Source: an optimization exercise on an open RTL-to-GDS flow (aim: small area and a short achievable clock period). Production flows keep margins and buffers that such runs may drop. At most, simulation tests tie the RTL to the original design; equivalence was not proved. The series may have gaps, and a smaller design here may also do less where the tests do not look. No functional check of the RTL was part of run 5. No activity file was given, so power comes from the tool's default toggle rates.

**flow/run.sh**
```bash
#!/bin/bash
# synth_recipe.tcl (not shown) runs the flow's synth.tcl, then flattens the netlist and writes it again
# the make line also repeats each setting of config.mk as NAME=value (left out here)
make -C /OpenROAD-flow-scripts/flow DESIGN_CONFIG=/design/flow/config.mk WORK_HOME=/design/flow/orfs CLKGATE_MAP_FILE= SYNTH_SCRIPT=/design/flow/synth_recipe.tcl finish
```
**flow/config.mk**
```make
export PLATFORM = sky130hd
export DESIGN_NAME = thinpad_cpu
export DESIGN_NICKNAME = thinpad_cpu
export VERILOG_FILES = /design/flow/design.v
export SDC_FILE = /design/flow/constraint.sdc
export NUM_CORES = 4
export LEC_CHECK = 0
export CAP_MARGIN = 20
export CORE_MARGIN = 2
export CORE_UTILIZATION = 30
export PLACE_DENSITY = 0.5
export SLEW_MARGIN = 20
```
**flow/constraint.sdc**
```tcl
create_clock -name core_clock -period 11.0 [get_ports {clk}]
set_input_delay 2.2000 -clock core_clock [delete_from_list [all_inputs] [get_ports {clk}]]
set_output_delay 2.2000 -clock core_clock [all_outputs]
set_load 0.01 [all_outputs]
```
**flow/design.v**
```verilog
module ALU(in1, in2, ALUCtl, Sign, OpCode, out, Branch);
	input [31:0] in1, in2; 
	input [4:0] ALUCtl;
	input Sign;
    input [5:0] OpCode; 
	output [31:0] out;
	output Branch;
	assign Branch = 
	    (OpCode == 6'h04)? (out == 0): 
        (OpCode == 6'h05)? (out != 0): 
        (OpCode == 6'h07)? (out > 0): 0; 
	wire ss;
	assign ss = {in1[31], in2[31]}; 
	wire lt_31;
	assign lt_31 = (in1[30:0] < in2[30:0]); 
	wire lt_signed;
	assign lt_signed = (in1[31] ^ in2[31])? 
		((ss == 2'b01)? 0: 1): lt_31;
    assign out = 
        (ALUCtl == 5'b00000)? in1 & in2:
		(ALUCtl == 5'b00001)? in1 | in2:
		(ALUCtl == 5'b00010)? in1 + in2:
		(ALUCtl == 5'b00110)? in1 - in2:
		(ALUCtl == 5'b00111)? {31'h00000000, Sign? lt_signed: (in1 < in2)}:
		(ALUCtl == 5'b01100)? ~(in1 | in2):
		(ALUCtl == 5'b01101)? in1 ^ in2:
		(ALUCtl == 5'b10000)? (in2 << in1[4:0]):
		(ALUCtl == 5'b11000)? (in2 >> in1[4:0]):
		(ALUCtl == 5'b11001)? ({{32{in2[31]}}, in2} >> in1[4:0]):
        (ALUCtl == 5'b11010)? in1:
		32'h00000000;
endmodule
module ALUControl(ALUOp, Funct, ALUCtl, Sign); 
	input [3:0] ALUOp; 
	input [5:0] Funct; 
	output reg [4:0] ALUCtl; 
	output Sign; 
	parameter aluAND = 5'b00000;
	parameter aluOR  = 5'b00001;
	parameter aluADD = 5'b00010;
	parameter aluSUB = 5'b00110;
	parameter aluXOR = 5'b01101;
	parameter aluSLL = 5'b10000;
	parameter aluSRL = 5'b11000;
	parameter aluSRA = 5'b11001;
    parameter aluMOV = 5'b11010;
	assign Sign = (ALUOp[2:0] == 3'b010)? ~Funct[0]: ~ALUOp[3];
	reg [4:0] aluFunct;
	always @(*)
		case (Funct)
			6'b00_0000: aluFunct <= aluSLL; 
			6'b00_0010: aluFunct <= aluSRL;
			6'b00_0011: aluFunct <= aluSRA;
			6'b00_0110: aluFunct <= aluSRL;
			6'b00_1011: aluFunct <= aluMOV;
			6'b00_0110: aluFunct <= aluSRL;
			6'b10_0000: aluFunct <= aluADD;
			6'b10_0001: aluFunct <= aluADD;
			6'b10_0010: aluFunct <= aluSUB;
			6'b10_0011: aluFunct <= aluSUB;
			6'b10_0100: aluFunct <= aluAND;
			6'b10_0101: aluFunct <= aluOR;
			6'b10_0110: aluFunct <= aluXOR;
			default: aluFunct <= aluADD;
		endcase
	always @(*)
		case (ALUOp[2:0])
			3'b000: ALUCtl <= aluADD; 
			3'b001: ALUCtl <= aluSUB; 
			3'b010: ALUCtl <= aluOR; 
			3'b011: ALUCtl <= aluXOR; 
			3'b100: ALUCtl <= aluFunct; 
			default: ALUCtl <= aluADD;
		endcase
endmodule
module Control(
    input [31:0] Instruction,
    input PC_31,
	output [2:0] PCSrc, 
    output [1:0] RegDst, 
    output RegWrite, 
	output MemRead, 
    output MemWrite, 
    output [1:0] MemtoReg,
    output ALUSrc1,
    output ALUSrc2,
    output ExtOp,
    output LuOp,
    output [3:0] ALUOp,
    output Exception,
    output DoRead);
    wire [5:0] OpCode, Function;
    assign OpCode = Instruction[31:26]; 
    assign Function = Instruction[5:0]; 
    assign Exception = ~PC_31 &
                    ~(OpCode == 6'h00 &(
                        Function == 6'h21 | Function == 6'h24 |
                        Function == 6'h08 | Function == 6'h0b |
                        Function == 6'h25 | Function == 6'h00 |
                        Function == 6'h03 | Function == 6'h02 |
                        Function == 6'h06 | Function == 6'h26 ))&
                    ~(  OpCode == 6'h09 | OpCode == 6'h0c |
                        OpCode == 6'h04 | OpCode == 6'h07 |
                        OpCode == 6'h02 | OpCode == 6'h03 |
                        OpCode == 6'h20 | OpCode == 6'h0f |
                        OpCode == 6'h23 | OpCode == 6'h0d |
                        OpCode == 6'h28 | OpCode == 6'h2b |
                        OpCode == 6'h0e | OpCode == 6'h05 );
    assign PCSrc[2:0]=Exception? 3'b101:
            ( OpCode == 6'h04 | OpCode == 6'h05 | OpCode == 6'h07 &Instruction[20:16] == 5'b00 )?
        3'b001:
            ( OpCode == 6'h03 | OpCode == 6'h02 )?
        3'b010:
            ( OpCode == 6'h00 & Function == 6'h08 )?
        3'b011: 3'b000; 
    assign RegWrite = (Exception)?1:
            ( OpCode == 6'h04 | OpCode == 6'h07 |
            OpCode == 6'h05 | OpCode == 6'h02 |
            OpCode == 6'h03 | OpCode == 6'h2b | OpCode == 6'h28 |
            (OpCode == 6'h00 & Function == 6'h08))? 0:1; 
    assign RegDst[1:0] = 
            ( Exception )? 2'b11:
            ( OpCode == 6'h09 | OpCode == 6'h0c |
            OpCode == 6'h20 | OpCode == 6'h0f |
            OpCode == 6'h23 | OpCode == 6'h0d |
            OpCode == 6'h28 | OpCode == 6'h0e )? 2'b01:
            ( OpCode == 6'h03 )? 2'b10: 2'b00;
    assign MemRead = ( OpCode == 6'h23 || OpCode==6'h20 )? 1:0;
    assign MemWrite = ( OpCode == 6'h2b || OpCode == 6'h28 )? 1:0;
    assign MemtoReg[1:0] = ( OpCode == 6'h03 | Exception )?2'b10:
        ( OpCode == 6'h23 | OpCode == 6'h20 )? 2'b01: 2'b00;
    assign ALUSrc1 = ( OpCode == 6'h00 & ( Function == 6'h00 | 
        Function == 6'h03 | Function == 6'h02 ))?1:0;
    assign ALUSrc2 = ( OpCode == 6'h09 | OpCode == 6'h0c | OpCode == 6'h20 |
            OpCode == 6'h23 | OpCode == 6'h0d | OpCode == 6'h28 | OpCode == 6'h0f |
            OpCode == 6'h2b | OpCode == 6'h0e )?1:0;
    assign ExtOp = ( OpCode == 6'h0c | OpCode == 6'h0d |OpCode == 6'h0e | OpCode == 6'h04 | 
        OpCode == 6'h07 | OpCode == 6'h05)?0: 1; 
    assign LuOp = ( OpCode == 6'h0f )? 1: 0;
    assign ALUOp[2:0] = ( OpCode == 6'h00)?3'b100:
        (OpCode == 6'h04 | OpCode == 6'h05 | OpCode == 6'h06 | OpCode == 6'h07)? 3'b001:
        (OpCode == 6'h0c)? 3'b010:(OpCode == 6'h0d)? 3'b011: 3'b000; 
    assign ALUOp[3] = OpCode[0];
    assign DoRead = (OpCode == 6'h02 | OpCode == 6'h03
        | OpCode == 6'h0f )? 0:1;
endmodule
module RegisterFile(reset, clk, RegWrite, Read_register1, Read_register2, Write_register, Write_data, Read_data1, Read_data2, DoRead);
	input reset, clk;
	input RegWrite, DoRead; 
	input [4:0] Read_register1, Read_register2, Write_register;
	input [31:0] Write_data;
	output [31:0] Read_data1, Read_data2;
	reg [31:0] RF_data[31:1];
	assign Read_data1 = (Read_register1 != 5'b00000 & DoRead )? RF_data[Read_register1]: 32'h00000000 ;
	assign Read_data2 = (Read_register2 != 5'b00000 & DoRead )? RF_data[Read_register2]: 32'h00000000 ;
	integer i;
	always @(posedge reset or posedge clk)
		if (reset)
			for (i = 1; i < 32; i = i + 1) 
				if (i != 29) RF_data[i] <= 32'h00000000;
                else RF_data[i] <= 32'h00000800;
		else if (RegWrite & (Write_register != 5'b00000)) 
			RF_data[Write_register] <= Write_data; 
endmodule
module IF_ID(reset, clk, Flush, Stall, IF_PC, IF_PC_plus_4, IF_Instruction, ID_Instruction, ID_PC_plus_4);
    input reset, clk, Flush, Stall;
    input [31:0] IF_PC, IF_PC_plus_4, IF_Instruction;
    output reg [31:0] ID_Instruction, ID_PC_plus_4;
    always @(posedge reset or posedge clk) 
        if (reset) begin 
            ID_Instruction <= 32'b0; 
            ID_PC_plus_4 <= 32'h80000000; 
        end
        else if (Flush) begin 
            ID_Instruction <= 32'b0; 
            ID_PC_plus_4 <= IF_PC;
        end
        else if (Stall) begin
            ID_Instruction <= ID_Instruction;
            ID_PC_plus_4 <= ID_PC_plus_4; 
        end
        else begin
            ID_Instruction <= IF_Instruction; 
            ID_PC_plus_4 <= IF_PC_plus_4;
        end
endmodule
module ID_EX(reset, clk, Stall, Flush_IF_and_ID, LastFlush,
        ID_PCSrc, ID_ALUOp, ID_Instruction, ID_PC_plus_4 ,ID_LU_out, ID_Databus1, ID_Databus2, 
        ID_ALUSrc1, ID_ALUSrc2, ID_MemRead, ID_MemWrite, ID_MemtoReg, ID_RegWrite, ID_RegDst, MovNoWrite_ID,
        EX_PCSrc, EX_ALUOp, EX_Instruction, EX_PC_plus_4, EX_LU_out,EX_Databus1, EX_Databus2, 
        EX_ALUSrc1, EX_ALUSrc2, EX_MemRead, EX_MemWrite, EX_MemtoReg, EX_RegWrite, EX_RegDst, MovNoWrite_EX);
    input reset, clk, Stall, Flush_IF_and_ID, ID_ALUSrc1, ID_ALUSrc2, ID_MemRead, ID_MemWrite, ID_RegWrite, MovNoWrite_ID; 
    output reg EX_ALUSrc1, EX_ALUSrc2, EX_MemRead, EX_MemWrite, EX_RegWrite, MovNoWrite_EX, LastFlush;
    input [1:0] ID_MemtoReg, ID_RegDst;
    output reg [1:0] EX_MemtoReg, EX_RegDst;
    input [2:0] ID_PCSrc;
    output reg [2:0] EX_PCSrc;
    input [3:0] ID_ALUOp;
    output reg [3:0] EX_ALUOp;
    input [31:0] ID_Instruction, ID_Databus1, ID_Databus2, ID_PC_plus_4, ID_LU_out;
    output reg [31:0] EX_Instruction, EX_Databus1, EX_Databus2, EX_PC_plus_4, EX_LU_out;
    always @(posedge reset or posedge clk)
        if (reset) begin
            LastFlush <= 0;
            EX_ALUSrc1 <= 0; 
            EX_ALUSrc2 <= 0; 
            EX_MemRead <= 0;
            EX_MemWrite <= 0; 
            EX_RegWrite <= 0;
            EX_MemtoReg <= 2'b0; 
            EX_RegDst <= 2'b0; 
            EX_PCSrc <= 2'b0;
            EX_ALUOp <= 4'b0;
            EX_Databus1 <= 32'b0;
            EX_Databus2 <= 32'b0;
            EX_LU_out <= 32'b0; 
            EX_Instruction <= 32'h00000000;
            EX_PC_plus_4 <= 32'h80000008; 
            MovNoWrite_EX <= 0;
        end
        else if (Stall | Flush_IF_and_ID) begin
            EX_ALUSrc1 <= ID_ALUSrc1; 
            EX_ALUSrc2 <= ID_ALUSrc2;
            LastFlush <= Flush_IF_and_ID;
            EX_MemRead <= 0; 
            EX_MemWrite <= 0; 
            EX_RegWrite <= 0; 
            MovNoWrite_EX <= MovNoWrite_ID;
            EX_MemtoReg <= ID_MemtoReg; 
            EX_RegDst <= ID_RegDst;
            EX_PCSrc <= ID_PCSrc;
            EX_ALUOp <= ID_ALUOp;
            EX_Databus1 <= ID_Databus1;
            EX_Databus2 <= ID_Databus2;
            EX_LU_out <= ID_LU_out; 
            EX_Instruction <= ID_Instruction; 
            EX_PC_plus_4 <= ID_PC_plus_4;
        end
        else begin
            EX_ALUSrc1 <= ID_ALUSrc1; 
            EX_ALUSrc2 <= ID_ALUSrc2; 
            LastFlush <= 0;
            EX_MemRead <= ID_MemRead; 
            EX_MemWrite <= ID_MemWrite;
            EX_RegWrite <= ID_RegWrite;
            EX_MemtoReg <= ID_MemtoReg; 
            EX_RegDst <= ID_RegDst;
            EX_PCSrc <= ID_PCSrc;
            EX_ALUOp <= ID_ALUOp;
            EX_Databus1 <= ID_Databus1;
            EX_Databus2 <= ID_Databus2;
            EX_LU_out <= ID_LU_out;
            EX_Instruction <= ID_Instruction;
            EX_PC_plus_4 <= ID_PC_plus_4;
            MovNoWrite_EX <= MovNoWrite_ID;
        end
endmodule
module EX_MEM(reset, clk, EX_Instruction, EX_MemRead, EX_MemWrite, EX_RegWrite, EX_MemtoReg, EX_Write_register, EX_ALU_out, EX_Databus2, EX_PC_plus_4, MovNoWrite_EX,
    MEM_MemRead, MEM_MemWrite, MEM_Instruction, MEM_RegWrite, MEM_MemtoReg, MEM_Write_register, MEM_ALU_out, MEM_Databus2, MEM_PC_plus_4, MovNoWrite_MEM);
    input reset, clk, EX_MemRead, EX_MemWrite, EX_RegWrite, MovNoWrite_EX; 
    output reg MEM_MemRead, MEM_MemWrite, MEM_RegWrite, MovNoWrite_MEM;
    input [1:0] EX_MemtoReg;
    output reg [1:0] MEM_MemtoReg;
    input [4:0] EX_Write_register;
    output reg [4:0] MEM_Write_register;
    input [31:0] EX_ALU_out, EX_Databus2, EX_PC_plus_4 ,EX_Instruction;
    output reg [31:0] MEM_ALU_out, MEM_Databus2, MEM_PC_plus_4,MEM_Instruction;
    always @(posedge reset or posedge clk)
        if (reset) begin
            MEM_Instruction <= 32'b0;
            MEM_MemRead <= 0;
            MEM_MemWrite <= 0;
            MEM_RegWrite <= 0;
            MEM_MemtoReg <= 2'b0;
            MEM_Write_register <= 5'b0;
            MEM_ALU_out <= 32'b0;
            MEM_Databus2 <= 32'b0;
            MEM_PC_plus_4 <= 32'b0;
            MovNoWrite_MEM <= 0;
        end
        else begin
            MEM_Instruction <= EX_Instruction;
            MEM_MemRead <= EX_MemRead;
            MEM_MemWrite <= EX_MemWrite;
            MEM_RegWrite <= EX_RegWrite;
            MEM_MemtoReg <= EX_MemtoReg;
            MEM_Write_register <= EX_Write_register;
            MEM_ALU_out <= EX_ALU_out;
            MEM_Databus2 <= EX_Databus2;
            MEM_PC_plus_4 <= EX_PC_plus_4;
            MovNoWrite_MEM <= MovNoWrite_EX;
        end
endmodule
module MEM_WB(reset, clk, MEM_RegWrite, MEM_MemtoReg, MEM_Write_register, MEM_ALU_out, MEM_ReadData, MEM_PC_plus_4, MovNoWrite_MEM,
    WB_RegWrite, WB_MemtoReg, WB_Write_register, WB_ALU_out, WB_ReadData, WB_PC_plus_4, MovNoWrite_WB);
    input reset, clk, MEM_RegWrite, MovNoWrite_MEM;
    output reg WB_RegWrite, MovNoWrite_WB;
    input [1:0] MEM_MemtoReg;
    output reg [1:0] WB_MemtoReg;
    input [4:0] MEM_Write_register;
    output reg [4:0] WB_Write_register;
    input [31:0] MEM_ALU_out, MEM_ReadData, MEM_PC_plus_4;
    output reg [31:0] WB_ALU_out, WB_ReadData, WB_PC_plus_4;
    always @(posedge reset or posedge clk)
        if (reset) begin 
            WB_RegWrite <= 0;
            WB_MemtoReg <= 2'b0;
            WB_Write_register <= 5'b0;
            WB_ALU_out <= 32'b0;
            WB_ReadData <= 32'b0;
            WB_PC_plus_4 <= 32'b0;
            MovNoWrite_WB <= 0;
        end
        else begin 
            WB_RegWrite <= MovNoWrite_MEM ? 0: MEM_RegWrite;
            WB_MemtoReg <= MEM_MemtoReg;
            WB_Write_register <= MEM_Write_register;
            WB_ALU_out <= MEM_ALU_out;
            WB_ReadData <= MEM_ReadData;
            WB_PC_plus_4 <= MEM_PC_plus_4;
            MovNoWrite_WB <= MovNoWrite_MEM;
        end
endmodule
module ram(
    input wire                 rst,
    input wire                 inst_ce,
    input wire[31:0]           inst_addr,
    output wire[31:0]          inst,
    input wire                 mem_ce,   
    input wire                 mem_we,   
    input wire[31:0]           mem_addr, 
    input wire[31:0]           mem_data_i,  
    output reg[31:0]           mem_data_o,  
    input wire[31:0]           base_ram_data_i,
    output wire[31:0]          base_ram_data_o,
    output wire                base_ram_data_oe,
    output wire[19:0]          base_ram_addr, 
    output wire[3:0]           base_ram_be_n, 
    output wire                base_ram_ce_n,
    output wire                base_ram_oe_n,
    output wire                base_ram_we_n,
    input wire[31:0]           ext_ram_data_i,
    output wire[31:0]          ext_ram_data_o,
    output wire                ext_ram_data_oe,
    output wire[19:0]          ext_ram_addr,
    output wire[3:0]           ext_ram_be_n,
    output wire                ext_ram_ce_n,
    output wire                ext_ram_oe_n,
    output wire                ext_ram_we_n,
    input wire[5:0]            Op,
    input wire                 stall,
    output wire                uart_rdn,         
    output wire                uart_wrn,         
    input wire                 uart_dataready,    
    input wire                 uart_tbre,         
    input wire                 uart_tsre         
);
    reg base_ram_ce_n_reg ;
    reg base_ram_oe_n_reg;
    reg base_ram_we_n_reg;
    reg [3:0] base_ram_be_n_reg;
    reg ext_ram_ce_n_reg;
    reg ext_ram_oe_n_reg;
    reg ext_ram_we_n_reg;
    reg [3:0] ext_ram_be_n_reg;
    reg [31:0] inner_ram_data;
    reg [31:0] inst_reg;
    reg write_flag;
    reg base_ext_sel;  
    wire[31:0] read_from_ram_data;
    reg uart_read_or_write;  
    reg uart_rdn_reg;
    reg uart_wrn_reg;
    reg uart_reading_flag;  
    wire uart_writable;
    assign uart_rdn = uart_rdn_reg;
    assign uart_wrn = uart_wrn_reg;
    assign uart_writable = (uart_tbre == 1'b1 && uart_tsre == 1'b1) ? 1'b1 : 1'b0;
    assign base_ram_data_o = inner_ram_data;
    assign base_ram_data_oe = write_flag && base_ext_sel;
    assign base_ram_addr = (inst_ce == 1'b1 && stall == 0) ? inst_addr[21:2] : mem_addr[21:2]; 
    assign base_ram_be_n = base_ram_be_n_reg;   
    assign base_ram_ce_n = base_ram_ce_n_reg;
    assign base_ram_oe_n = base_ram_oe_n_reg;
    assign base_ram_we_n = base_ram_we_n_reg;
    assign ext_ram_data_o = inner_ram_data;
    assign ext_ram_data_oe = write_flag && !base_ext_sel;
    assign ext_ram_addr = (inst_ce == 1'b1 && stall == 0) ? inst_addr[21:2] : mem_addr[21:2];
    assign ext_ram_be_n = ext_ram_be_n_reg;
    assign ext_ram_ce_n = ext_ram_ce_n_reg;
    assign ext_ram_oe_n = ext_ram_oe_n_reg;
    assign ext_ram_we_n = ext_ram_we_n_reg;
    assign inst = inst_reg;
    assign read_from_ram_data = base_ext_sel ? base_ram_data_i : ext_ram_data_i;
    always @ (*) begin
        base_ext_sel <= 1'b1;
        if (mem_ce) begin
            if (mem_addr >= 32'h80000000 && mem_addr < 32'h80400000 ) begin         
                base_ext_sel <= 1'b1;                                                
            end else if (mem_addr >= 32'h80400000 && mem_addr < 32'h80800000) begin 
                base_ext_sel <= 1'b0;
            end
        end
        else if (inst_ce) begin 
            if (inst_addr >= 32'h80000000 && inst_addr < 32'h80400000) begin
                base_ext_sel <= 1'b1;
            end else if (inst_addr >= 32'h80400000 && inst_addr < 32'h80800000) begin
                base_ext_sel <= 1'b0;
             end
        end 
    end
always @ (*) begin
        if (rst == 1'b1) begin  
            uart_wrn_reg <= 1'b1;
            uart_rdn_reg <= 1'b1;
            base_ram_ce_n_reg <= 1'b1;
            base_ram_oe_n_reg <= 1'b1;
            base_ram_we_n_reg <= 1'b1;
            base_ram_be_n_reg <= 4'b1111;
            ext_ram_ce_n_reg <= 1'b1;
            ext_ram_oe_n_reg <= 1'b1;
            ext_ram_we_n_reg <= 1'b1;
            ext_ram_be_n_reg <= 4'b1111;
            inner_ram_data <= 32'b0;
            write_flag <= 1'b0;
        end else begin
            uart_wrn_reg <= 1'b1;
            uart_rdn_reg <= 1'b1;
            base_ram_ce_n_reg <= 1'b1;
            base_ram_we_n_reg <= 1'b1;
            base_ram_oe_n_reg <= 1'b1;
            base_ram_be_n_reg <= 4'b1111;
            ext_ram_ce_n_reg <= 1'b1;
            ext_ram_oe_n_reg <= 1'b1;
            ext_ram_we_n_reg <= 1'b1;
            ext_ram_be_n_reg <= 4'b1111;
            inner_ram_data <= 32'b0;
            write_flag <= 1'b0;
            if (mem_ce == 1'b1) begin                                        
                if (mem_addr == 32'hbfd003f8 || mem_addr == 32'hbfd003fc) begin
                    if (mem_we && mem_addr == 32'hbfd003f8) begin                   
                        write_flag <= 1'b1;
                        inner_ram_data <= {24'b0, mem_data_i[7:0]};
                        uart_wrn_reg <= 1'b0;
                    end else begin                                                   
                        if (mem_addr == 32'hbfd003f8) begin                          
                            uart_rdn_reg <= 1'b0;
                        end
                    end
                end else begin
                    if (base_ext_sel) begin                                          
                        base_ram_ce_n_reg <= 1'b0;
                        if(mem_we) begin
                            inner_ram_data <= 32'b0;
                            case (Op)
                                6'b101000 : begin
                                    if(mem_addr[1:0]==2'b11) begin
                                        base_ram_be_n_reg <= 4'b0111;
                                        inner_ram_data[31:24] <= mem_data_i[7:0];
                                    end else if(mem_addr[1:0]==2'b10) begin
                                        base_ram_be_n_reg <= 4'b1011;
                                        inner_ram_data[23:16] <= mem_data_i[7:0];
                                    end else if(mem_addr[1:0]== 2'b01) begin
                                        base_ram_be_n_reg <= 4'b1101;
                                        inner_ram_data[15:8] <= mem_data_i[7:0];
                                    end else begin
                                        base_ram_be_n_reg <= 4'b1110;
                                        inner_ram_data[7:0] <= mem_data_i[7:0];
                                    end
                                end
                                6'b101011: begin
                                    base_ram_be_n_reg <= 4'b0000;
                                    inner_ram_data <= mem_data_i;
                                end
                            endcase
                            base_ram_oe_n_reg <= 1'b1;
                            base_ram_we_n_reg <= 1'b0;
                            write_flag <= 1'b1;
                        end else begin                       
                            base_ram_be_n_reg <= 4'b0000;
                            base_ram_oe_n_reg <= 1'b0;
                            base_ram_we_n_reg <= 1'b1;
                            write_flag <= 1'b0;
                        end
                    end else begin                           
                        ext_ram_ce_n_reg <= 1'b0;
                        if(mem_we) begin
                            inner_ram_data <= 32'b0;
                            case (Op)
                                6'b101000 : begin
                                    if(mem_addr[1:0]==2'b11) begin
                                        ext_ram_be_n_reg <= 4'b0111;
                                        inner_ram_data[31:24] <= mem_data_i[7:0];
                                    end else if(mem_addr[1:0]==2'b10) begin
                                        ext_ram_be_n_reg <= 4'b1011;
                                        inner_ram_data[23:16] <= mem_data_i[7:0];
                                    end else if(mem_addr[1:0]== 2'b01) begin
                                        ext_ram_be_n_reg <= 4'b1101;
                                        inner_ram_data[15:8] <= mem_data_i[7:0];
                                    end else begin
                                        ext_ram_be_n_reg <= 4'b1110;
                                        inner_ram_data[7:0] <= mem_data_i[7:0];
                                    end
                                end
                                6'b101011: begin
                                    ext_ram_be_n_reg <= 4'b0000;
                                    inner_ram_data <= mem_data_i;
                                end
                            endcase
                            ext_ram_oe_n_reg <= 1'b1;
                            ext_ram_we_n_reg <= 1'b0;
                            write_flag <= 1'b1;
                        end else begin                       
                            ext_ram_be_n_reg <= 4'b0000;
                            ext_ram_oe_n_reg <= 1'b0;
                            ext_ram_we_n_reg <= 1'b1;
                            write_flag <= 1'b0;
                        end
                    end
                end
            end else if (inst_ce == 1'b1) begin   
                uart_wrn_reg <= 1'b1;
                uart_rdn_reg <= 1'b1;
                write_flag <= 1'b0;
                if (base_ext_sel) begin                  
                    base_ram_be_n_reg <= 4'b0000;
                    base_ram_ce_n_reg <= 1'b0;
                    base_ram_we_n_reg <= 1'b1;
                    base_ram_oe_n_reg <= 1'b0;
                    ext_ram_ce_n_reg <= 1'b1;
                    ext_ram_oe_n_reg <= 1'b1;
                    ext_ram_we_n_reg <= 1'b1;
                    ext_ram_be_n_reg <= 4'b0000;
                end else begin                           
                    ext_ram_be_n_reg <= 4'b0000;
                    ext_ram_ce_n_reg <= 1'b0;
                    ext_ram_we_n_reg <= 1'b1;
                    ext_ram_oe_n_reg <= 1'b0;
                    base_ram_ce_n_reg <= 1'b1;
                    base_ram_we_n_reg <= 1'b1;
                    base_ram_oe_n_reg <= 1'b1;
                    base_ram_be_n_reg <= 4'b0000;
                end
            end
        end
    end
    always @* begin
        if (rst == 1'b1 || inst_ce == 1'b0) begin
            inst_reg <= 32'b0;
        end else if(inst_ce == 1'b1 && mem_ce == 1'b0 && stall == 0) begin
            inst_reg <= read_from_ram_data;
        end else begin
            inst_reg <= 32'b0;
        end
    end
always @* begin
        if (rst == 1'b1 || mem_ce == 1'b0) begin
            mem_data_o <= 32'b0;
        end else if (mem_addr == 32'hbfd003fc && mem_we == 1'b0) begin  
            mem_data_o <= {30'b0, uart_dataready, uart_writable};
        end else if (mem_addr == 32'hbfd003f8 && mem_we == 1'b0) begin  
            mem_data_o <= {24'b0, base_ram_data_i[7:0]};
        end else if(mem_we == 1'b0) begin  
            case (Op)
                6'b100000: begin 
                    if(mem_addr[1:0]==2'b11) begin
                        mem_data_o <= {{24{read_from_ram_data[31]}}, read_from_ram_data[31:24]};
                    end else if(mem_addr[1:0]==2'b10) begin
                        mem_data_o <= {{24{read_from_ram_data[23]}}, read_from_ram_data[23:16]};
                    end else if(mem_addr[1:0]== 2'b01) begin
                        mem_data_o <= {{24{read_from_ram_data[15]}}, read_from_ram_data[15:8]};
                    end else begin
                        mem_data_o <= {{24{read_from_ram_data[7]}}, read_from_ram_data[7:0]};
                    end
                end
                6'b100011: begin
                    mem_data_o <= read_from_ram_data;
                end
                default: mem_data_o <= 32'h00000000;
            endcase
        end else begin  
            mem_data_o <= 32'b0;
        end
end
endmodule
`default_nettype none
module thinpad_cpu(
    input wire clk,
    input wire rst,
    output wire uart_rdn,
    output wire uart_wrn,
    input wire uart_dataready,
    input wire uart_tbre,
    input wire uart_tsre,
    input  wire[31:0] base_ram_data_i,
    output wire[31:0] base_ram_data_o,
    output wire base_ram_data_oe,
    output wire[19:0] base_ram_addr,
    output wire[3:0] base_ram_be_n,
    output wire base_ram_ce_n,
    output wire base_ram_oe_n,
    output wire base_ram_we_n,
    input  wire[31:0] ext_ram_data_i,
    output wire[31:0] ext_ram_data_o,
    output wire ext_ram_data_oe,
    output wire[19:0] ext_ram_addr,
    output wire[3:0] ext_ram_be_n,
    output wire ext_ram_ce_n,
    output wire ext_ram_oe_n,
    output wire ext_ram_we_n
);
wire Exception, Branch, Flush_IF, Flush_IF_and_ID;
wire ExtOp, LuOp;
wire ID_MemRead, EX_MemRead, MEM_MemRead;
wire ID_MemWrite, EX_MemWrite, MEM_MemWrite;
wire ID_RegWrite, EX_RegWrite, MEM_RegWrite, WB_RegWrite;
wire ID_ALUSrc1, EX_ALUSrc1, ID_ALUSrc2, EX_ALUSrc2;
wire [2:0] ID_PCSrc, EX_PCSrc;
wire [1:0] ID_RegDst, EX_RegDst;
wire [1:0] ID_MemtoReg, EX_MemtoReg, MEM_MemtoReg, WB_MemtoReg;
wire [3:0] ID_ALUOp, EX_ALUOp;
wire [31:0] PC_next;
wire [31:0] IF_PC;
reg [31:0] PC;
wire Stall;
wire reset;
wire DoRead;
assign reset = rst;
assign IF_PC = Stall? PC: PC_next;
reg ce;
always @(*) begin
    if(reset) begin
        ce <= 1'b0;
    end else begin
        ce <= 1'b1;
    end
end
always @(posedge reset or posedge clk)
    if (reset) begin
		PC <= 32'h80000000;
	end else begin
		PC <= IF_PC;
    end
wire [31:0] IF_PC_4, ID_PC_4, EX_PC_4, MEM_PC_4, WB_PC_4;
assign IF_PC_4[30:0] = PC[30:0] +3'd4;
assign IF_PC_4[31] = PC[31];
wire [31:0] IF_Instruction, ID_Instruction, EX_Instruction ,MEM_Instruction;
wire LastFlush;
    assign Flush_IF = (ID_PCSrc == 3'b010) | (ID_PCSrc == 3'b011) ;
    assign Flush_IF_and_ID = Branch & ( EX_PCSrc == 3'b001 ) & (~LastFlush);
    assign Stall = EX_MemRead &
        ((EX_Instruction[20:16] == ID_Instruction[25:21]) |
        (EX_Instruction[20:16] == ID_Instruction[20:16])) | (MEM_MemRead | MEM_MemWrite) | (ID_MemRead & EX_MemWrite) |(ID_MemWrite & EX_MemWrite)
        ;
    IF_ID IF_ID(.reset(reset), .clk(clk), .Flush( Flush_IF || Flush_IF_and_ID), .Stall(Stall),
         .IF_PC(IF_PC), .IF_PC_plus_4(IF_PC_4), .IF_Instruction(IF_Instruction), .ID_Instruction(ID_Instruction), .ID_PC_plus_4(ID_PC_4));
    Control control1(.Instruction(ID_Instruction), .PC_31(ID_PC_4[31]),
		.PCSrc(ID_PCSrc), .RegDst(ID_RegDst), .RegWrite(ID_RegWrite), 
		.MemRead(ID_MemRead), .MemWrite(ID_MemWrite), .MemtoReg(ID_MemtoReg),
		.ALUSrc1(ID_ALUSrc1), .ALUSrc2(ID_ALUSrc2), .ExtOp(ExtOp), .LuOp(LuOp), .ALUOp(ID_ALUOp), .Exception(Exception),
        .DoRead(DoRead));
    wire [31:0] ID_Data1, ID_Data2, ID_Data3;
    wire [31:0] EX_Data1, EX_Data2, EX_Data1w, EX_Data2w, EX_Data3;
    wire [31:0] MEM_Data2, MEM_Data3;
    wire [4:0] EX_Registerw, MEM_Registerw, WB_Registerw;
    RegisterFile register( .reset(reset), .clk(clk), .RegWrite(WB_RegWrite), .Read_register1(ID_Instruction[25:21]), 
        .Read_register2(ID_Instruction[20:16]), .Write_register(WB_Registerw), 
        .Write_data(ID_Data3), .Read_data1(ID_Data1), .Read_data2(ID_Data2), .DoRead(DoRead));
    wire [31:0] Ext_out;
    assign Ext_out = {ExtOp? 16'h0000 : {16{ID_Instruction[15]}}, ID_Instruction[15:0]};
    wire [31:0] ID_LU_out, EX_LU_out;
	assign ID_LU_out = LuOp? {ID_Instruction[15:0], 16'h0000}: Ext_out;
    wire [31:0] Jump_target;
	assign Jump_target = {ID_PC_4[31:28], ID_Instruction[25:0], 2'b00};
    wire MovNoWrite_ID, MovNoWrite_EX, MovNoWrite_MEM, MovNoWrite_WB;
    assign MovNoWrite_ID = (ID_Instruction[31:26] == 6'h00 & ID_Instruction[5:0] == 6'h0b & EX_Data2w == 32'h00000000 );
    ID_EX ID_EX(reset, clk, Stall, Flush_IF_and_ID, LastFlush,
        ID_PCSrc, ID_ALUOp, ID_Instruction, ID_PC_4 ,ID_LU_out, EX_Data1w, EX_Data2w,
        ID_ALUSrc1, ID_ALUSrc2, ID_MemRead, ID_MemWrite, ID_MemtoReg, ID_RegWrite, ID_RegDst, MovNoWrite_ID,
        EX_PCSrc, EX_ALUOp, EX_Instruction, EX_PC_4, EX_LU_out, EX_Data1, EX_Data2, 
        EX_ALUSrc1, EX_ALUSrc2, EX_MemRead, EX_MemWrite, EX_MemtoReg, EX_RegWrite, EX_RegDst, MovNoWrite_EX);
    wire [4:0] ALUToken;
    wire Signed;
    ALUControl aluctrl(.ALUOp(EX_ALUOp), .Funct(EX_Instruction[5:0]), .ALUCtl(ALUToken), .Sign(Signed));
    wire[31:0] ALU_in1, ALU_in2, EX_ALU_out, MEM_ALU_out, WB_ALU_out;
    assign ALU_in1 = EX_ALUSrc1 ?{27'h00000, EX_Instruction[10:6]}: EX_Data1;
    assign ALU_in2 = EX_ALUSrc2? EX_LU_out: EX_Data2;
    ALU alu(.in1(ALU_in1), .in2(ALU_in2), .ALUCtl(ALUToken), .Sign(Signed), .OpCode(EX_Instruction[31:26]), .out(EX_ALU_out), .Branch(Branch));
    wire [31:0] Branch_target;
	assign Branch_target = Branch? EX_PC_4 + {EX_LU_out[29:0], 2'b00}: EX_PC_4;
    assign PC_next = (EX_PCSrc == 3'b001 & Branch)? Branch_target:
            (ID_PCSrc == 3'b000 | ID_PCSrc == 3'b001)? IF_PC_4:
            (ID_PCSrc == 3'b010)? Jump_target:
            (ID_PCSrc == 3'b011)? EX_Data1w:
            (ID_PCSrc == 3'b100)? 32'h80000004:
            (ID_PCSrc == 3'b101)? 32'h80000008 : IF_PC_4;
    assign EX_Registerw = 
        (EX_RegDst == 2'b00)? EX_Instruction[15:11]:
        (EX_RegDst == 2'b01)? EX_Instruction[20:16]:
        (EX_RegDst == 2'b10)? 5'd31:
        (EX_RegDst == 2'b11)? 5'd26: 5'd26;
    EX_MEM EX_MEM(reset, clk, EX_Instruction, EX_MemRead, EX_MemWrite, EX_RegWrite, EX_MemtoReg, EX_Registerw, EX_ALU_out, EX_Data2, EX_PC_4,MovNoWrite_EX, 
        MEM_MemRead, MEM_MemWrite, MEM_Instruction, MEM_RegWrite, MEM_MemtoReg, MEM_Registerw, MEM_ALU_out, MEM_Data2, MEM_PC_4, MovNoWrite_MEM);    
    wire [31:0] MEM_ReadData, WB_ReadData;
    wire MovNoWrite;
    assign MovNoWrite = (MEM_Instruction[31:26] == 6'h00 & MEM_Instruction[5:0] == 6'h0b & MEM_Data2 == 32'h00000000 );
    MEM_WB MEM_WB(reset, clk, MEM_RegWrite, MEM_MemtoReg, MEM_Registerw, MEM_ALU_out, MEM_ReadData, MEM_PC_4, MovNoWrite_MEM,
        WB_RegWrite, WB_MemtoReg, WB_Registerw, WB_ALU_out, WB_ReadData, WB_PC_4, MovNoWrite_WB);
    assign ID_Data3 = (WB_MemtoReg == 2'b00)? WB_ALU_out: (WB_MemtoReg == 2'b01)? WB_ReadData: {1'b0, WB_PC_4[30:0]};
    assign EX_Data3 = (EX_MemtoReg == 2'b00)? EX_ALU_out: {1'b0, EX_PC_4[30:0]};
    assign MEM_Data3 = (MEM_MemtoReg == 2'b00)? MEM_ALU_out: (MEM_MemtoReg == 2'b01)? MEM_ReadData: {1'b0, MEM_PC_4[30:0]};
    wire [1:0] ForwardA, ForwardB;
    assign ForwardA = (~(MovNoWrite_EX) & EX_RegWrite & (EX_Registerw != 0 ) & (EX_Registerw == ID_Instruction[25:21]))? 2'b01:
                    (~(MovNoWrite_MEM) & MEM_RegWrite & (MEM_Registerw != 0) & (MEM_Registerw == ID_Instruction[25:21]))? 2'b10:
                    (~(MovNoWrite_WB) & WB_RegWrite & (WB_Registerw != 0) & (WB_Registerw == ID_Instruction[25:21]))? 2'b11: 2'b00;
    assign ForwardB = ( ~(MovNoWrite_EX) & EX_RegWrite & (EX_Registerw != 0) & (EX_Registerw == ID_Instruction[20:16]))? 2'b01:
                    ( ~(MovNoWrite_MEM) & MEM_RegWrite &(MEM_Registerw != 0 )& (MEM_Registerw == ID_Instruction[20:16]))? 2'b10:
                    (~(MovNoWrite_WB) & WB_RegWrite & (WB_Registerw != 0) & (WB_Registerw == ID_Instruction[20:16]))? 2'b11: 2'b00;
    assign EX_Data1w = 
        (ForwardA == 2'b01)? EX_Data3: 
        (ForwardA == 2'b10)? MEM_Data3:
        (ForwardA == 2'b11)? ID_Data3: ID_Data1; 
    assign EX_Data2w = 
        (ForwardB == 2'b01)? EX_Data3: 
        (ForwardB == 2'b10)? MEM_Data3: 
        (ForwardB == 2'b11)? ID_Data3: ID_Data2;
    ram ram( .rst(reset), .inst_ce(ce), .inst_addr(PC), .inst(IF_Instruction), .mem_ce( MEM_MemRead | MEM_MemWrite ), .mem_we(MEM_MemWrite),
        .mem_addr(MEM_ALU_out), .mem_data_i(MEM_Data2), .mem_data_o(MEM_ReadData),
        .base_ram_data_i(base_ram_data_i), .base_ram_data_o(base_ram_data_o), .base_ram_data_oe(base_ram_data_oe), .base_ram_addr(base_ram_addr),
        .base_ram_be_n(base_ram_be_n), .base_ram_ce_n(base_ram_ce_n), .base_ram_oe_n(base_ram_oe_n), .base_ram_we_n(base_ram_we_n),
        .ext_ram_data_i(ext_ram_data_i), .ext_ram_data_o(ext_ram_data_o), .ext_ram_data_oe(ext_ram_data_oe), .ext_ram_addr(ext_ram_addr),
        .ext_ram_be_n(ext_ram_be_n), .ext_ram_ce_n(ext_ram_ce_n), .ext_ram_oe_n(ext_ram_oe_n), .ext_ram_we_n(ext_ram_we_n),
        .Op(MEM_Instruction[31:26]), .stall(Stall),
        .uart_rdn(uart_rdn), .uart_wrn(uart_wrn), .uart_dataready(uart_dataready), .uart_tbre(uart_tbre), .uart_tsre(uart_tsre));
endmodule
`default_nettype wire
```
Fig. 1: run 1, sequential cells colored by instance or generate block
Drawn at 1 px/um.
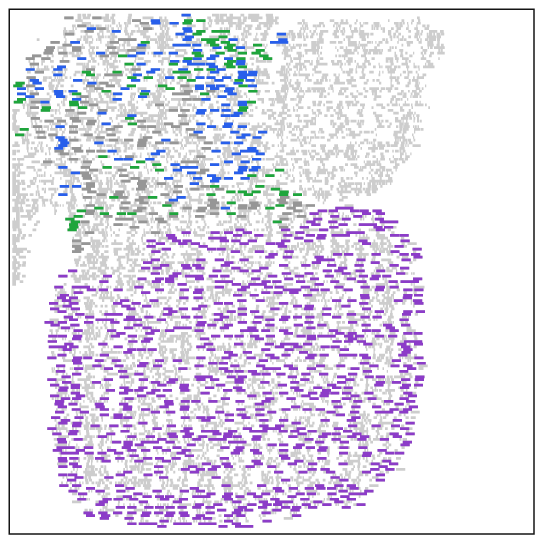
| color | scope | sequential cells |
|---|---|---|
| green | EX_MEM | 112 |
| blue | ID_EX | 172 |
| purple | register | 992 |
not colored: 200

Fig. 2: run 1, clock distribution
Drawn at 1 px/um.
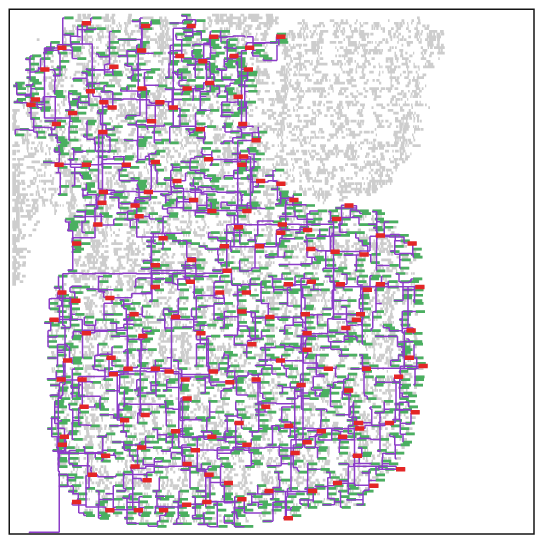
[green] flip-flops | count: 1476
[red] clock drivers | count: 162
[purple] clock wires | length: 20.6 mm
routed clock nets: 163
final setup skew: 68.6 ps
Worst-Skew Late Latency: 890 ps
P_clk: 5950 uW
clock network fraction of total power: 19.9%

Fig. 3: run 1, where the registers sit
Drawn at 1 px/um.
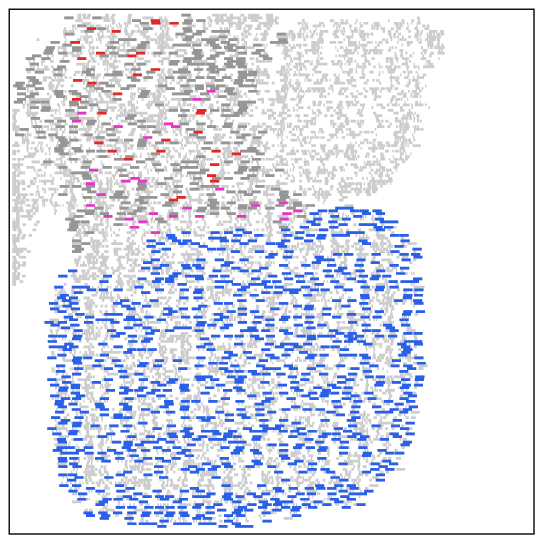
| color | name in the netlist | sequential cells |
|---|---|---|
| blue | register.RF_data | 992 |
| magenta | MEM_WB.WB_PC_plus_4 | 31 |
| red | ID_EX.EX_PC_plus_4 | 32 |
not colored: 421

## run 1: placed cells by master, fill, tap and decap left out, types with 82 or more instances in the layout
cell	count
a21oi_1	346
a221oi_1	208
a22o_1	187
a22oi_1	661
buf_4	291
clkbuf_16	162
clkdlybuf4s50_1	190
dfrtp_1	1466
ha_1	126
inv_1	166
mux2i_1	238
nand2_1	1563
nand3_1	162
nand4_1	106
nor2_1	395
nor3_1	202
o21ai_0	1224
xnor2_1	82
## run 1: power groups by stage
stage / clock, uW / sequential (uW) / combinational (uW)
4_1_cts: 5970 / 9730 / 13300
6_report: 5950 / 9870 / 14100
2_1_floorplan: 0 / 8770 / 7760
3_5_place_dp: 0 / 9810 / 13300
3_3_place_gp: 0 / 9790 / 13200
5_1_grt: 6180 / 10000 / 14600
## run 1: layout make-up
class / count / area (um^2) / area share (%)
Sequential cell: 1476 / 36900 / 39.7
Tap cell: 3552 / 4440 / 4.77
Timing Repair Buffer: 495 / 4320 / 4.64
Clock buffer: 216 / 4540 / 4.87
Inverter: 175 / 662 / 0.711
Antenna cell: 15 / 37.5 / 0.0403
Clock inverter: 80 / 1170 / 1.26
Multi-Input combinational cell: 6692 / 41000 / 44.0
## run 1: state kept, by name (all words and copies together) (netlist names), 3 cells and up
signal and count:
register.RF_data 992, ID_EX.EX_PC_plus_4 32, MEM_WB.WB_ALU_out 32, ID_EX.EX_LU_out 32, EX_MEM.MEM_ALU_out 32, EX_MEM.MEM_Write_register 5
PC 32, IF_ID.ID_PC_plus_4 32, MEM_WB.WB_Write_register 5, EX_MEM.MEM_PC_plus_4 31, ID_EX.EX_Databus2 32, ID_EX.EX_Instruction 27
MEM_WB.WB_PC_plus_4 31, EX_MEM.MEM_Instruction 6, IF_ID.ID_Instruction 32, EX_MEM.MEM_Databus2 32, ID_EX.EX_PCSrc 3, ID_EX.EX_Databus1 32
ID_EX.EX_ALUOp 3, MEM_WB.WB_ReadData 32
## run 1: routing by layer
metal	up-vias	GRT usage (%)	wire length (um)
met3	1790	11.9	63900
met2	6953	45.0	184000
met5	-	0.173	173
li1	33000	-	-
met4	22	20.9	35700
met1	40700	43.8	182000
==> impl_metrics.env, run 1 <==
export IMPL_period_share_pct=82.3
export IMPL_syn_cell_area_mm2=0.0809
export IMPL_dieArea_mm2=0.274
export IMPL_synthCells=9165
export IMPL_final_max_slew_viol_count=0
export IMPL_grt_max_degree=166
export IMPL_regToRegEndpoint="IF_ID.ID_PC_plus_4[13]"
export IMPL_whs_path_depth=0
export IMPL_grt_overflow=0
export IMPL_relSlewSlack_pct=12.6
export IMPL_num_io_pins=191
export IMPL_min_path_type="reg -> reg"
export IMPL_cellPowerDensity_mw_per_mm2=321
export IMPL_clockBufferDepth=3
export IMPL_max_stage_delay_ps=880
export IMPL_period_needed_ps=9050
export IMPL_tns_ps=0
export IMPL_critical_path_max_fanout=22
export IMPL_p_leak_uw=0.0398
export IMPL_hold_viol_final=0
export IMPL_yosysMostFrequentCell="nand2_1"
export IMPL_min_from="IF_ID.ID_PC_plus_4[13]"
export IMPL_vias=82500
export IMPL_ir_worst_vdd_mv=0.154
export IMPL_numPortBuffers=190
export IMPL_nets=9200
export IMPL_end_kind="flip-flop"
export IMPL_fp_dieW_um=523
export IMPL_dp_hpwl_um=299000
export IMPL_syn_nets=9363
export IMPL_p_switching_uw=15000
export IMPL_slowest_stage="nor4b_1"
export IMPL_reg2reg_slack_ps=1950
export IMPL_outcome="no timing/DRC/antenna violations"
export IMPL_via_per_inst=6.50
export IMPL_routed_wl_um=465000
export IMPL_postLayoutCoreUtil_pct=34.7
export IMPL_r2r_start="ID_EX.EX_ALUSrc2"
export IMPL_clock_sinks=1476
export IMPL_synth_area_top_cells="dfrtp_1, o21ai_0, nand2_1, a22oi_1, clkbuf_1"
export IMPL_setup_worst_path_start="ID_EX.EX_ALUSrc2"
export IMPL_synth_area_per_cell_um2=8.83
export IMPL_critical_path_required_ps=11690
export IMPL_synth_async_reset_ratio_pct=100
export IMPL_antenna_found_initial=28
export IMPL_p_total_uw=29900
export IMPL_cp_num_cells=21
export IMPL_yosys_top_cells_count="nand2_1, dfrtp_1, o21ai_0, a22oi_1, clkbuf_1"
export IMPL_seq_area_frac_synth_pct=45.7
export IMPL_path_buf_inv=2
export IMPL_fin_area_mm2=0.0931
export IMPL_clk_pin_slew_ps=60
export IMPL_gp_congestion=1.01
export IMPL_synth_edf_count=0
export IMPL_worst_slew_pin_slew_ps=1300
export IMPL_muxShareOfSynthArea_pct=4.24
export IMPL_synth_xor_area_share_pct=1.23
export IMPL_fp_dieH_um=523
export IMPL_setup_slack_ps=1950
export IMPL_grt_pass1_wl_um=636000
export IMPL_synth_top_area_share_pct=45.5
export IMPL_switching_share_pct=50.3
export IMPL_cts_root_buf="clkbuf_16"
export IMPL_dp_cells=12400
export IMPL_cts_resized=0
export IMPL_dp_worst_setup_slack_ps=2180
export IMPL_combPwrFrac_pct=47.0
export IMPL_rsz0062_at_grt="false"
export IMPL_seq_power_share_pct=33.0
export IMPL_fillers=27600
export IMPL_std_cell_rows=190
export IMPL_synthSimpleGateAreaFrac_pct=15.7
export IMPL_hold_path_end="ID_EX.EX_PC_plus_4[13]"
export IMPL_dpl_cell_area_mm2=0.0873
export IMPL_crit_chain="mux2i_1 > inv_1 > ha_1 > fa_1 > nor2_1 > o211ai_1 > a21oi_1 > a211oi_1 > nor4b_1 > or3_1 > o21ai_0 > a221oi_2 > o21ai_0 > nor4_1 > nand4_1 > nor3_4 > mux2i_4 > buf_4 > mux2_2 > mux2i_1 > a211oi_1"
export IMPL_drv_cap=0
export IMPL_area_growth_pct=15.1
export IMPL_antenna_left=0
export IMPL_synth_cell_types=104
export IMPL_fin_cells=12700
export IMPL_dr_pass1_iters=9
export IMPL_routedWlPerCell_um=36.6
export IMPL_drive_gt1_share_pct=9.58
export IMPL_cpLargestDelayFamily="simple AND/OR/NAND/NOR gates"
export IMPL_holdWs_ps=370
export IMPL_cts_tree="yes"
export IMPL_grt_pass1_vias=77300
export IMPL_fmax_mhz=110
export IMPL_drc_errors=0
export IMPL_grt_usage_pct=33.0
export IMPL_arrival_ps=9740
export IMPL_synth_top_family_by_area="compound AO/OA/AOI/OAI gates"
export IMPL_ys_flop_type="dfrtp_1"
export IMPL_synth_seq_cells=1476
export IMPL_yosys_warnings=9
export IMPL_cts_buffers=162
export IMPL_core_area_mm2=0.268
export IMPL_crit_type="reg -> reg"
export IMPL_setup_viol=0
export IMPL_synth_compound_area_share_pct=26.1
export IMPL_reg2reg_depth=21
export IMPL_synth_fa_ha_area_share_pct=2.02
export IMPL_crit_path_start_kind="flip-flop"
export IMPL_p_int_uw=14900
export IMPL_hold_buffers=0
export IMPL_yosys_area_top_type="dfrtp_1"
export IMPL_setup_worst_path_end="IF_ID.ID_PC_plus_4[13]"
export IMPL_start_util_pct=30.2
export IMPL_initialDrtViolationCount=14500
export IMPL_post_cts_buffers=0
export IMPL_htree_levels=4
==> run 2: a larger rewrite; changed files in full <==
==> flow/design.v <==
`default_nettype none
module thinpad_cpu(
    input wire clk,
    input wire rst,
    output wire uart_rdn,
    output wire uart_wrn,
    input wire uart_dataready,
    input wire uart_tbre,
    input wire uart_tsre,
    input  wire[31:0] base_ram_data_i,
    output wire[31:0] base_ram_data_o,
    output wire base_ram_data_oe,
    output wire[19:0] base_ram_addr,
    output wire[3:0] base_ram_be_n,
    output wire base_ram_ce_n,
    output wire base_ram_oe_n,
    output wire base_ram_we_n,
    input  wire[31:0] ext_ram_data_i,
    output wire[31:0] ext_ram_data_o,
    output wire ext_ram_data_oe,
    output wire[19:0] ext_ram_addr,
    output wire[3:0] ext_ram_be_n,
    output wire ext_ram_ce_n,
    output wire ext_ram_oe_n,
    output wire ext_ram_we_n
);
    reg [31:0] PC;
    reg [31:0] ID_Instruction;
    reg [31:0] ID_PC_4;             
    reg        EX_MemRead, EX_MemWrite, EX_rw, EX_isBr, LastFlush;
    reg        EX_beq, EX_ismovn, EX_fwdALU, EX_op0;
    reg        EX_sADD, EX_sub, EX_sAND, EX_sOR, EX_sXOR, EX_sSL, EX_sSR, EX_sMOV, EX_fill;
    reg [1:0]  EX_m2r;
    reg [4:0]  EX_Rw;
    reg [31:0] EX_in1, EX_in2, EX_D2, EX_PCX;
    reg        MEM_MemRead, MEM_MemWrite, MEM_wen;
    reg        MEM_op0;
    reg [1:0]  MEM_m2r;
    reg [4:0]  MEM_Rw;
    reg [31:0] MEM_ALU, MEM_D2;
    reg [30:0] MEM_link;
    reg        WB_wen;
    reg [4:0]  WB_Rw;
    reg [31:0] WB_D3;
    wire [5:0] op = ID_Instruction[31:26];
    wire [5:0] fn = ID_Instruction[5:0];
    wire [4:0] rs = ID_Instruction[25:21];
    wire [4:0] rt = ID_Instruction[20:16];
    wire [4:0] rd = ID_Instruction[15:11];
    wire [15:0] imm = ID_Instruction[15:0];
    wire opz = (op == 6'h00);
    wire Exception = ~ID_PC_4[31] &
        ~(opz & (fn == 6'h21 | fn == 6'h24 | fn == 6'h08 | fn == 6'h0b |
                 fn == 6'h25 | fn == 6'h00 | fn == 6'h03 | fn == 6'h02 |
                 fn == 6'h06 | fn == 6'h26)) &
        ~(op == 6'h09 | op == 6'h0c | op == 6'h04 | op == 6'h07 |
          op == 6'h02 | op == 6'h03 | op == 6'h20 | op == 6'h0f |
          op == 6'h23 | op == 6'h0d | op == 6'h28 | op == 6'h2b |
          op == 6'h0e | op == 6'h05);
    wire ID_isBr  = ~Exception & (op == 6'h04 | op == 6'h05 | (op == 6'h07 & rt == 5'd0));
    wire ID_isJ   = ~Exception & ~ID_isBr & (op == 6'h03 | op == 6'h02);
    wire ID_isJR  = ~Exception & ~ID_isBr & ~(op == 6'h03 | op == 6'h02) & opz & fn == 6'h08;
    wire ID_RegWrite = Exception |
        ~(op == 6'h04 | op == 6'h07 | op == 6'h05 | op == 6'h02 |
          op == 6'h03 | op == 6'h2b | op == 6'h28 | (opz & fn == 6'h08));
    wire rd_rt = (op == 6'h09 | op == 6'h0c | op == 6'h20 | op == 6'h0f |
                  op == 6'h23 | op == 6'h0d | op == 6'h28 | op == 6'h0e);
    wire [4:0] ID_Rw = Exception ? 5'd26 : rd_rt ? rt : (op == 6'h03) ? 5'd31 : rd;
    wire ID_MemRead  = (op == 6'h23 | op == 6'h20);
    wire ID_MemWrite = (op == 6'h2b | op == 6'h28);
    wire [1:0] ID_m2r = (op == 6'h03 | Exception) ? 2'b10 : ID_MemRead ? 2'b01 : 2'b00;
    wire ALUSrc1 = opz & (fn == 6'h00 | fn == 6'h03 | fn == 6'h02);
    wire ALUSrc2 = (op == 6'h09 | op == 6'h0c | op == 6'h20 | op == 6'h23 | op == 6'h0d |
                    op == 6'h28 | op == 6'h0f | op == 6'h2b | op == 6'h0e);
    wire ExtOp = ~(op == 6'h0c | op == 6'h0d | op == 6'h0e | op == 6'h04 |
                   op == 6'h07 | op == 6'h05);
    wire LuOp = (op == 6'h0f);
    wire DoRead = ~(op == 6'h02 | op == 6'h03 | op == 6'h0f);
    wire [31:0] LU = LuOp ? {imm, 16'h0000} : {ExtOp ? 16'h0000 : {16{imm[15]}}, imm};
    wire opBr = (op == 6'h04 | op == 6'h05 | op == 6'h06 | op == 6'h07);
    wire fSL  = opz & (fn == 6'h00);
    wire fSRL = opz & (fn == 6'h02 | fn == 6'h06);
    wire fSRA = opz & (fn == 6'h03);
    wire fMOV = opz & (fn == 6'h0b);
    wire fSUB = opz & (fn == 6'h22 | fn == 6'h23);
    wire fAND = opz & (fn == 6'h24);
    wire fOR  = opz & (fn == 6'h25);
    wire fXOR = opz & (fn == 6'h26);
    wire ID_sub  = fSUB | opBr;
    wire ID_sAND = fAND;
    wire ID_sOR  = fOR | (op == 6'h0c);
    wire ID_sXOR = fXOR | (op == 6'h0d);
    wire ID_sSL  = fSL;
    wire ID_sSR  = fSRL | fSRA;
    wire ID_sMOV = fMOV;
    wire ID_sADD = ~(ID_sAND | ID_sOR | ID_sXOR | ID_sSL | ID_sSR | ID_sMOV);
    reg [31:0] rf [1:31];
    reg [31:1] rf_valid;
    always @(posedge clk)
        if (WB_wen) rf[WB_Rw] <= WB_D3;
    always @(posedge clk or posedge rst)
        if (rst) rf_valid <= 31'b0;
        else if (WB_wen) rf_valid[WB_Rw] <= 1'b1;
    wire [31:0] rf_r1 = rf[rs];
    wire [31:0] rf_r2 = rf[rt];
    wire v1 = rf_valid[rs];
    wire v2 = rf_valid[rt];
    wire [31:0] ID_Data1 = (rs != 5'd0 & DoRead & v1) ? rf_r1 :
                           (DoRead & rs == 5'd29) ? 32'h00000800 : 32'h0;
    wire [31:0] ID_Data2 = (rt != 5'd0 & DoRead & v2) ? rf_r2 :
                           (DoRead & rt == 5'd29) ? 32'h00000800 : 32'h0;
    wire [32:0] sum33 = {EX_in1, EX_sub} + {EX_in2, EX_sub};
    wire [31:0] sum = sum33[32:1];
    wire [63:0] shx = {{32{EX_fill & EX_in2[31]}}, EX_in2} >> EX_in1[4:0];
    wire [31:0] shr = shx[31:0];
    wire [31:0] shl;
    genvar g;
    generate for (g = 0; g < 32; g = g + 1) begin : rev
        assign shl[g] = shr[31-g];
    end endgenerate
    wire [31:0] ALU_out =
        ({32{EX_sADD}} & sum) |
        ({32{EX_sAND}} & (EX_in1 & EX_in2)) |
        ({32{EX_sOR}}  & (EX_in1 | EX_in2)) |
        ({32{EX_sXOR}} & (EX_in1 ^ EX_in2)) |
        ({32{EX_sSL}}  & shl) |
        ({32{EX_sSR}}  & shr) |
        ({32{EX_sMOV}} & EX_in1);
    wire eq = &(EX_in1 ^ EX_in2);      
    wire take = EX_isBr & (EX_beq ? eq : ~eq);
    wire Flush_IF_and_ID = take & ~LastFlush;
    wire EX_mnw = EX_ismovn & (EX_D2 == 32'h0);
    wire EX_fwd = EX_rw & ~EX_mnw;
    wire [31:0] EX_Data3 = EX_fwdALU ? ALU_out : {1'b0, EX_PCX[30:0]};
    wire mem_ce = MEM_MemRead | MEM_MemWrite;
    wire u_f8 = (MEM_ALU == 32'hbfd003f8);
    wire u_fc = (MEM_ALU == 32'hbfd003fc);
    wire isuart = u_f8 | u_fc;
    wire pc_base  = ~(PC[31:22] == 10'b1000000001);
    wire mem_base = ~(MEM_ALU[31:22] == 10'b1000000001);
    wire sel = mem_ce ? mem_base : pc_base;
    wire Stall;
    wire on = ~rst;
    wire mem_acc = mem_ce & ~isuart;
    wire wr = MEM_MemWrite;
    wire fetch_oe = on & ~(mem_ce & (isuart | wr));
    assign base_ram_ce_n = ~(on & sel & ~(mem_ce & isuart));
    assign ext_ram_ce_n  = ~(on & ~sel & ~(mem_ce & isuart));
    assign base_ram_we_n = ~(on & mem_acc & wr & sel);
    assign ext_ram_we_n  = ~(on & mem_acc & wr & ~sel);
    assign base_ram_oe_n = ~(fetch_oe & sel);
    assign ext_ram_oe_n  = ~(fetch_oe & ~sel);
    wire [3:0] lane = (MEM_ALU[1:0] == 2'b11) ? 4'b0111 :
                      (MEM_ALU[1:0] == 2'b10) ? 4'b1011 :
                      (MEM_ALU[1:0] == 2'b01) ? 4'b1101 : 4'b1110;
    wire [3:0] be_n = (mem_ce & wr & ~MEM_op0) ? lane : 4'b0000;
    assign base_ram_be_n = be_n;
    assign ext_ram_be_n = be_n;
    wire [19:0] addr = Stall ? MEM_ALU[21:2] : PC[21:2];
    assign base_ram_addr = addr;
    assign ext_ram_addr = addr;
    wire write_flag = on & mem_ce & wr & (u_f8 | ~isuart);
    assign base_ram_data_oe = write_flag & sel;
    assign ext_ram_data_oe = write_flag & ~sel;
    wire [31:0] wdata = MEM_op0 ? MEM_D2 : {4{MEM_D2[7:0]}};
    assign base_ram_data_o = wdata;
    assign ext_ram_data_o = wdata;
    assign uart_wrn = ~(on & mem_ce & wr & u_f8);
    assign uart_rdn = ~(on & mem_ce & ~wr & u_f8);
    wire [31:0] rdata = mem_base ? base_ram_data_i : ext_ram_data_i;
    wire [7:0] rbyte = (MEM_ALU[1:0] == 2'b11) ? rdata[31:24] :
                       (MEM_ALU[1:0] == 2'b10) ? rdata[23:16] :
                       (MEM_ALU[1:0] == 2'b01) ? rdata[15:8] : rdata[7:0];
    wire [31:0] ldata = u_fc ? {30'b0, uart_dataready, uart_tbre & uart_tsre} :
                        u_f8 ? {24'b0, base_ram_data_i[7:0]} :
                        MEM_op0 ? rdata : {{24{rbyte[7]}}, rbyte};
    wire [31:0] MEM_Data3 = MEM_m2r[1] ? {1'b0, MEM_link} :
                            MEM_m2r[0] ? ldata : MEM_ALU;
    wire fA_ex  = EX_fwd  & (EX_Rw == rs);
    wire fA_mem = MEM_wen & (MEM_Rw == rs);
    wire fA_wb  = WB_wen  & (WB_Rw == rs);
    wire fB_ex  = EX_fwd  & (EX_Rw == rt);
    wire fB_mem = MEM_wen & (MEM_Rw == rt);
    wire fB_wb  = WB_wen  & (WB_Rw == rt);
    wire [31:0] Data1w = fA_ex ? EX_Data3 : fA_mem ? MEM_Data3 : fA_wb ? WB_D3 : ID_Data1;
    wire [31:0] Data2w = fB_ex ? EX_Data3 : fB_mem ? MEM_Data3 : fB_wb ? WB_D3 : ID_Data2;
    assign Stall = (EX_MemRead & ((EX_Rw == rs) | (EX_Rw == rt))) | mem_ce |
                   ((ID_MemRead | ID_MemWrite) & EX_MemWrite);
    wire kill = Stall | Flush_IF_and_ID;
    wire [31:0] IF_PC_4 = {PC[31], PC[30:0] + 31'd4};
    wire [31:0] Jump_target = {ID_PC_4[31:28], ID_Instruction[25:0], 2'b00};
    wire [31:0] PC_next = take ? EX_PCX :
                          ID_isJ ? Jump_target :
                          ID_isJR ? Data1w :
                          Exception ? 32'h80000008 : IF_PC_4;
    wire [31:0] IF_PC = Stall ? PC : PC_next;
    wire Flush = ID_isJ | ID_isJR | Flush_IF_and_ID;
    wire [31:0] IF_Instruction = pc_base ? base_ram_data_i : ext_ram_data_i;
    always @(posedge clk or posedge rst)
        if (rst) PC <= 32'h80000000;
        else PC <= IF_PC;
    always @(posedge clk or posedge rst)
        if (rst) ID_Instruction <= 32'b0;
        else if (Flush) ID_Instruction <= 32'b0;
        else if (!Stall) ID_Instruction <= IF_Instruction;
    always @(posedge clk)
        if (Flush) ID_PC_4 <= IF_PC;
        else if (!Stall) ID_PC_4 <= IF_PC_4;
    wire [31:0] src2 = ALUSrc2 ? LU : Data2w;
    wire [31:0] rev2;
    generate for (g = 0; g < 32; g = g + 1) begin : rv2
        assign rev2[g] = Data2w[31-g];
    end endgenerate
    always @(posedge clk or posedge rst)
        if (rst) begin
            EX_MemRead <= 1'b0; EX_MemWrite <= 1'b0; EX_rw <= 1'b0;
            EX_isBr <= 1'b0; LastFlush <= 1'b0;
        end else begin
            EX_MemRead <= ID_MemRead & ~kill;
            EX_MemWrite <= ID_MemWrite & ~kill;
            EX_rw <= ID_RegWrite & ~kill & (ID_Rw != 5'd0);
            EX_isBr <= ID_isBr;
            LastFlush <= Flush_IF_and_ID;
        end
    always @(posedge clk) begin
        EX_beq <= (op == 6'h04);
        EX_ismovn <= fMOV;
        EX_fwdALU <= (ID_m2r == 2'b00);
        EX_m2r <= ID_m2r;
        EX_op0 <= op[0];
        EX_Rw <= ID_Rw;
        EX_sADD <= ID_sADD; EX_sub <= ID_sub; EX_sAND <= ID_sAND; EX_sOR <= ID_sOR;
        EX_sXOR <= ID_sXOR; EX_sSL <= ID_sSL; EX_sSR <= ID_sSR; EX_sMOV <= ID_sMOV;
        EX_fill <= fSRA;
        EX_in1 <= ALUSrc1 ? {27'b0, ID_Instruction[10:6]} : Data1w;
        EX_in2 <= fSL ? rev2 : ID_sub ? ~src2 : src2;
        EX_D2 <= Data2w;
        EX_PCX <= ID_isBr ? ID_PC_4 + {LU[29:0], 2'b00} : ID_PC_4;
    end
    always @(posedge clk or posedge rst)
        if (rst) begin
            MEM_MemRead <= 1'b0; MEM_MemWrite <= 1'b0; MEM_wen <= 1'b0; WB_wen <= 1'b0;
        end else begin
            MEM_MemRead <= EX_MemRead; MEM_MemWrite <= EX_MemWrite; MEM_wen <= EX_fwd;
            WB_wen <= MEM_wen;
        end
    always @(posedge clk) begin
        MEM_op0 <= EX_op0;
        MEM_m2r <= EX_m2r;
        MEM_Rw <= EX_Rw;
        MEM_ALU <= ALU_out;
        MEM_D2 <= EX_D2;
        MEM_link <= EX_PCX[30:0];
        WB_Rw <= MEM_Rw;
        WB_D3 <= MEM_Data3;
    end
endmodule
`default_nettype wire
Fig. 4: run 2, routed metal, one color a layer
Drawn at 1 px/um.
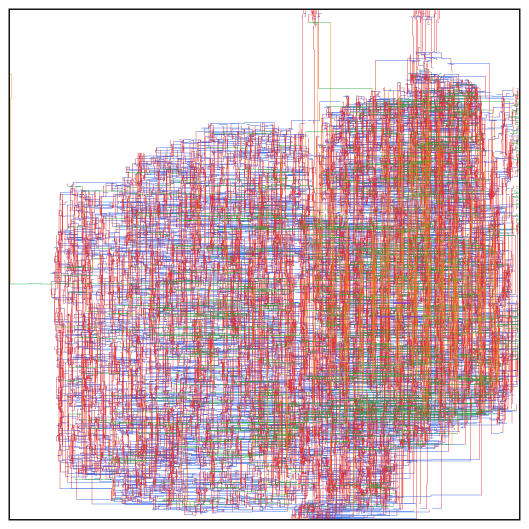
| color | layer | wire length |
|---|---|---|
| blue | metal 1 | 131 mm |
| red | metal 2 | 146 mm |
| orange | metal 4 | 19500 um |
| green | metal 3 | 27.6 mm |
| purple | metal 5 | 51.5 um |
Total GRT Usage: 24.5%
total wire length: 325000 um
via count: 56700

Fig. 5: run 2, clock nets
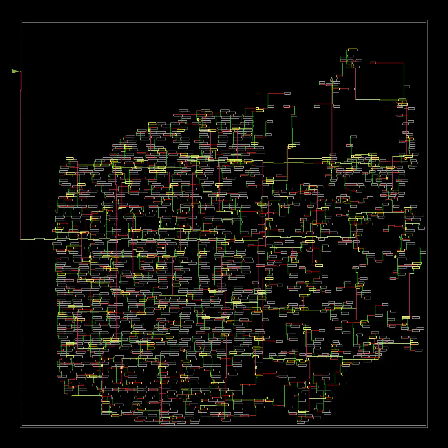
final setup skew: 74.9 ps
Worst-Skew Late Latency: 870 ps

==> run 2 against run 1 <==
Against the previous run: still clean on timing, DRC and antenna; final cell count shrank 26%; count of clock-buffer cells in the layout is 6 higher; register-to-register slack better by 2800 ps; synthesized cell count shrank 35%; clock skew grew 6.3 ps; sequential power fell by 7.0%; worst setup slack gained 2100 ps; hold slack got worse by 52 ps; critical endpoint is now ext_ram_addr[10].
==> impl_metrics.env, run 2 <==
export IMPL_multi_input_area_mm2=0.0343
export IMPL_p_leak_uw=0.0300
export IMPL_setup_viol=0
export IMPL_yosys_warnings=1
export IMPL_max_stage_delay_ps=860
export IMPL_fmax_mhz=145
export IMPL_synth_area_per_cell_um2=12.9
export IMPL_synth_async_reset_ratio_pct=7.35
export IMPL_area_growth_pct=13.7
export IMPL_fp_dieH_um=509
export IMPL_syn_cell_area_mm2=0.0765
export IMPL_clockBufferDepth=3
export IMPL_dp_cells=9129
export IMPL_core_area_mm2=0.254
export IMPL_synthCells=5917
export IMPL_clk_pin_slew_ps=60
export IMPL_antenna_found_initial=12
export IMPL_fillers=24600
export IMPL_numPortBuffers=190
export IMPL_worst_slew_pin_slew_ps=1300
export IMPL_grt_pass1_wl_um=447000
export IMPL_post_cts_buffers=0
export IMPL_drc_errors=0
export IMPL_cts_root_buf="clkbuf_16"
export IMPL_outcome="no timing/DRC/antenna violations"
export IMPL_cts_buffers=165
export IMPL_arrival_ps=4720
export IMPL_rsz0062_at_grt="false"
export IMPL_postLayoutCoreUtil_pct=34.3
export IMPL_cts_tree="yes"
export IMPL_initialDrtViolationCount=7351
export IMPL_std_cell_rows=185
export IMPL_layout_area_seq_mm2=0.0392
export IMPL_yosysMostFrequentCell="edfxtp_1"
export IMPL_antenna_left=0
export IMPL_nets=6111
export IMPL_hold_buffers=0
export IMPL_dieArea_mm2=0.259
export IMPL_synth_area_top_cells="edfxtp_1, mux4_2, dfxtp_1, dfrtp_1, mux2i_1"
export IMPL_critical_path_max_fanout=44
export IMPL_mostFrequentLayoutCells="edfxtp_1, mux4_2, nand2_1"
export IMPL_p_total_uw=30700
export IMPL_period_needed_ps=6920
export IMPL_drive_gt1_share_pct=19.0
export IMPL_hold_viol_final=0
export IMPL_clock_sinks=1415
export IMPL_routedWlPerCell_um=34.4
export IMPL_fp_dieW_um=509
export IMPL_synth_seq_cells=1415
export IMPL_cellPowerDensity_mw_per_mm2=354
export IMPL_grt_overflow=0
export IMPL_fin_cells=9439
export IMPL_layout_commonest_cell="edfxtp_1"
export IMPL_cts_resized=0
export IMPL_num_io_pins=191
export IMPL_dp_hpwl_um=215000
export IMPL_gp_congestion=1.00
export IMPL_period_share_pct=62.9
export IMPL_largest_register="rf"
export IMPL_critical_path_required_ps=8800
export IMPL_ys_flop_type="edfxtp_1"
export IMPL_slowest_stage="dfrtp_4"
[run 2: kinds of logic after synthesis]
family	synth area share, %
AND/OR/NAND/NOR	8.80
flip-flops	51.1
AO/OA/AOI/OAI	12.2
multiplexers	20.3
buffers and inverters	4.52
adder cells (fa/ha/maj)	1.85
XOR/XNOR	1.18
[run 2: where the power goes]
group | leakage, uW | total, uW | switching (uW) | internal (uW)
Combinational | 0.0143 | 16000 | 10300 | 5740
Clock | 0.00264 | 5530 | 2410 | 3120
Sequential | 0.0130 | 9180 | 1730 | 7460
Total | 0.0300 | 30700 | 14400 | 16300
[run 2: routing by layer]
metal	track usage, %	wire length (um)
met5	0	51
met1	32.5	131000
met2	38.0	146000
met4	12.8	19500
met3	4.88	27600
[run 2: layout make-up]
| type | count | area share, % |
|---|---|---|
| Timing Repair Buffer | 369 | 3.80 |
| Clock inverter | 80 | 1.05 |
| Tap cell | 3366 | 4.84 |
| Antenna cell | 8 | 0.0230 |
| Clock buffer | 222 | 5.18 |
| Multi-Input combinational cell | 3839 | 39.5 |
| Sequential cell | 1415 | 45.0 |
| Inverter | 140 | 0.609 |
[run 2: worst max-delay path, delay by kind of cell, from the launching register on]
kind	cells	cell delay (ps)
buf+inv	2	1000
compound gates	2	1260
xor+xnor	1	210
simple gates	3	470
flops	1	860
[run 2: final timing paths]
kind                       cells after the start  slack, ps               start               end
max                                            8       4080  ID_Instruction[23]  ext_ram_addr[10]
min                                            0        320              EX_op0           MEM_op0
max reg2reg                                   18       4780  ID_Instruction[31]        EX_PCX[30]
min reg2reg                                    0        320              EX_op0           MEM_op0
max in group asynchronous                      3       7550                 rst            PC[13]
min in group asynchronous                      2       1900                 rst       rf_valid[3]
[run 2: through the flow]
stage / setup slack (ps) / hold WS (ps)
floorplan: 3560 / 310
global placement: 4160 / 313
detailed placement: 4220 / 314
CTS: 4100 / 327
global route: 4010 / 333
finish: 4080 / 319
==> run 3: changes to the inputs <==
--- a/flow/design.v
+++ b/flow/design.v
@@ -24,6 +24,7 @@
     output wire ext_ram_oe_n,
     output wire ext_ram_we_n
 );
+    genvar g;
     reg [31:0] PC;
     reg [31:0] ID_Instruction;
     reg [31:0] ID_PC_4;             
@@ -41,7 +42,6 @@
     reg [30:0] MEM_link;
     reg        WB_wen;
     reg [4:0]  WB_Rw;
-    reg [31:0] WB_D3;
     wire [5:0] op = ID_Instruction[31:26];
     wire [5:0] fn = ID_Instruction[5:0];
     wire [4:0] rs = ID_Instruction[25:21];
@@ -97,24 +97,36 @@
     reg [31:0] rf [1:31];
     reg [31:1] rf_valid;
     always @(posedge clk)
-        if (WB_wen) rf[WB_Rw] <= WB_D3;
+        if (MEM_wen) rf[MEM_Rw] <= MEM_Data3;
     always @(posedge clk or posedge rst)
         if (rst) rf_valid <= 31'b0;
-        else if (WB_wen) rf_valid[WB_Rw] <= 1'b1;
-    wire [31:0] rf_r1 = rf[rs];
-    wire [31:0] rf_r2 = rf[rt];
-    wire v1 = rf_valid[rs];
-    wire v2 = rf_valid[rt];
-    wire [31:0] ID_Data1 = (rs != 5'd0 & DoRead & v1) ? rf_r1 :
-                           (DoRead & rs == 5'd29) ? 32'h00000800 : 32'h0;
-    wire [31:0] ID_Data2 = (rt != 5'd0 & DoRead & v2) ? rf_r2 :
-                           (DoRead & rt == 5'd29) ? 32'h00000800 : 32'h0;
+        else if (MEM_wen) rf_valid[MEM_Rw] <= 1'b1;
+    wire [31:1] dec1, dec2;
+    generate for (g = 1; g < 32; g = g + 1) begin : dec
+        assign dec1[g] = (rs == g);
+        assign dec2[g] = (rt == g);
+    end endgenerate
+    reg [31:0] rf_r1, rf_r2;
+    reg v1, v2;
+    integer k;
+    always @(*) begin
+        rf_r1 = 32'h0; rf_r2 = 32'h0; v1 = 1'b0; v2 = 1'b0;
+        for (k = 1; k < 32; k = k + 1) begin
+            rf_r1 = rf_r1 | ({32{dec1[k]}} & rf[k]);
+            rf_r2 = rf_r2 | ({32{dec2[k]}} & rf[k]);
+            v1 = v1 | (dec1[k] & rf_valid[k]);
+            v2 = v2 | (dec2[k] & rf_valid[k]);
+        end
+    end
+    wire rd1 = DoRead | (WB_wen & WB_Rw == rs);
+    wire rd2 = DoRead | (WB_wen & WB_Rw == rt);
+    wire [31:0] ID_Data1 = (rd1 & v1) ? rf_r1 : (rd1 & rs == 5'd29) ? 32'h00000800 : 32'h0;
+    wire [31:0] ID_Data2 = (rd2 & v2) ? rf_r2 : (rd2 & rt == 5'd29) ? 32'h00000800 : 32'h0;
     wire [32:0] sum33 = {EX_in1, EX_sub} + {EX_in2, EX_sub};
     wire [31:0] sum = sum33[32:1];
     wire [63:0] shx = {{32{EX_fill & EX_in2[31]}}, EX_in2} >> EX_in1[4:0];
     wire [31:0] shr = shx[31:0];
     wire [31:0] shl;
-    genvar g;
     generate for (g = 0; g < 32; g = g + 1) begin : rev
         assign shl[g] = shr[31-g];
     end endgenerate
@@ -178,12 +190,10 @@
                             MEM_m2r[0] ? ldata : MEM_ALU;
     wire fA_ex  = EX_fwd  & (EX_Rw == rs);
     wire fA_mem = MEM_wen & (MEM_Rw == rs);
-    wire fA_wb  = WB_wen  & (WB_Rw == rs);
     wire fB_ex  = EX_fwd  & (EX_Rw == rt);
     wire fB_mem = MEM_wen & (MEM_Rw == rt);
-    wire fB_wb  = WB_wen  & (WB_Rw == rt);
-    wire [31:0] Data1w = fA_ex ? EX_Data3 : fA_mem ? MEM_Data3 : fA_wb ? WB_D3 : ID_Data1;
-    wire [31:0] Data2w = fB_ex ? EX_Data3 : fB_mem ? MEM_Data3 : fB_wb ? WB_D3 : ID_Data2;
+    wire [31:0] Data1w = fA_ex ? EX_Data3 : fA_mem ? MEM_Data3 : ID_Data1;
+    wire [31:0] Data2w = fB_ex ? EX_Data3 : fB_mem ? MEM_Data3 : ID_Data2;
     assign Stall = (EX_MemRead & ((EX_Rw == rs) | (EX_Rw == rt))) | mem_ce |
                    ((ID_MemRead | ID_MemWrite) & EX_MemWrite);
     wire kill = Stall | Flush_IF_and_ID;
@@ -252,7 +262,6 @@
         MEM_D2 <= EX_D2;
         MEM_link <= EX_PCX[30:0];
         WB_Rw <= MEM_Rw;
-        WB_D3 <= MEM_Data3;
     end
 endmodule
 `default_nettype wire
Fig. 6: run 3, clock nets
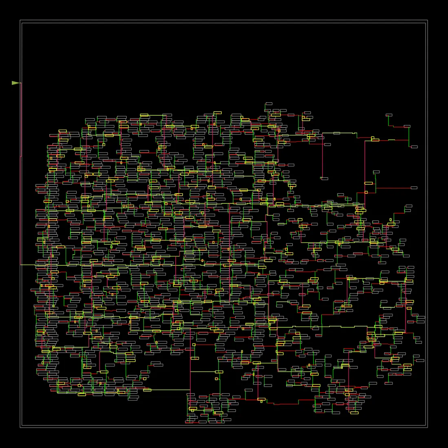
clock buffer count: 187
P_clk: 5450 uW

Fig. 7: run 3, where the registers sit
Drawn at 1 px/um.
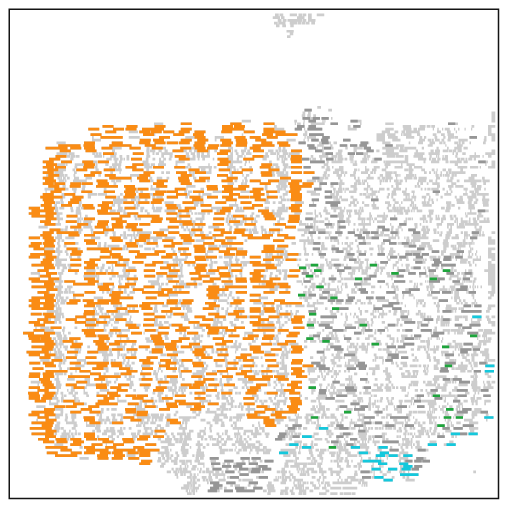
| color | name in the netlist | sequential cells |
|---|---|---|
| green | MEM_link | 31 |
| cyan | ID_Instruction | 32 |
| orange | rf | 992 |
not colored: 328
sequential share of cell area: 47.3%
Reg area: 0.0385 mm^2
Finished Core Util: 35.0%

==> run 3 against run 2 <==
Against the previous run: routed wire length is 24% higher; maximum frequency is 1.1% higher; synthesized cell count increased by 7.4%; sequential cell count shrank 32; global-route usage rose by 8.0 points; core utilization up 0.72 points; still clean.
==> impl_metrics.env, run 3 <==
export IMPL_reg2reg_slack_ps=5030
export IMPL_fp_dieH_um=488
export IMPL_ys_flop_type="edfxtp_1"
export IMPL_ir_worst_vdd_mv=0.213
export IMPL_grt_pass1_wl_um=533000
export IMPL_fp_dieW_um=488
export IMPL_relSlewSlack_pct=13.9
export IMPL_clkPwrFrac_pct=19.4
export IMPL_period_needed_ps=6840
export IMPL_initialDrtViolationCount=13400
export IMPL_clk_pin_slew_ps=50
export IMPL_synthCells=6354
export IMPL_cellPowerDensity_mw_per_mm2=346
export IMPL_core_area_mm2=0.233
export IMPL_reg2reg_depth=13
export IMPL_synth_area_per_cell_um2=11.0
export IMPL_seq_area_frac_synth_pct=54.8
export IMPL_drv_cap=0
export IMPL_p_leak_uw=0.0292
export IMPL_antenna_found_initial=38
export IMPL_fin_skew_ps=58.3
export IMPL_cts_root_buf="clkbuf_16"
export IMPL_dieArea_mm2=0.238
export IMPL_max_stage_delay_ps=710
export IMPL_drc_errors=0
export IMPL_combPwrFrac_pct=49.3
export IMPL_yosys_warnings=1
export IMPL_seq_power_share_pct=31.3
export IMPL_synth_seq_cells=1383
export IMPL_p_total_uw=28100
export IMPL_r2r_start="EX_in1[3]"
export IMPL_clk_latency_ps=840
export IMPL_crit_path_start_kind="flip-flop"
export IMPL_period_share_pct=62.2
export IMPL_cts_resized=0
export IMPL_setup_viol=0
export IMPL_layout_commonest_cell="edfxtp_1"
export IMPL_whs_path_depth=0
export IMPL_routed_wl_um=402000
export IMPL_dr_pass1_iters=9
export IMPL_tns_ps=0
export IMPL_slowest_stage="a21oi_4"
export IMPL_grt_overflow=0
export IMPL_arrival_ps=4640
export IMPL_regToRegEndpoint="ID_PC_4[29]"
export IMPL_grt_pass1_vias=60300
export IMPL_routedWlPerCell_um=42.0
export IMPL_final_max_slew_viol_count=0
export IMPL_nets=6564
export IMPL_syn_cell_area_mm2=0.0702
export IMPL_cts_buffers=150
export IMPL_drive_gt1_share_pct=11.4
export IMPL_yosysMostFrequentCell="edfxtp_1"
export IMPL_end_kind="primary output"
export IMPL_cts_tree="yes"
export IMPL_htree_levels=4
export IMPL_min_from="EX_op0"
export IMPL_synth_cell_types=98
export IMPL_vias=65500
export IMPL_clock_sinks=1383
export IMPL_post_cts_buffers=0
export IMPL_path_buf_inv=3
export IMPL_syn_nets=6532
export IMPL_clockBufferDepth=3
export IMPL_rsz0062_at_grt="false"
export IMPL_hold_path_end="MEM_op0"
export IMPL_setup_slack_ps=4160
export IMPL_antenna_left=0
export IMPL_area_growth_pct=15.8
export IMPL_synth_edf_count=1024
export IMPL_switching_share_pct=48.8
export IMPL_yosys_top_cells_count="edfxtp_1, a22oi_1, nand2_1, clkbuf_1, nor2_1"
export IMPL_num_io_pins=191
export IMPL_min_path_type="reg -> reg"
export IMPL_crit_type="reg -> out"
export IMPL_critical_path_required_ps=8800
export IMPL_p_switching_uw=13700
export IMPL_synth_async_reset_ratio_pct=7.52
export IMPL_largest_reg_flops=992
export IMPL_fmax_mhz=146
export IMPL_start_util_pct=30.2
export IMPL_dp_hpwl_um=250000
export IMPL_synth_area_top_cells="edfxtp_1, a22oi_1, dfxtp_1, dfrtp_1, nand2_1"
export IMPL_cp_num_cells=11
export IMPL_outcome="no timing/DRC/antenna violations"
export IMPL_std_cell_rows=177
export IMPL_p_int_uw=14400
export IMPL_synth_top_area_share_pct=43.8
export IMPL_worst_slew_pin_slew_ps=1270
export IMPL_gp_congestion=1.01
export IMPL_mostFrequentLayoutCells="edfxtp_1, a22oi_1, nand2_1"
export IMPL_grt_usage_pct=32.6
export IMPL_hold_viol_final=0
export IMPL_yosys_area_top_type="edfxtp_1"
export IMPL_numPortBuffers=190
export IMPL_largest_register="rf"
export IMPL_grt_max_degree=71
-- run 3: cell types whose count changed after synthesis, sizes merged, moves of 131 or more --
cell    previous run  this run
nand3             82       229
clkbuf           236       385
and3              53       184
a22oi             26       759
mux2i            237       104
a211oi           211        62
mux4             568        49
-- run 3: metrics by stage --
| stage | hold slack (ps) | std cells | area, um^2 |
|---|---|---|---|
| 2_1_floorplan | 310 | 6354 | 70200 |
| 3_3_place_gp | 312 | 9277 | 76100 |
| 3_5_place_dp | 315 | 9277 | 76100 |
| 4_1_cts | 327 | 9551 | 81200 |
| 5_1_grt | 336 | 9554 | 81300 |
| 6_report | 326 | 9573 | 81300 |
-- run 3: power by group through the flow --
stage | registers (uW) | clock network (uW) | logic (uW)
6_report | 8810 | 5450 | 13900
5_1_grt | 8840 | 5650 | 14000
4_1_cts | 8740 | 5440 | 13000
3_5_place_dp | 8830 | 0 | 13000
3_3_place_gp | 8850 | 0 | 12900
2_1_floorplan | 8070 | 0 | 6870
-- run 3: worst max path at each step --
stage / from / endpoint / slack, ps
global placement: rst / base_ram_we_n / 4270
floorplan: rst / ext_ram_data_oe / 3580
global route: ID_Instruction[20] / ext_ram_addr[10] / 3880
CTS: ID_Instruction[25] / base_ram_addr[16] / 4120
detailed placement: rst / base_ram_we_n / 4290
finish: ID_Instruction[21] / base_ram_addr[16] / 4160
-- run 3: routing by layer --
layer | track usage, % | vias to the layer above | wire, um
met4 | 21.8 | 16 | 33400
met5 | 0 | - | 106
met1 | 40.2 | 32400 | 143000
li1 | - | 25100 | -
met3 | 11.9 | 1657 | 58500
met2 | 47.4 | 6342 | 167000
-- run 3: area by class of cell --
class | count | area, um^2
Sequential cell | 1383 | 38500
Tap cell | 3043 | 3810
Multi-Input combinational cell | 4284 | 29600
Clock buffer | 187 | 4040
Fill cell | 23000 | 151000
Antenna cell | 22 | 55.1
Inverter | 137 | 519
Timing Repair Buffer | 430 | 3700
Clock inverter | 87 | 1130
-- run 3: kinds of logic (layout without fill, tap and decap cells) --
kind of cell	count (synthesis)	after routing	synth area share (%)
DFF	1383	1383	54.8
and+or+nand+nor	1962	1962	14.0
AOI/OAI and AO/OA	1932	1932	20.4
xor gates and xnor gates	98	98	1.22
buffers and inverters	687	841	4.12
adders and majority gates	109	109	1.96
muxes	183	183	3.54
other	0	22	0
==> run 4: changes to the inputs <==
--- a/flow/config.mk
+++ b/flow/config.mk
@@ -9,4 +9,5 @@
 export CORE_MARGIN = 2
 export CORE_UTILIZATION = 30
 export PLACE_DENSITY = 0.5
+export SETUP_SLACK_MARGIN = 5
 export SLEW_MARGIN = 20
Fig. 8: run 4, where the registers sit
Drawn at 1 px/um.
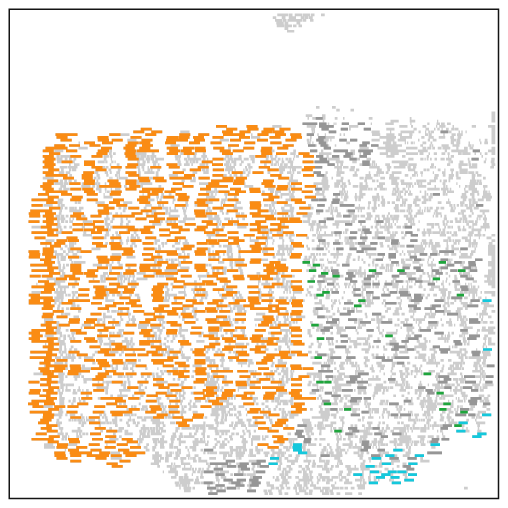
| color | name in the netlist | sequential cells |
|---|---|---|
| orange | rf | 992 |
| green | MEM_link | 31 |
| cyan | ID_Instruction | 32 |
not colored: 328
sequential share of cell area: 47.3%
Finished Core Util: 35.0%
Reg area: 0.0385 mm^2
Seq. pwr: 8750 uW

Fig. 9: run 4, routed metal, one color a layer
Drawn at 1 px/um.
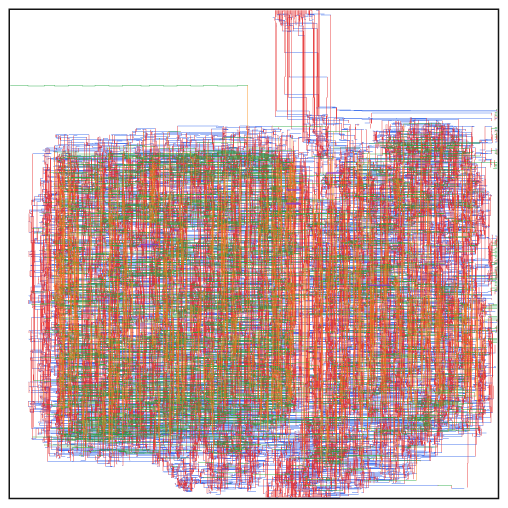
| color | layer | wire length |
|---|---|---|
| red | metal 2 | 169 mm |
| orange | metal 4 | 34.9 mm |
| blue | metal 1 | 143 mm |
| green | metal 3 | 57.1 mm |
| purple | metal 5 | 77.5 um |

==> run 4 against run 3 <==
Against the previous run: largest power group unchanged; worst setup slack better by 900 ps; core utilization about the same; sequential share of layout area is essentially flat; clock power fell by 4.4%; sequential cell count unchanged; critical endpoint is now base_ram_we_n; sequential power is 0.7% lower; maximum frequency grew 15%; first-iteration DRC count decreased by 3.8%; final cell count rose by 0.10%; count of clock-buffer cells in the layout rose by 15; die area unchanged; still clean.
==> impl_metrics.env, run 4 <==
export IMPL_relSlewSlack_pct=6.87
export IMPL_routedWlPerCell_um=42.2
export IMPL_crit_path_start_kind="flip-flop"
export IMPL_antenna_found_initial=29
export IMPL_min_from="EX_m2r[1]"
export IMPL_synth_edf_count=1024
export IMPL_multi_input_area_mm2=0.0297
export IMPL_dp_hpwl_um=247000
export IMPL_setup_slack_ps=5060
export IMPL_largest_register="rf"
export IMPL_fp_dieW_um=488
export IMPL_clockBufferDepth=3
export IMPL_outcome="no timing/DRC/antenna violations"
export IMPL_synth_area_per_cell_um2=11.0
export IMPL_cts_buffers=152
export IMPL_tns_ps=0
export IMPL_mostFrequentLayoutCells="edfxtp_1, a22oi_1, nand2_1"
export IMPL_via_per_inst=6.86
export IMPL_vias=65700
export IMPL_synth_async_reset_ratio_pct=7.52
export IMPL_setup_viol=0
export IMPL_critical_path_required_ps=8800
export IMPL_fp_dieH_um=488
export IMPL_start_util_pct=30.2
export IMPL_grt_max_degree=65
export IMPL_end_kind="primary output"
export IMPL_antenna_left=0
export IMPL_synth_seq_cells=1383
export IMPL_clk_pin_slew_ps=60
export IMPL_area_growth_pct=15.9
export IMPL_reg2reg_depth=14
export IMPL_fillers=22900
export IMPL_drc_errors=0
export IMPL_worst_slew_pin_slew_ps=1400
export IMPL_layout_commonest_cell="edfxtp_1"
export IMPL_rsz0062_at_grt="false"
export IMPL_initialDrtViolationCount=12900
export IMPL_std_cell_rows=177
export IMPL_syn_nets=6532
export IMPL_grt_usage_pct=32.7
export IMPL_dp_worst_setup_slack_ps=3820
export IMPL_period_share_pct=54.0
export IMPL_hold_buffers=0
export IMPL_ys_flop_type="edfxtp_1"
export IMPL_synthCells=6354
export IMPL_period_needed_ps=5940
export IMPL_crit_type="reg -> out"
export IMPL_drive_gt1_share_pct=11.5
export IMPL_dr_pass1_iters=18
export IMPL_whs_path_depth=0
export IMPL_hold_viol_final=0
export IMPL_cellPowerDensity_mw_per_mm2=344
export IMPL_r2r_start="ID_Instruction[20]"
export IMPL_arrival_ps=3740
export IMPL_p_leak_uw=0.0292
export IMPL_grt_overflow=0
export IMPL_synth_top_area_share_pct=43.8
export IMPL_nets=6581
export IMPL_setup_worst_path_start="MEM_ALU[3]"
export IMPL_fmax_mhz=168
export IMPL_grt_pass1_vias=60400
export IMPL_num_io_pins=191
export IMPL_largest_reg_flops=992
export IMPL_clock_sinks=1383
export IMPL_yosysMostFrequentCell="edfxtp_1"
export IMPL_fin_skew_ps=43.5
export IMPL_min_path_type="reg -> reg"
export IMPL_yosys_warnings=1
export IMPL_htree_levels=4
export IMPL_yosys_area_top_type="edfxtp_1"
export IMPL_core_area_mm2=0.233
export IMPL_synth_cell_types=98
export IMPL_numPortBuffers=190
export IMPL_gp_congestion=1.01
export IMPL_yosys_top_cells_count="edfxtp_1, a22oi_1, nand2_1, clkbuf_1, nor2_1"
export IMPL_critical_path_max_fanout=7
export IMPL_cts_tree="yes"
export IMPL_cts_root_buf="clkbuf_16"
export IMPL_final_max_slew_viol_count=0
export IMPL_syn_cell_area_mm2=0.0702
export IMPL_clk_latency_ps=840
export IMPL_synth_area_top_cells="edfxtp_1, a22oi_1, dfxtp_1, dfrtp_1, nand2_1"
export IMPL_drv_cap=0
export IMPL_seq_area_frac_synth_pct=54.8
export IMPL_routed_wl_um=404000
export IMPL_ir_worst_vdd_mv=0.293
export IMPL_grt_pass1_wl_um=533000
export IMPL_dieArea_mm2=0.238
## run 4: power breakdown
part           total, uW  switching (uW)  internal [uW]
Clock               5210            2300           2910
Sequential          8750            1210           7540
Combinational      14000           10200           3810
Total              28000           13700          14300
## run 4: final timing paths
path / end / slack (ps)
setup reg to reg: EX_in2[4] / 5180
max in group asynchronous: ID_Instruction[26] / 8540
hold / removal: MEM_m2r[1] / 330
min in group asynchronous: PC[0] / 1530
setup / recovery: base_ram_we_n / 5060
hold reg to reg: MEM_m2r[1] / 330
## run 4: cells by family (layout without fill, tap and decap cells)
logic type,count (synthesis),in the layout,synth area share [%]
compound gates,1932,1932,20.4
xor+xnor,98,98,1.22
fa+ha+maj,109,109,1.96
buf+inv,687,851,4.12
flops,1383,1383,54.8
mux,183,183,3.54
other cells,0,21,0
simple gates,1962,1963,14.0
## run 4: metal layers
metal	vias to the layer above	part of all wire, %	track usage (%)
met4	10	8.6	22.7
met3	1698	14	11.8
met1	32700	35	40.0
li1	25100	-	-
met5	-	0.019	0.0612
met2	6253	42	47.8
## run 4: per-stage QoR
stage	util [%]	cells	power (uW)	hold WS (ps)	instance area [um^2]
after floorplan	-	6354	14900	310	70200
after global placement	32.7	9281	21700	311	76100
after detailed placement	32.7	9281	21800	312	76100
after CTS	34.9	9559	27000	326	81200
after global routing	35.0	9565	28300	332	81400
final	35.0	9583	28000	330	81400
## run 4: area by class of cell
cell class | count | share of cell area (%)
multi-input cells | 4285 | 36.5
diodes | 21 | 0.0646
well taps | 3043 | 4.68
flip-flops and latches | 1383 | 47.3
repair buffers | 443 | 4.83
repair inverters | 1 | 0.00615
inverters | 137 | 0.636
clock buffers | 202 | 5.11
clock inverters | 68 | 0.912
## run 4: timing repair
item	in CTS	in global routing
pin swaps	3	0
gates resized for setup	25	9
endpoints found under the setup margin	49	44
hold endpoints to repair	0	0
buffers inserted	5	1
cloned	3	1
## run 4: critical path, cell delays in order, from the launching register on
cell and delay, ps:
dfxtp_1 540, nand4_1 350, or4_1 750, nor2_4 280
nand2_1 140, nand3_1 110, nor2_1 70, o21ai_2 110
clkdlybuf4s50_1 560
==> run 5: changes to the inputs <==
--- a/flow/design.v
+++ b/flow/design.v
@@ -151,7 +151,7 @@
     wire pc_base  = ~(PC[31:22] == 10'b1000000001);
     wire mem_base = ~(MEM_ALU[31:22] == 10'b1000000001);
     wire sel = mem_ce ? mem_base : pc_base;
-    wire Stall;
+    reg Stall;    
     wire on = ~rst;
     wire mem_acc = mem_ce & ~isuart;
     wire wr = MEM_MemWrite;
@@ -194,8 +194,16 @@
     wire fB_mem = MEM_wen & (MEM_Rw == rt);
     wire [31:0] Data1w = fA_ex ? EX_Data3 : fA_mem ? MEM_Data3 : ID_Data1;
     wire [31:0] Data2w = fB_ex ? EX_Data3 : fB_mem ? MEM_Data3 : ID_Data2;
-    assign Stall = (EX_MemRead & ((EX_Rw == rs) | (EX_Rw == rt))) | mem_ce |
-                   ((ID_MemRead | ID_MemWrite) & EX_MemWrite);
+    wire [31:0] IF_Instruction = pc_base ? base_ram_data_i : ext_ram_data_i;
+    wire [5:0] n_op = IF_Instruction[31:26];
+    wire n_isMem = (n_op == 6'h23 | n_op == 6'h20 | n_op == 6'h2b | n_op == 6'h28);
+    wire Stall_next = EX_MemRead | EX_MemWrite |
+        (~Stall & ~Flush_IF_and_ID &
+         ((ID_MemRead & ((ID_Rw == IF_Instruction[25:21]) | (ID_Rw == IF_Instruction[20:16]))) |
+          (ID_MemWrite & n_isMem)));
+    always @(posedge clk or posedge rst)
+        if (rst) Stall <= 1'b0;
+        else Stall <= Stall_next;
     wire kill = Stall | Flush_IF_and_ID;
     wire [31:0] IF_PC_4 = {PC[31], PC[30:0] + 31'd4};
     wire [31:0] Jump_target = {ID_PC_4[31:28], ID_Instruction[25:0], 2'b00};
@@ -205,7 +213,6 @@
                           Exception ? 32'h80000008 : IF_PC_4;
     wire [31:0] IF_PC = Stall ? PC : PC_next;
     wire Flush = ID_isJ | ID_isJR | Flush_IF_and_ID;
-    wire [31:0] IF_Instruction = pc_base ? base_ram_data_i : ext_ram_data_i;
     always @(posedge clk or posedge rst)
         if (rst) PC <= 32'h80000000;
         else PC <= IF_PC;
@@ -245,7 +252,7 @@
         EX_in1 <= ALUSrc1 ? {27'b0, ID_Instruction[10:6]} : Data1w;
         EX_in2 <= fSL ? rev2 : ID_sub ? ~src2 : src2;
         EX_D2 <= Data2w;
-        EX_PCX <= ID_isBr ? ID_PC_4 + {LU[29:0], 2'b00} : ID_PC_4;
+        EX_PCX <= ID_isBr ? ID_PC_4 + {{14{imm[15]}}, imm, 2'b00} : ID_PC_4;
     end
     always @(posedge clk or posedge rst)
         if (rst) begin
==> flow/flow/run.sh (new file) <==
#!/bin/bash
set -euo pipefail
bash standard.sh SETUP_SLACK_MARGIN=6.0 finish > standard_flow.log 2>&1
==> flow/standard.sh (new file) <==
#!/bin/bash
# synth_recipe.tcl (not shown) runs the flow's synth.tcl, then flattens the netlist and writes it again
# the make line also repeats each setting of config.mk as NAME=value (left out here)
make -C /OpenROAD-flow-scripts/flow DESIGN_CONFIG=/design/flow/config.mk WORK_HOME=/design/flow/orfs CLKGATE_MAP_FILE= SYNTH_SCRIPT=/design/flow/synth_recipe.tcl "${@:-finish}"
--- a/flow/config.mk
+++ b/flow/config.mk
@@ -9,5 +9,4 @@
 export CORE_MARGIN = 2
 export CORE_UTILIZATION = 30
 export PLACE_DENSITY = 0.5
-export SETUP_SLACK_MARGIN = 5
 export SLEW_MARGIN = 20
removed: flow/run.sh
Fig. 10: run 5, where the registers sit
Drawn at 1 px/um.
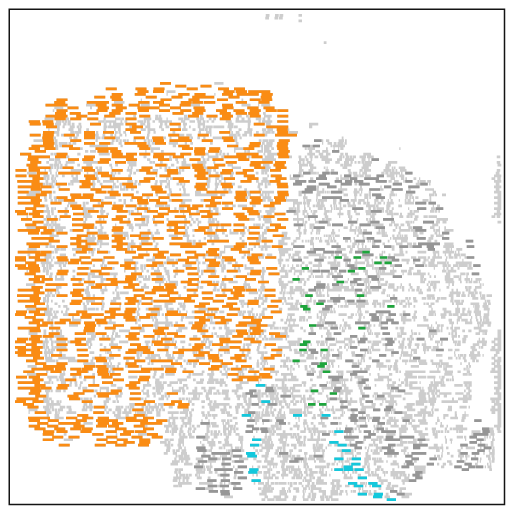
| color | name in the netlist | sequential cells |
|---|---|---|
| green | MEM_link | 31 |
| cyan | ID_Instruction | 32 |
| orange | rf | 992 |
not colored: 329
Seq. pwr: 8760 uW
sequential share of cell area: 45.8%
Reg area: 0.0385 mm^2

Fig. 11: run 5, metal 2
Drawn at 1 px/um.
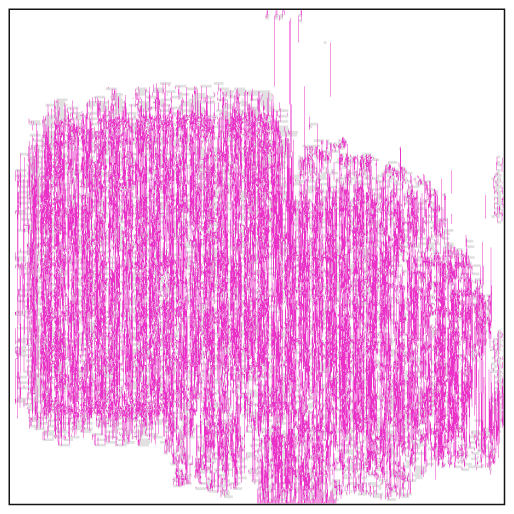
nets with wire on the layer: 5823
longest straight run: 248 um
main direction: vertical
wire length on this layer: 172 mm
share of all routed wire: 41%
total wire length: 417000 um
via count: 68900
met2 Use GR: 48.0%

==> run 5 against run 4 <==
Against the previous run: final cell count increased by 4.1%; via count increased by 4.8%; count of clock-buffer cells in the layout decreased by 8; area after synthesis increased by 2.5%; non-clock buffer count increased by 50; first-iteration DRC count increased by 12%; combinational power decreased by 4%; largest power group unchanged; routed wire length increased by 3.2%; global-route usage increased by 0.077 points.
==> impl_metrics.env, run 5 <==
export IMPL_clkPwrFrac_pct=19.3
export IMPL_numPortBuffers=190
export IMPL_initialDrtViolationCount=14500
export IMPL_synth_cell_types=117
export IMPL_gp_congestion=0.991
export IMPL_cts_tree="yes"
export IMPL_worst_slew_pin_slew_ps=1360
export IMPL_syn_nets=6740
export IMPL_setup_viol=0
export IMPL_num_io_pins=191
export IMPL_grt_max_degree=70
export IMPL_p_total_uw=27500
export IMPL_period_share_pct=48.3
export IMPL_dieArea_mm2=0.244
export IMPL_antenna_left=0
export IMPL_dp_worst_setup_slack_ps=4940
export IMPL_switching_share_pct=48.5
export IMPL_start_util_pct=30.2
export IMPL_grt_pass1_vias=62800
export IMPL_drive_gt1_share_pct=13.8
export IMPL_fin_skew_ps=53.6
export IMPL_yosys_top_cells_count="edfxtp_1, a22oi_1, nand2_1, nor2_1, and3_1"
export IMPL_clk_latency_ps=860
export IMPL_area_growth_pct=17.0
export IMPL_synth_top_area_share_pct=42.7
export IMPL_synth_seq_cells=1384
export IMPL_outcome="no timing/DRC/antenna violations"
export IMPL_antenna_found_initial=44
export IMPL_period_needed_ps=5310
export IMPL_combPwrFrac_pct=48.9
export IMPL_hold_buffers=0
export IMPL_p_switching_uw=13300
export IMPL_core_area_mm2=0.238
export IMPL_routedWlPerCell_um=41.8
export IMPL_min_path_type="reg -> reg"
export IMPL_yosys_warnings=1
export IMPL_clock_sinks=1384
export IMPL_syn_cell_area_mm2=0.0719
export IMPL_std_cell_rows=179
export IMPL_p_int_uw=14200
export IMPL_synth_edf_count=1024
export IMPL_p_leak_uw=0.0303
export IMPL_cellPowerDensity_mw_per_mm2=327
export IMPL_critical_path_max_fanout=20
export IMPL_setup_worst_path_start="ID_Instruction[23]"
export IMPL_drv_cap=0
export IMPL_mostFrequentLayoutCells="edfxtp_1, a22oi_1, nand2_1"
export IMPL_nets=6832
export IMPL_dp_hpwl_um=258000
export IMPL_grt_overflow=0
export IMPL_fp_dieH_um=494
export IMPL_largest_reg_flops=992
export IMPL_dr_pass1_iters=10
export IMPL_via_per_inst=6.90
export IMPL_fin_cells=9975
export IMPL_cts_resized=108
export IMPL_tns_ps=0
export IMPL_fp_dieW_um=494
export IMPL_dp_cells=9628
export IMPL_arrival_ps=6030
export IMPL_yosys_area_top_type="edfxtp_1"
export IMPL_yosysMostFrequentCell="edfxtp_1"
export IMPL_synth_async_reset_ratio_pct=7.59
export IMPL_synth_area_per_cell_um2=11.0
export IMPL_crit_path_start_kind="flip-flop"
export IMPL_min_from="EX_op0"
export IMPL_end_kind="flip-flop"
export IMPL_clk_pin_slew_ps=60
export IMPL_ys_flop_type="edfxtp_1"
export IMPL_post_cts_buffers=12
export IMPL_hold_viol_final=0
export IMPL_cts_root_buf="clkbuf_16"
export IMPL_drc_errors=0
export IMPL_holdWs_ps=327
export IMPL_critical_path_required_ps=11720
export IMPL_cts_buffers=152
export IMPL_fmax_mhz=188
export IMPL_layout_commonest_cell="edfxtp_1"
export IMPL_final_max_slew_viol_count=0
export IMPL_crit_type="reg -> reg"
export IMPL_clockBufferDepth=3
export IMPL_grt_pass1_wl_um=551000
export IMPL_ir_worst_vdd_mv=0.259
export IMPL_grt_usage_pct=32.8
export IMPL_relSlewSlack_pct=8.27
export IMPL_synthCells=6562
export IMPL_seq_power_share_pct=31.8
export IMPL_setup_slack_ps=5690
export IMPL_seq_area_frac_synth_pct=53.5
export IMPL_synth_area_top_cells="edfxtp_1, a22oi_1, dfxtp_1, dfrtp_1, and3_1"
export IMPL_htree_levels=4
export IMPL_largest_register="rf"
export IMPL_r2r_start="ID_Instruction[23]"
export IMPL_rsz0062_at_grt="true"
==> run 5: cell types whose count changed after synthesis, moves of 53 or more <==
cell       previous run  this run
a2111oi_0            46        99
a21oi_1             185       242
a22oi_1             758       695
and3_1              184       359
buf_2                29        91
clkbuf_1            384       328
nand2_1             591       499
nor2_1              333       402
==> run 5: power by group through the flow <==
stage / Sequential (uW) / Clock, uW / Combinational [uW]
after floorplan: 8160 / 0 / 6550
after global placement: 8790 / 0 / 12400
after detailed placement: 8780 / 0 / 12400
after CTS: 8690 / 5300 / 12600
after global routing: 8790 / 5510 / 13500
final: 8760 / 5310 / 13500
==> run 5: path summary, 6_finish.rpt <==
path,cells past startpoint,slack [ps],end
min,0,330,MEM_op0
max,11,5690,PC[8]
min reg2reg,0,330,MEM_op0
max reg2reg,11,5690,PC[8]
min in group asynchronous,3,1670,ID_Instruction[30]
max in group asynchronous,4,7860,PC[25]
==> run 5: critical path: stages, from the launching register on <==
cell      delay [ps]
dfrtp_1          540
buf_4            300
or3b_2           670
nor2_4           870
buf_4            650
a22oi_1          200
nand3_1          120
or4_1            220
a21oi_1          110
a22oi_1          810
a222oi_1         280
a221oi_1         330
==> run 5: cells by family (layout without fill, tap and decap cells) <==
logic type | after synthesis | count (layout) | share of synthesized area (%)
muxes | 174 | 174 | 3.26
DFF | 1384 | 1384 | 53.5
AOI/OAI and AO/OA | 1959 | 1959 | 20.2
other | 0 | 34 | 0
and+or+nand+nor | 2127 | 2127 | 15.4
buffers and inverters | 703 | 915 | 4.42
adders and majority gates | 110 | 110 | 1.93
xor gates and xnor gates | 105 | 105 | 1.28
==> run 5: routing by layer <==
metal  up-vias  wire length [um]  track usage [%]
met1     33700            146000             39.4
met5         -               168            0.352
li1      26100                 -                -
met3      2005             59200             11.7
met4        18             40500             24.5
met2      7019            172000             48.0
==> run 5: layout make-up <==
class	count	area, um^2
timing repair inverter	1	5.00
tap	3167	3960
clock inverter	80	947
multi-input combinational	4475	31600
inverter	147	572
timing repair buffer	493	4330
clock buffer	194	4090
antenna	34	85.1
fill	23300	154000
sequential	1384	38500
==> run 5: through the flow <==
stage,area (um^2),utilization (%)
global placement,78200,32.8
finish,84100,35.3
global route,84100,35.3
CTS,83600,35.1
floorplan,72000,-
detailed placement,78200,32.9
==> run 6: changes to the inputs <==
--- a/flow/design.v
+++ b/flow/design.v
@@ -35,7 +35,7 @@
     reg [4:0]  EX_Rw;
     reg [31:0] EX_in1, EX_in2, EX_D2, EX_PCX;
     reg        MEM_MemRead, MEM_MemWrite, MEM_wen;
-    reg        MEM_op0;
+    reg        MEM_op0, MEM_uf8, MEM_ufc, MEM_base;
     reg [1:0]  MEM_m2r;
     reg [4:0]  MEM_Rw;
     reg [31:0] MEM_ALU, MEM_D2;
@@ -145,11 +145,11 @@
     wire EX_fwd = EX_rw & ~EX_mnw;
     wire [31:0] EX_Data3 = EX_fwdALU ? ALU_out : {1'b0, EX_PCX[30:0]};
     wire mem_ce = MEM_MemRead | MEM_MemWrite;
-    wire u_f8 = (MEM_ALU == 32'hbfd003f8);
-    wire u_fc = (MEM_ALU == 32'hbfd003fc);
+    wire u_f8 = MEM_uf8;
+    wire u_fc = MEM_ufc;
     wire isuart = u_f8 | u_fc;
     wire pc_base  = ~(PC[31:22] == 10'b1000000001);
-    wire mem_base = ~(MEM_ALU[31:22] == 10'b1000000001);
+    wire mem_base = MEM_base;
     wire sel = mem_ce ? mem_base : pc_base;
     reg Stall;    
     wire on = ~rst;
@@ -174,12 +174,11 @@
     wire write_flag = on & mem_ce & wr & (u_f8 | ~isuart);
     assign base_ram_data_oe = write_flag & sel;
     assign ext_ram_data_oe = write_flag & ~sel;
-    wire [31:0] wdata = MEM_op0 ? MEM_D2 : {4{MEM_D2[7:0]}};
-    assign base_ram_data_o = wdata;
-    assign ext_ram_data_o = wdata;
+    assign base_ram_data_o = MEM_D2;
+    assign ext_ram_data_o = MEM_D2;
     assign uart_wrn = ~(on & mem_ce & wr & u_f8);
     assign uart_rdn = ~(on & mem_ce & ~wr & u_f8);
-    wire [31:0] rdata = mem_base ? base_ram_data_i : ext_ram_data_i;
+    wire [31:0] rdata = sel ? base_ram_data_i : ext_ram_data_i;
     wire [7:0] rbyte = (MEM_ALU[1:0] == 2'b11) ? rdata[31:24] :
                        (MEM_ALU[1:0] == 2'b10) ? rdata[23:16] :
                        (MEM_ALU[1:0] == 2'b01) ? rdata[15:8] : rdata[7:0];
@@ -194,7 +193,7 @@
     wire fB_mem = MEM_wen & (MEM_Rw == rt);
     wire [31:0] Data1w = fA_ex ? EX_Data3 : fA_mem ? MEM_Data3 : ID_Data1;
     wire [31:0] Data2w = fB_ex ? EX_Data3 : fB_mem ? MEM_Data3 : ID_Data2;
-    wire [31:0] IF_Instruction = pc_base ? base_ram_data_i : ext_ram_data_i;
+    wire [31:0] IF_Instruction = rdata;
     wire [5:0] n_op = IF_Instruction[31:26];
     wire n_isMem = (n_op == 6'h23 | n_op == 6'h20 | n_op == 6'h2b | n_op == 6'h28);
     wire Stall_next = EX_MemRead | EX_MemWrite |
@@ -266,7 +265,10 @@
         MEM_m2r <= EX_m2r;
         MEM_Rw <= EX_Rw;
         MEM_ALU <= ALU_out;
-        MEM_D2 <= EX_D2;
+        MEM_D2 <= EX_op0 ? EX_D2 : {4{EX_D2[7:0]}};
+        MEM_uf8 <= (ALU_out == 32'hbfd003f8);
+        MEM_ufc <= (ALU_out == 32'hbfd003fc);
+        MEM_base <= ~(ALU_out[31:22] == 10'b1000000001);
         MEM_link <= EX_PCX[30:0];
         WB_Rw <= MEM_Rw;
     end
==> flow/flow/run.sh (replaced) <==
#!/bin/bash
set -euo pipefail
bash standard.sh SETUP_SLACK_MARGIN=6.4 \
  "BUFFER_PORTS_ARGS=-buffer_cell sky130_fd_sc_hd__buf_2" \
  "CTS_ARGS=-sink_clustering_enable -repair_clock_nets -dont_use_dummy_load -sink_clustering_size 20 -sink_clustering_max_diameter 60 -buf_list sky130_fd_sc_hd__clkbuf_16" \
  finish > standard_flow.log 2>&1
Fig. 12: run 6, metal 2
Drawn at 1 px/um.
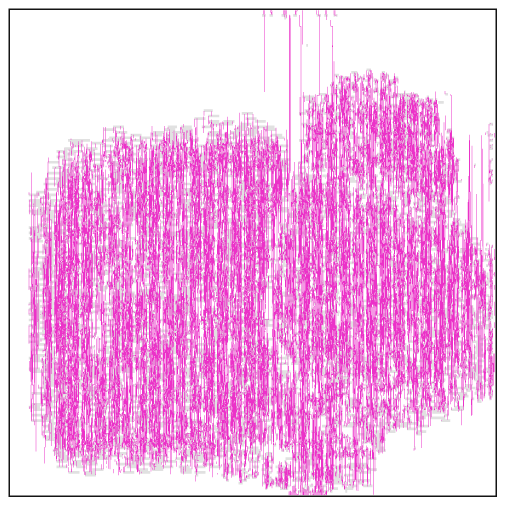
longest straight run: 180 um
nets with wire on the layer: 5712
via count: 66100
met2 Use GR: 47.3%

Fig. 13: run 6, where the registers sit
Drawn at 1 px/um.
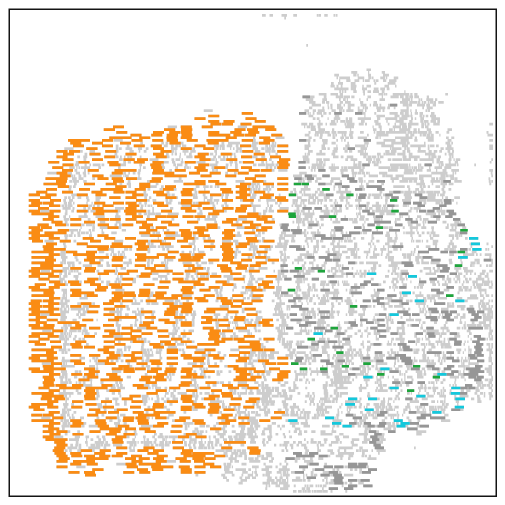
| color | name in the netlist | sequential cells |
|---|---|---|
| orange | rf | 992 |
| cyan | ID_Instruction | 32 |
| green | MEM_link | 31 |

==> run 6 against run 5 <==
Against the previous run: routed wire length down 2.1%; final cell count down 4.2%; via count down 4.0%; critical path depth up 2; largest power group unchanged; highest routed layer unchanged.
==> impl_metrics.env, run 6 <==
export IMPL_outcome="no timing/DRC/antenna violations"
export IMPL_min_path_type="reg -> reg"
export IMPL_final_max_slew_viol_count=0
export IMPL_crit_path_start_kind="flip-flop"
export IMPL_area_growth_pct=15.7
export IMPL_grt_pass1_wl_um=537000
export IMPL_routedWlPerCell_um=42.7
export IMPL_start_util_pct=30.2
export IMPL_arrival_ps=5580
export IMPL_largest_reg_flops=992
export IMPL_cts_root_buf="clkbuf_16"
export IMPL_yosys_area_top_type="edfxtp_1"
export IMPL_min_from="EX_m2r[1]"
export IMPL_critical_path_required_ps=11530
export IMPL_cpLargestDelayFamily="compound AO/OA/AOI/OAI gates"
export IMPL_clk_pin_slew_ps=70
export IMPL_p_leak_uw=0.0287
export IMPL_numPortBuffers=190
export IMPL_slowest_stage="o31ai_4"
export IMPL_fin_skew_ps=129
export IMPL_r2r_start="EX_in1[1]"
export IMPL_clock_sinks=1387
export IMPL_syn_cell_area_mm2=0.0695
export IMPL_clk_latency_ps=830
export IMPL_tns_ps=0
export IMPL_mostFrequentLayoutCells="edfxtp_1, a22oi_1, nand2_1"
export IMPL_max_stage_delay_ps=580
export IMPL_crit_top_cell="buf_12"
export IMPL_critical_path_max_fanout=28
export IMPL_hold_path_end="MEM_m2r[1]"
export IMPL_rsz0062_at_grt="true"
export IMPL_whs_path_depth=0
export IMPL_fp_dieW_um=485
export IMPL_layout_commonest_cell="edfxtp_1"
export IMPL_grt_pass1_vias=60000
export IMPL_nets=6696
export IMPL_via_per_inst=6.91
export IMPL_setup_worst_path_start="EX_in1[1]"
export IMPL_relSlewSlack_pct=10.3
export IMPL_synthCells=6338
export IMPL_fmax_mhz=198
export IMPL_dp_hpwl_um=246000
export IMPL_fp_dieH_um=485
export IMPL_regToRegEndpoint="EX_in2[29]"
export IMPL_period_share_pct=45.9
export IMPL_fillers=22600
export IMPL_drive_gt1_share_pct=17.5
export IMPL_end_kind="flip-flop"
export IMPL_hold_buffers=0
export IMPL_setup_viol=0
export IMPL_drv_cap=0
export IMPL_gp_congestion=1.00
export IMPL_antenna_found_initial=37
export IMPL_dr_pass1_iters=21
export IMPL_grt_max_degree=58
export IMPL_htree_levels=3
export IMPL_synth_cell_types=101
export IMPL_cts_buffers=117
export IMPL_worst_slew_pin_slew_ps=1340
export IMPL_hold_viol_final=0
export IMPL_reg2reg_slack_ps=5950
export IMPL_synth_seq_cells=1387
export IMPL_synth_edf_count=1024
export IMPL_clockBufferDepth=3
export IMPL_cellPowerDensity_mw_per_mm2=343
export IMPL_synth_async_reset_ratio_pct=7.57
export IMPL_drc_errors=0
export IMPL_synth_area_per_cell_um2=11.0
export IMPL_core_area_mm2=0.230
export IMPL_initialDrtViolationCount=14200
export IMPL_reg2reg_depth=13
export IMPL_synth_area_top_cells="edfxtp_1, a22oi_1, dfxtp_1, dfrtp_1, nand2_1"
export IMPL_crit_chain="buf_12 > buf_12 > mux2_4 > a22oi_2 > a21oi_1 > mux4_2 > a221o_1 > a311o_1 > o32a_2 > a211oi_1 > o21bai_4 > mux2_1 > o31ai_4"
export IMPL_crit_type="reg -> reg"
export IMPL_path_buf_inv=2
export IMPL_grt_overflow=0
export IMPL_seq_area_frac_synth_pct=55.4
export IMPL_yosysMostFrequentCell="edfxtp_1"
export IMPL_dieArea_mm2=0.236
export IMPL_period_needed_ps=5050
export IMPL_yosys_warnings=1
export IMPL_syn_nets=6516
export IMPL_num_io_pins=191
export IMPL_ys_flop_type="edfxtp_1"
export IMPL_std_cell_rows=176
export IMPL_cts_tree="yes"
export IMPL_ir_worst_vdd_mv=0.299
export IMPL_routed_wl_um=408000
export IMPL_antenna_left=0
export IMPL_largest_register="rf"
export IMPL_yosys_top_cells_count="edfxtp_1, a22oi_1, nand2_1, nor2_1, clkbuf_1"
export IMPL_synth_top_area_share_pct=44.2
export IMPL_p_total_uw=27600
export IMPL_grt_usage_pct=33.0
==> run 6: cell type report <==
| type | count | area (um^2) | area share [%] |
|---|---|---|---|
| tap | 3026 | 3790 | 4.70 |
| antenna | 18 | 45.0 | 0.0560 |
| sequential | 1387 | 38600 | 47.9 |
| multi-input combinational | 4308 | 30400 | 37.7 |
| timing repair buffer | 550 | 4160 | 5.17 |
| clock buffer | 117 | 2930 | 3.64 |
| inverter | 154 | 608 | 0.756 |
==> run 6: through the flow <==
stage                     util, %  instances  cell area [um^2]  setup WS (ps)  hold WS [ps]
final                        35.0       9560             80500           5950           323
after global routing         35.0       9544             80400           5940           341
after CTS                    34.6       9496             79600           5990           323
after detailed placement     32.8       9314             75500           4850           312
after global placement       32.7       9300             75200           4420           316
after floorplan                 -       6338             70000           6090           310
==> run 6: power breakdown <==
part / switching [uW] / internal, uW / leakage (uW) / total (uW)
clock network: 1920 / 1850 / 0.00144 / 3780
logic: 11000 / 4200 / 0.0144 / 15200
registers: 1060 / 7620 / 0.0128 / 8690
total: 14000 / 13700 / 0.0287 / 27600
==> run 6: worst max path at each step <==
stage	cells after the start	slack [ps]	to
after floorplan	12	6090	ID_PC_4[11]
after global placement	11	4420	EX_in2[29]
after detailed placement	11	4850	EX_in2[29]
after CTS	5	5990	ext_ram_oe_n
after global routing	5	5940	ext_ram_oe_n
final	13	5950	EX_in2[29]
==> run 6: what timing repair did <==
item | in CTS | in global routing
gates cloned | 17 | 6
gates resized for setup | 151 | 76
pin swaps | 35 | 27
setup endpoints to repair | 250 | 118
setup buffers | 48 | 38
==> run 6: cell families (layout without fill, tap and decap cells) <==
group / after synthesis / count (layout) / synth area share, %
compound gates: 2052 / 2066 / 21.2
xor+xnor: 116 / 116 / 1.46
fa+ha+maj: 109 / 109 / 1.98
buf+inv: 658 / 821 / 3.92
flops: 1387 / 1387 / 55.4
mux: 178 / 178 / 3.59
other cells: 0 / 18 / 0
simple gates: 1838 / 1839 / 12.5
==> run 6: per-layer routing <==
layer,vias up,global-route usage (%),routed length [um]
li1,25000,-,-
met2,6761,47.3,164000
met1,32600,40.6,144000
met5,-,0.347,369
met3,1759,14.0,65000
met4,34,21.1,35000
==> run 7: changes to the inputs <==
==> flow/flow/run.sh (replaced) <==
#!/bin/bash
set -euo pipefail
bash standard.sh SETUP_SLACK_MARGIN=6.1 \
  "BUFFER_PORTS_ARGS=-buffer_cell sky130_fd_sc_hd__buf_2" \
  "CTS_ARGS=-sink_clustering_enable -repair_clock_nets -dont_use_dummy_load -sink_clustering_size 20 -sink_clustering_max_diameter 60 -buf_list sky130_fd_sc_hd__clkbuf_16" \
  finish > standard_flow.log 2>&1
Fig. 14: run 7, clock nets
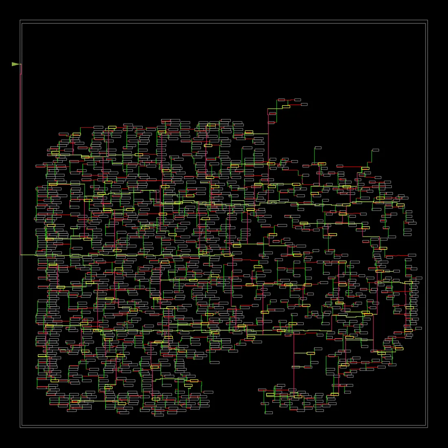
Seq Cell Count: 1387
Worst-Skew Late Latency: 830 ps

Fig. 15: run 7, routed metal, one color a layer
Drawn at 1 px/um.
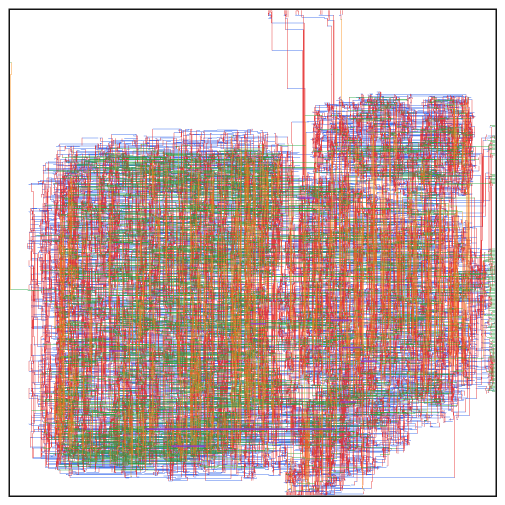
| color | layer | wire length |
|---|---|---|
| orange | metal 4 | 33.1 mm |
| purple | metal 5 | 324 um |
| green | metal 3 | 62.1 mm |
| red | metal 2 | 161 mm |
| blue | metal 1 | 140 mm |

==> run 7 against run 6 <==
Against the previous run: combinational power fell by 7%; largest cell class unchanged; global-route usage decreased by 1.0 points; critical path type unchanged; register-to-register slack is essentially flat; sequential power barely moved; clock power fell by 3%; still clean on timing, DRC and antenna; largest power group unchanged.
==> impl_metrics.env, run 7 <==
export IMPL_outcome="no timing/DRC/antenna violations"
export IMPL_min_path_type="reg -> reg"
export IMPL_p_leak_uw=0.0281
export IMPL_cts_root_buf="clkbuf_16"
export IMPL_yosysMostFrequentCell="edfxtp_1"
export IMPL_antenna_found_initial=31
export IMPL_hold_path_end="MEM_m2r[1]"
export IMPL_hold_viol_final=0
export IMPL_muxShareOfSynthArea_pct=3.59
export IMPL_yosys_top_cells_count="edfxtp_1, a22oi_1, nand2_1, nor2_1, clkbuf_1"
export IMPL_tns_ps=0
export IMPL_ys_flop_type="edfxtp_1"
export IMPL_fmax_mhz=198
export IMPL_highest_layer="met5"
export IMPL_regToRegEndpoint="ID_PC_4[1]"
export IMPL_synth_async_reset_ratio_pct=7.57
export IMPL_drive_gt1_share_pct=15.6
export IMPL_dieArea_mm2=0.236
export IMPL_critical_path_max_fanout=30
export IMPL_fin_skew_ps=111
export IMPL_grt_usage_pct=32.0
export IMPL_fp_dieH_um=485
export IMPL_grt_max_degree=61
export IMPL_fp_dieW_um=485
export IMPL_yosys_warnings=1
export IMPL_yosys_area_top_type="edfxtp_1"
export IMPL_synth_area_per_cell_um2=11.0
export IMPL_drv_cap=0
export IMPL_wl_met2_um=161000
export IMPL_start_util_pct=30.2
export IMPL_routed_wl_um=397000
export IMPL_rsz0062_at_grt="true"
export IMPL_met3WireLength_um=62100
export IMPL_via_per_inst=6.85
export IMPL_cellPowerDensity_mw_per_mm2=335
export IMPL_layout_commonest_cell="edfxtp_1"
export IMPL_syn_nets=6516
export IMPL_synth_xor_area_share_pct=1.46
export IMPL_hold_buffers=0
export IMPL_critical_path_required_ps=11600
export IMPL_synthCells=6338
export IMPL_synth_area_top_cells="edfxtp_1, a22oi_1, dfxtp_1, dfrtp_1, nand2_1"
export IMPL_synth_seq_cells=1387
export IMPL_drc_errors=0
export IMPL_relSlewSlack_pct=20.8
export IMPL_numPortBuffers=190
export IMPL_synth_fa_ha_area_share_pct=1.98
export IMPL_ir_worst_vdd_mv=0.321
export IMPL_reg2reg_slack_ps=5940
export IMPL_setup_worst_path_end="ID_PC_4[1]"
export IMPL_wl_met1_um=140000
export IMPL_synth_cell_types=101
export IMPL_clk_pin_slew_ps=70
export IMPL_area_growth_pct=13.8
export IMPL_final_max_slew_viol_count=0
export IMPL_grt_pass1_wl_um=523000
export IMPL_synth_top_area_share_pct=44.2
export IMPL_synth_edf_count=1024
export IMPL_setup_viol=0
export IMPL_reg2reg_depth=12
export IMPL_min_from="EX_m2r[1]"
export IMPL_clockBufferDepth=3
export IMPL_period_needed_ps=5060
export IMPL_largest_reg_flops=992
export IMPL_end_kind="flip-flop"
export IMPL_std_cell_rows=176
export IMPL_core_area_mm2=0.230
export IMPL_antenna_left=0
export IMPL_crit_path_start_kind="flip-flop"
export IMPL_cts_buffers=112
export IMPL_dp_hpwl_um=241000
export IMPL_setup_worst_path_start="ID_Instruction[25]"
export IMPL_synthSimpleGateAreaFrac_pct=12.5
export IMPL_crit_type="reg -> reg"
export IMPL_worst_slew_pin_slew_ps=1190
export IMPL_synth_compound_area_share_pct=21.2
export IMPL_clock_sinks=1387
export IMPL_routedWlPerCell_um=41.7
export IMPL_cts_tree="yes"
export IMPL_r2r_start="ID_Instruction[25]"
export IMPL_gp_congestion=0.999
export IMPL_mostFrequentLayoutCells="edfxtp_1, a22oi_1, nand2_1"
export IMPL_arrival_ps=5670
export IMPL_whs_path_depth=0
export IMPL_dr_pass1_iters=10
export IMPL_synth_top_family_by_area="compound AO/OA/AOI/OAI gates"
export IMPL_vias=65100
export IMPL_largest_register="rf"
export IMPL_period_share_pct=46.0
export IMPL_grt_overflow=0
export IMPL_initialDrtViolationCount=13900
export IMPL_num_io_pins=191
export IMPL_holdWs_ps=335
export IMPL_nets=6637
export IMPL_seq_area_frac_synth_pct=55.4
export IMPL_syn_cell_area_mm2=0.0695
export IMPL_grt_pass1_vias=59200
export IMPL_htree_levels=3
[run 7: cell types whose count changed in the layout (fill, tap and decap cells not counted), moves of 7 or more]
cell       change
clkbuf_16     -10
a21oi_4        -7
nor4_1         +7
nor3_2         -8
nor3_1         +9
buf_4         -16
o21ai_0        +7
buf_6         -16
a21oi_1        +9
[run 7: kinds of logic (layout without fill, tap and decap cells)]
logic type | count (synthesis) | in the layout
and+or+nand+nor | 1838 | 1838
DFF | 1387 | 1387
buffers and inverters | 658 | 773
AOI/OAI and AO/OA | 2052 | 2056
adders and majority gates | 109 | 109
muxes | 178 | 178
xor gates and xnor gates | 116 | 116
other | 0 | 23
[run 7: metrics by stage]
stage / util (%) / area [um^2] / total power (uW) / setup WS, ps / std cells
3_5_place_dp: 32.6 / 75100 / 21600 / 4870 / 9310
4_1_cts: 34.1 / 78600 / 25300 / 5960 / 9457
6_report: 34.4 / 79100 / 26500 / 5940 / 9506
5_1_grt: 34.4 / 79100 / 26900 / 5950 / 9487
3_3_place_gp: 32.6 / 75100 / 21500 / 4450 / 9309
2_1_floorplan: - / 69700 / 15100 / 5940 / 6338
[run 7: worst max-delay path: stages, from the launching register on]
cell,delay (ps)
dfrtp_1,330
buf_4,390
nand3_1,410
nor2_4,780
buf_4,650
a22oi_1,180
nand3_1,130
nor2_1,50
a21oi_1,820
a21oi_1,270
a21oi_1,440
a21oi_1,160
o31ai_1,230
[run 7: metal layers]
layer / up-vias / global-route usage [%]
li1: 24900 / -
met1: 32100 / 39.9
met2: 6470 / 45.5
met3: 1594 / 12.7
met4: 18 / 21.4
met5: - / 0.347
[run 7: power by group]
part | switching (uW) | leakage (uW) | internal [uW]
registers | 1100 | 0.0128 | 7620
clock network | 1900 | 0.00138 | 1780
logic | 10300 | 0.0139 | 3840
[run 7: final cells by class]
class                           count  area (um^2)
Tap cell                         3026         3790
Multi-Input combinational cell   4297        29800
Clock buffer                      112         2800
Sequential cell                  1387        38600
Timing Repair Buffer              506         3530
Inverter                          154          597
Antenna cell                       23         57.6
Fill cell                       22700       151000
Timing Repair inverter              1         5.00
[run 7: what timing repair did]
action,in CTS,in global routing
endpoints found under the setup margin,199,139
pin swaps,14,16
buffers inserted,33,23
gates resized for setup,89,51
gates cloned,2,3

-- separate check: timing with driven ports --
Ports are ideal in the flow. The routed layouts listed here were re-timed in OpenROAD. Step 1 assumes that a clkbuf_16 drives the clock port and a buf_2 every other input. Step 2 also shifts input and output timing later by t, the mid clock arrival at the registers, as if the neighbouring blocks saw the same clock. Slacks: ideal / step 1 / step 2; pairs: ideal / step 1.
| run | t, ns | slack for setup (ns) | hold WS [ns] | worst setup path after step 2 |
|---|---|---|---|---|
| run 1 | 0.949 | 1.947 / 1.947 / 1.874 | 0.370 / 0.370 / 0.370 | input to register |
| run 2 | 0.918 | 4.083 / 3.993 / 4.272 | 0.319 / 0.319 / 0.319 | input to output |
| run 3 | 0.899 | 4.158 / 4.066 / 4.515 | 0.326 / 0.326 / 0.326 | input to output |
| run 4 | 0.915 | 5.062 / 4.967 / 4.852 | 0.330 / 0.330 / 0.330 | input to register |
| run 5 | 0.928 | 5.685 / 5.685 / 5.209 | 0.327 / 0.327 / 0.327 | input to register |
| run 6 | 0.860 | 5.948 / 5.923 / 5.343 | 0.323 / 0.323 / 0.323 | input to register |
| run 7 | 0.869 | 5.939 / 5.928 / 5.313 | 0.335 / 0.335 / 0.335 | input to register |
After both steps every run listed still meets setup and hold. For run 7, which loses most, drivers alone change the setup slack by -0.011 ns; drivers and shift together by -0.626 ns.
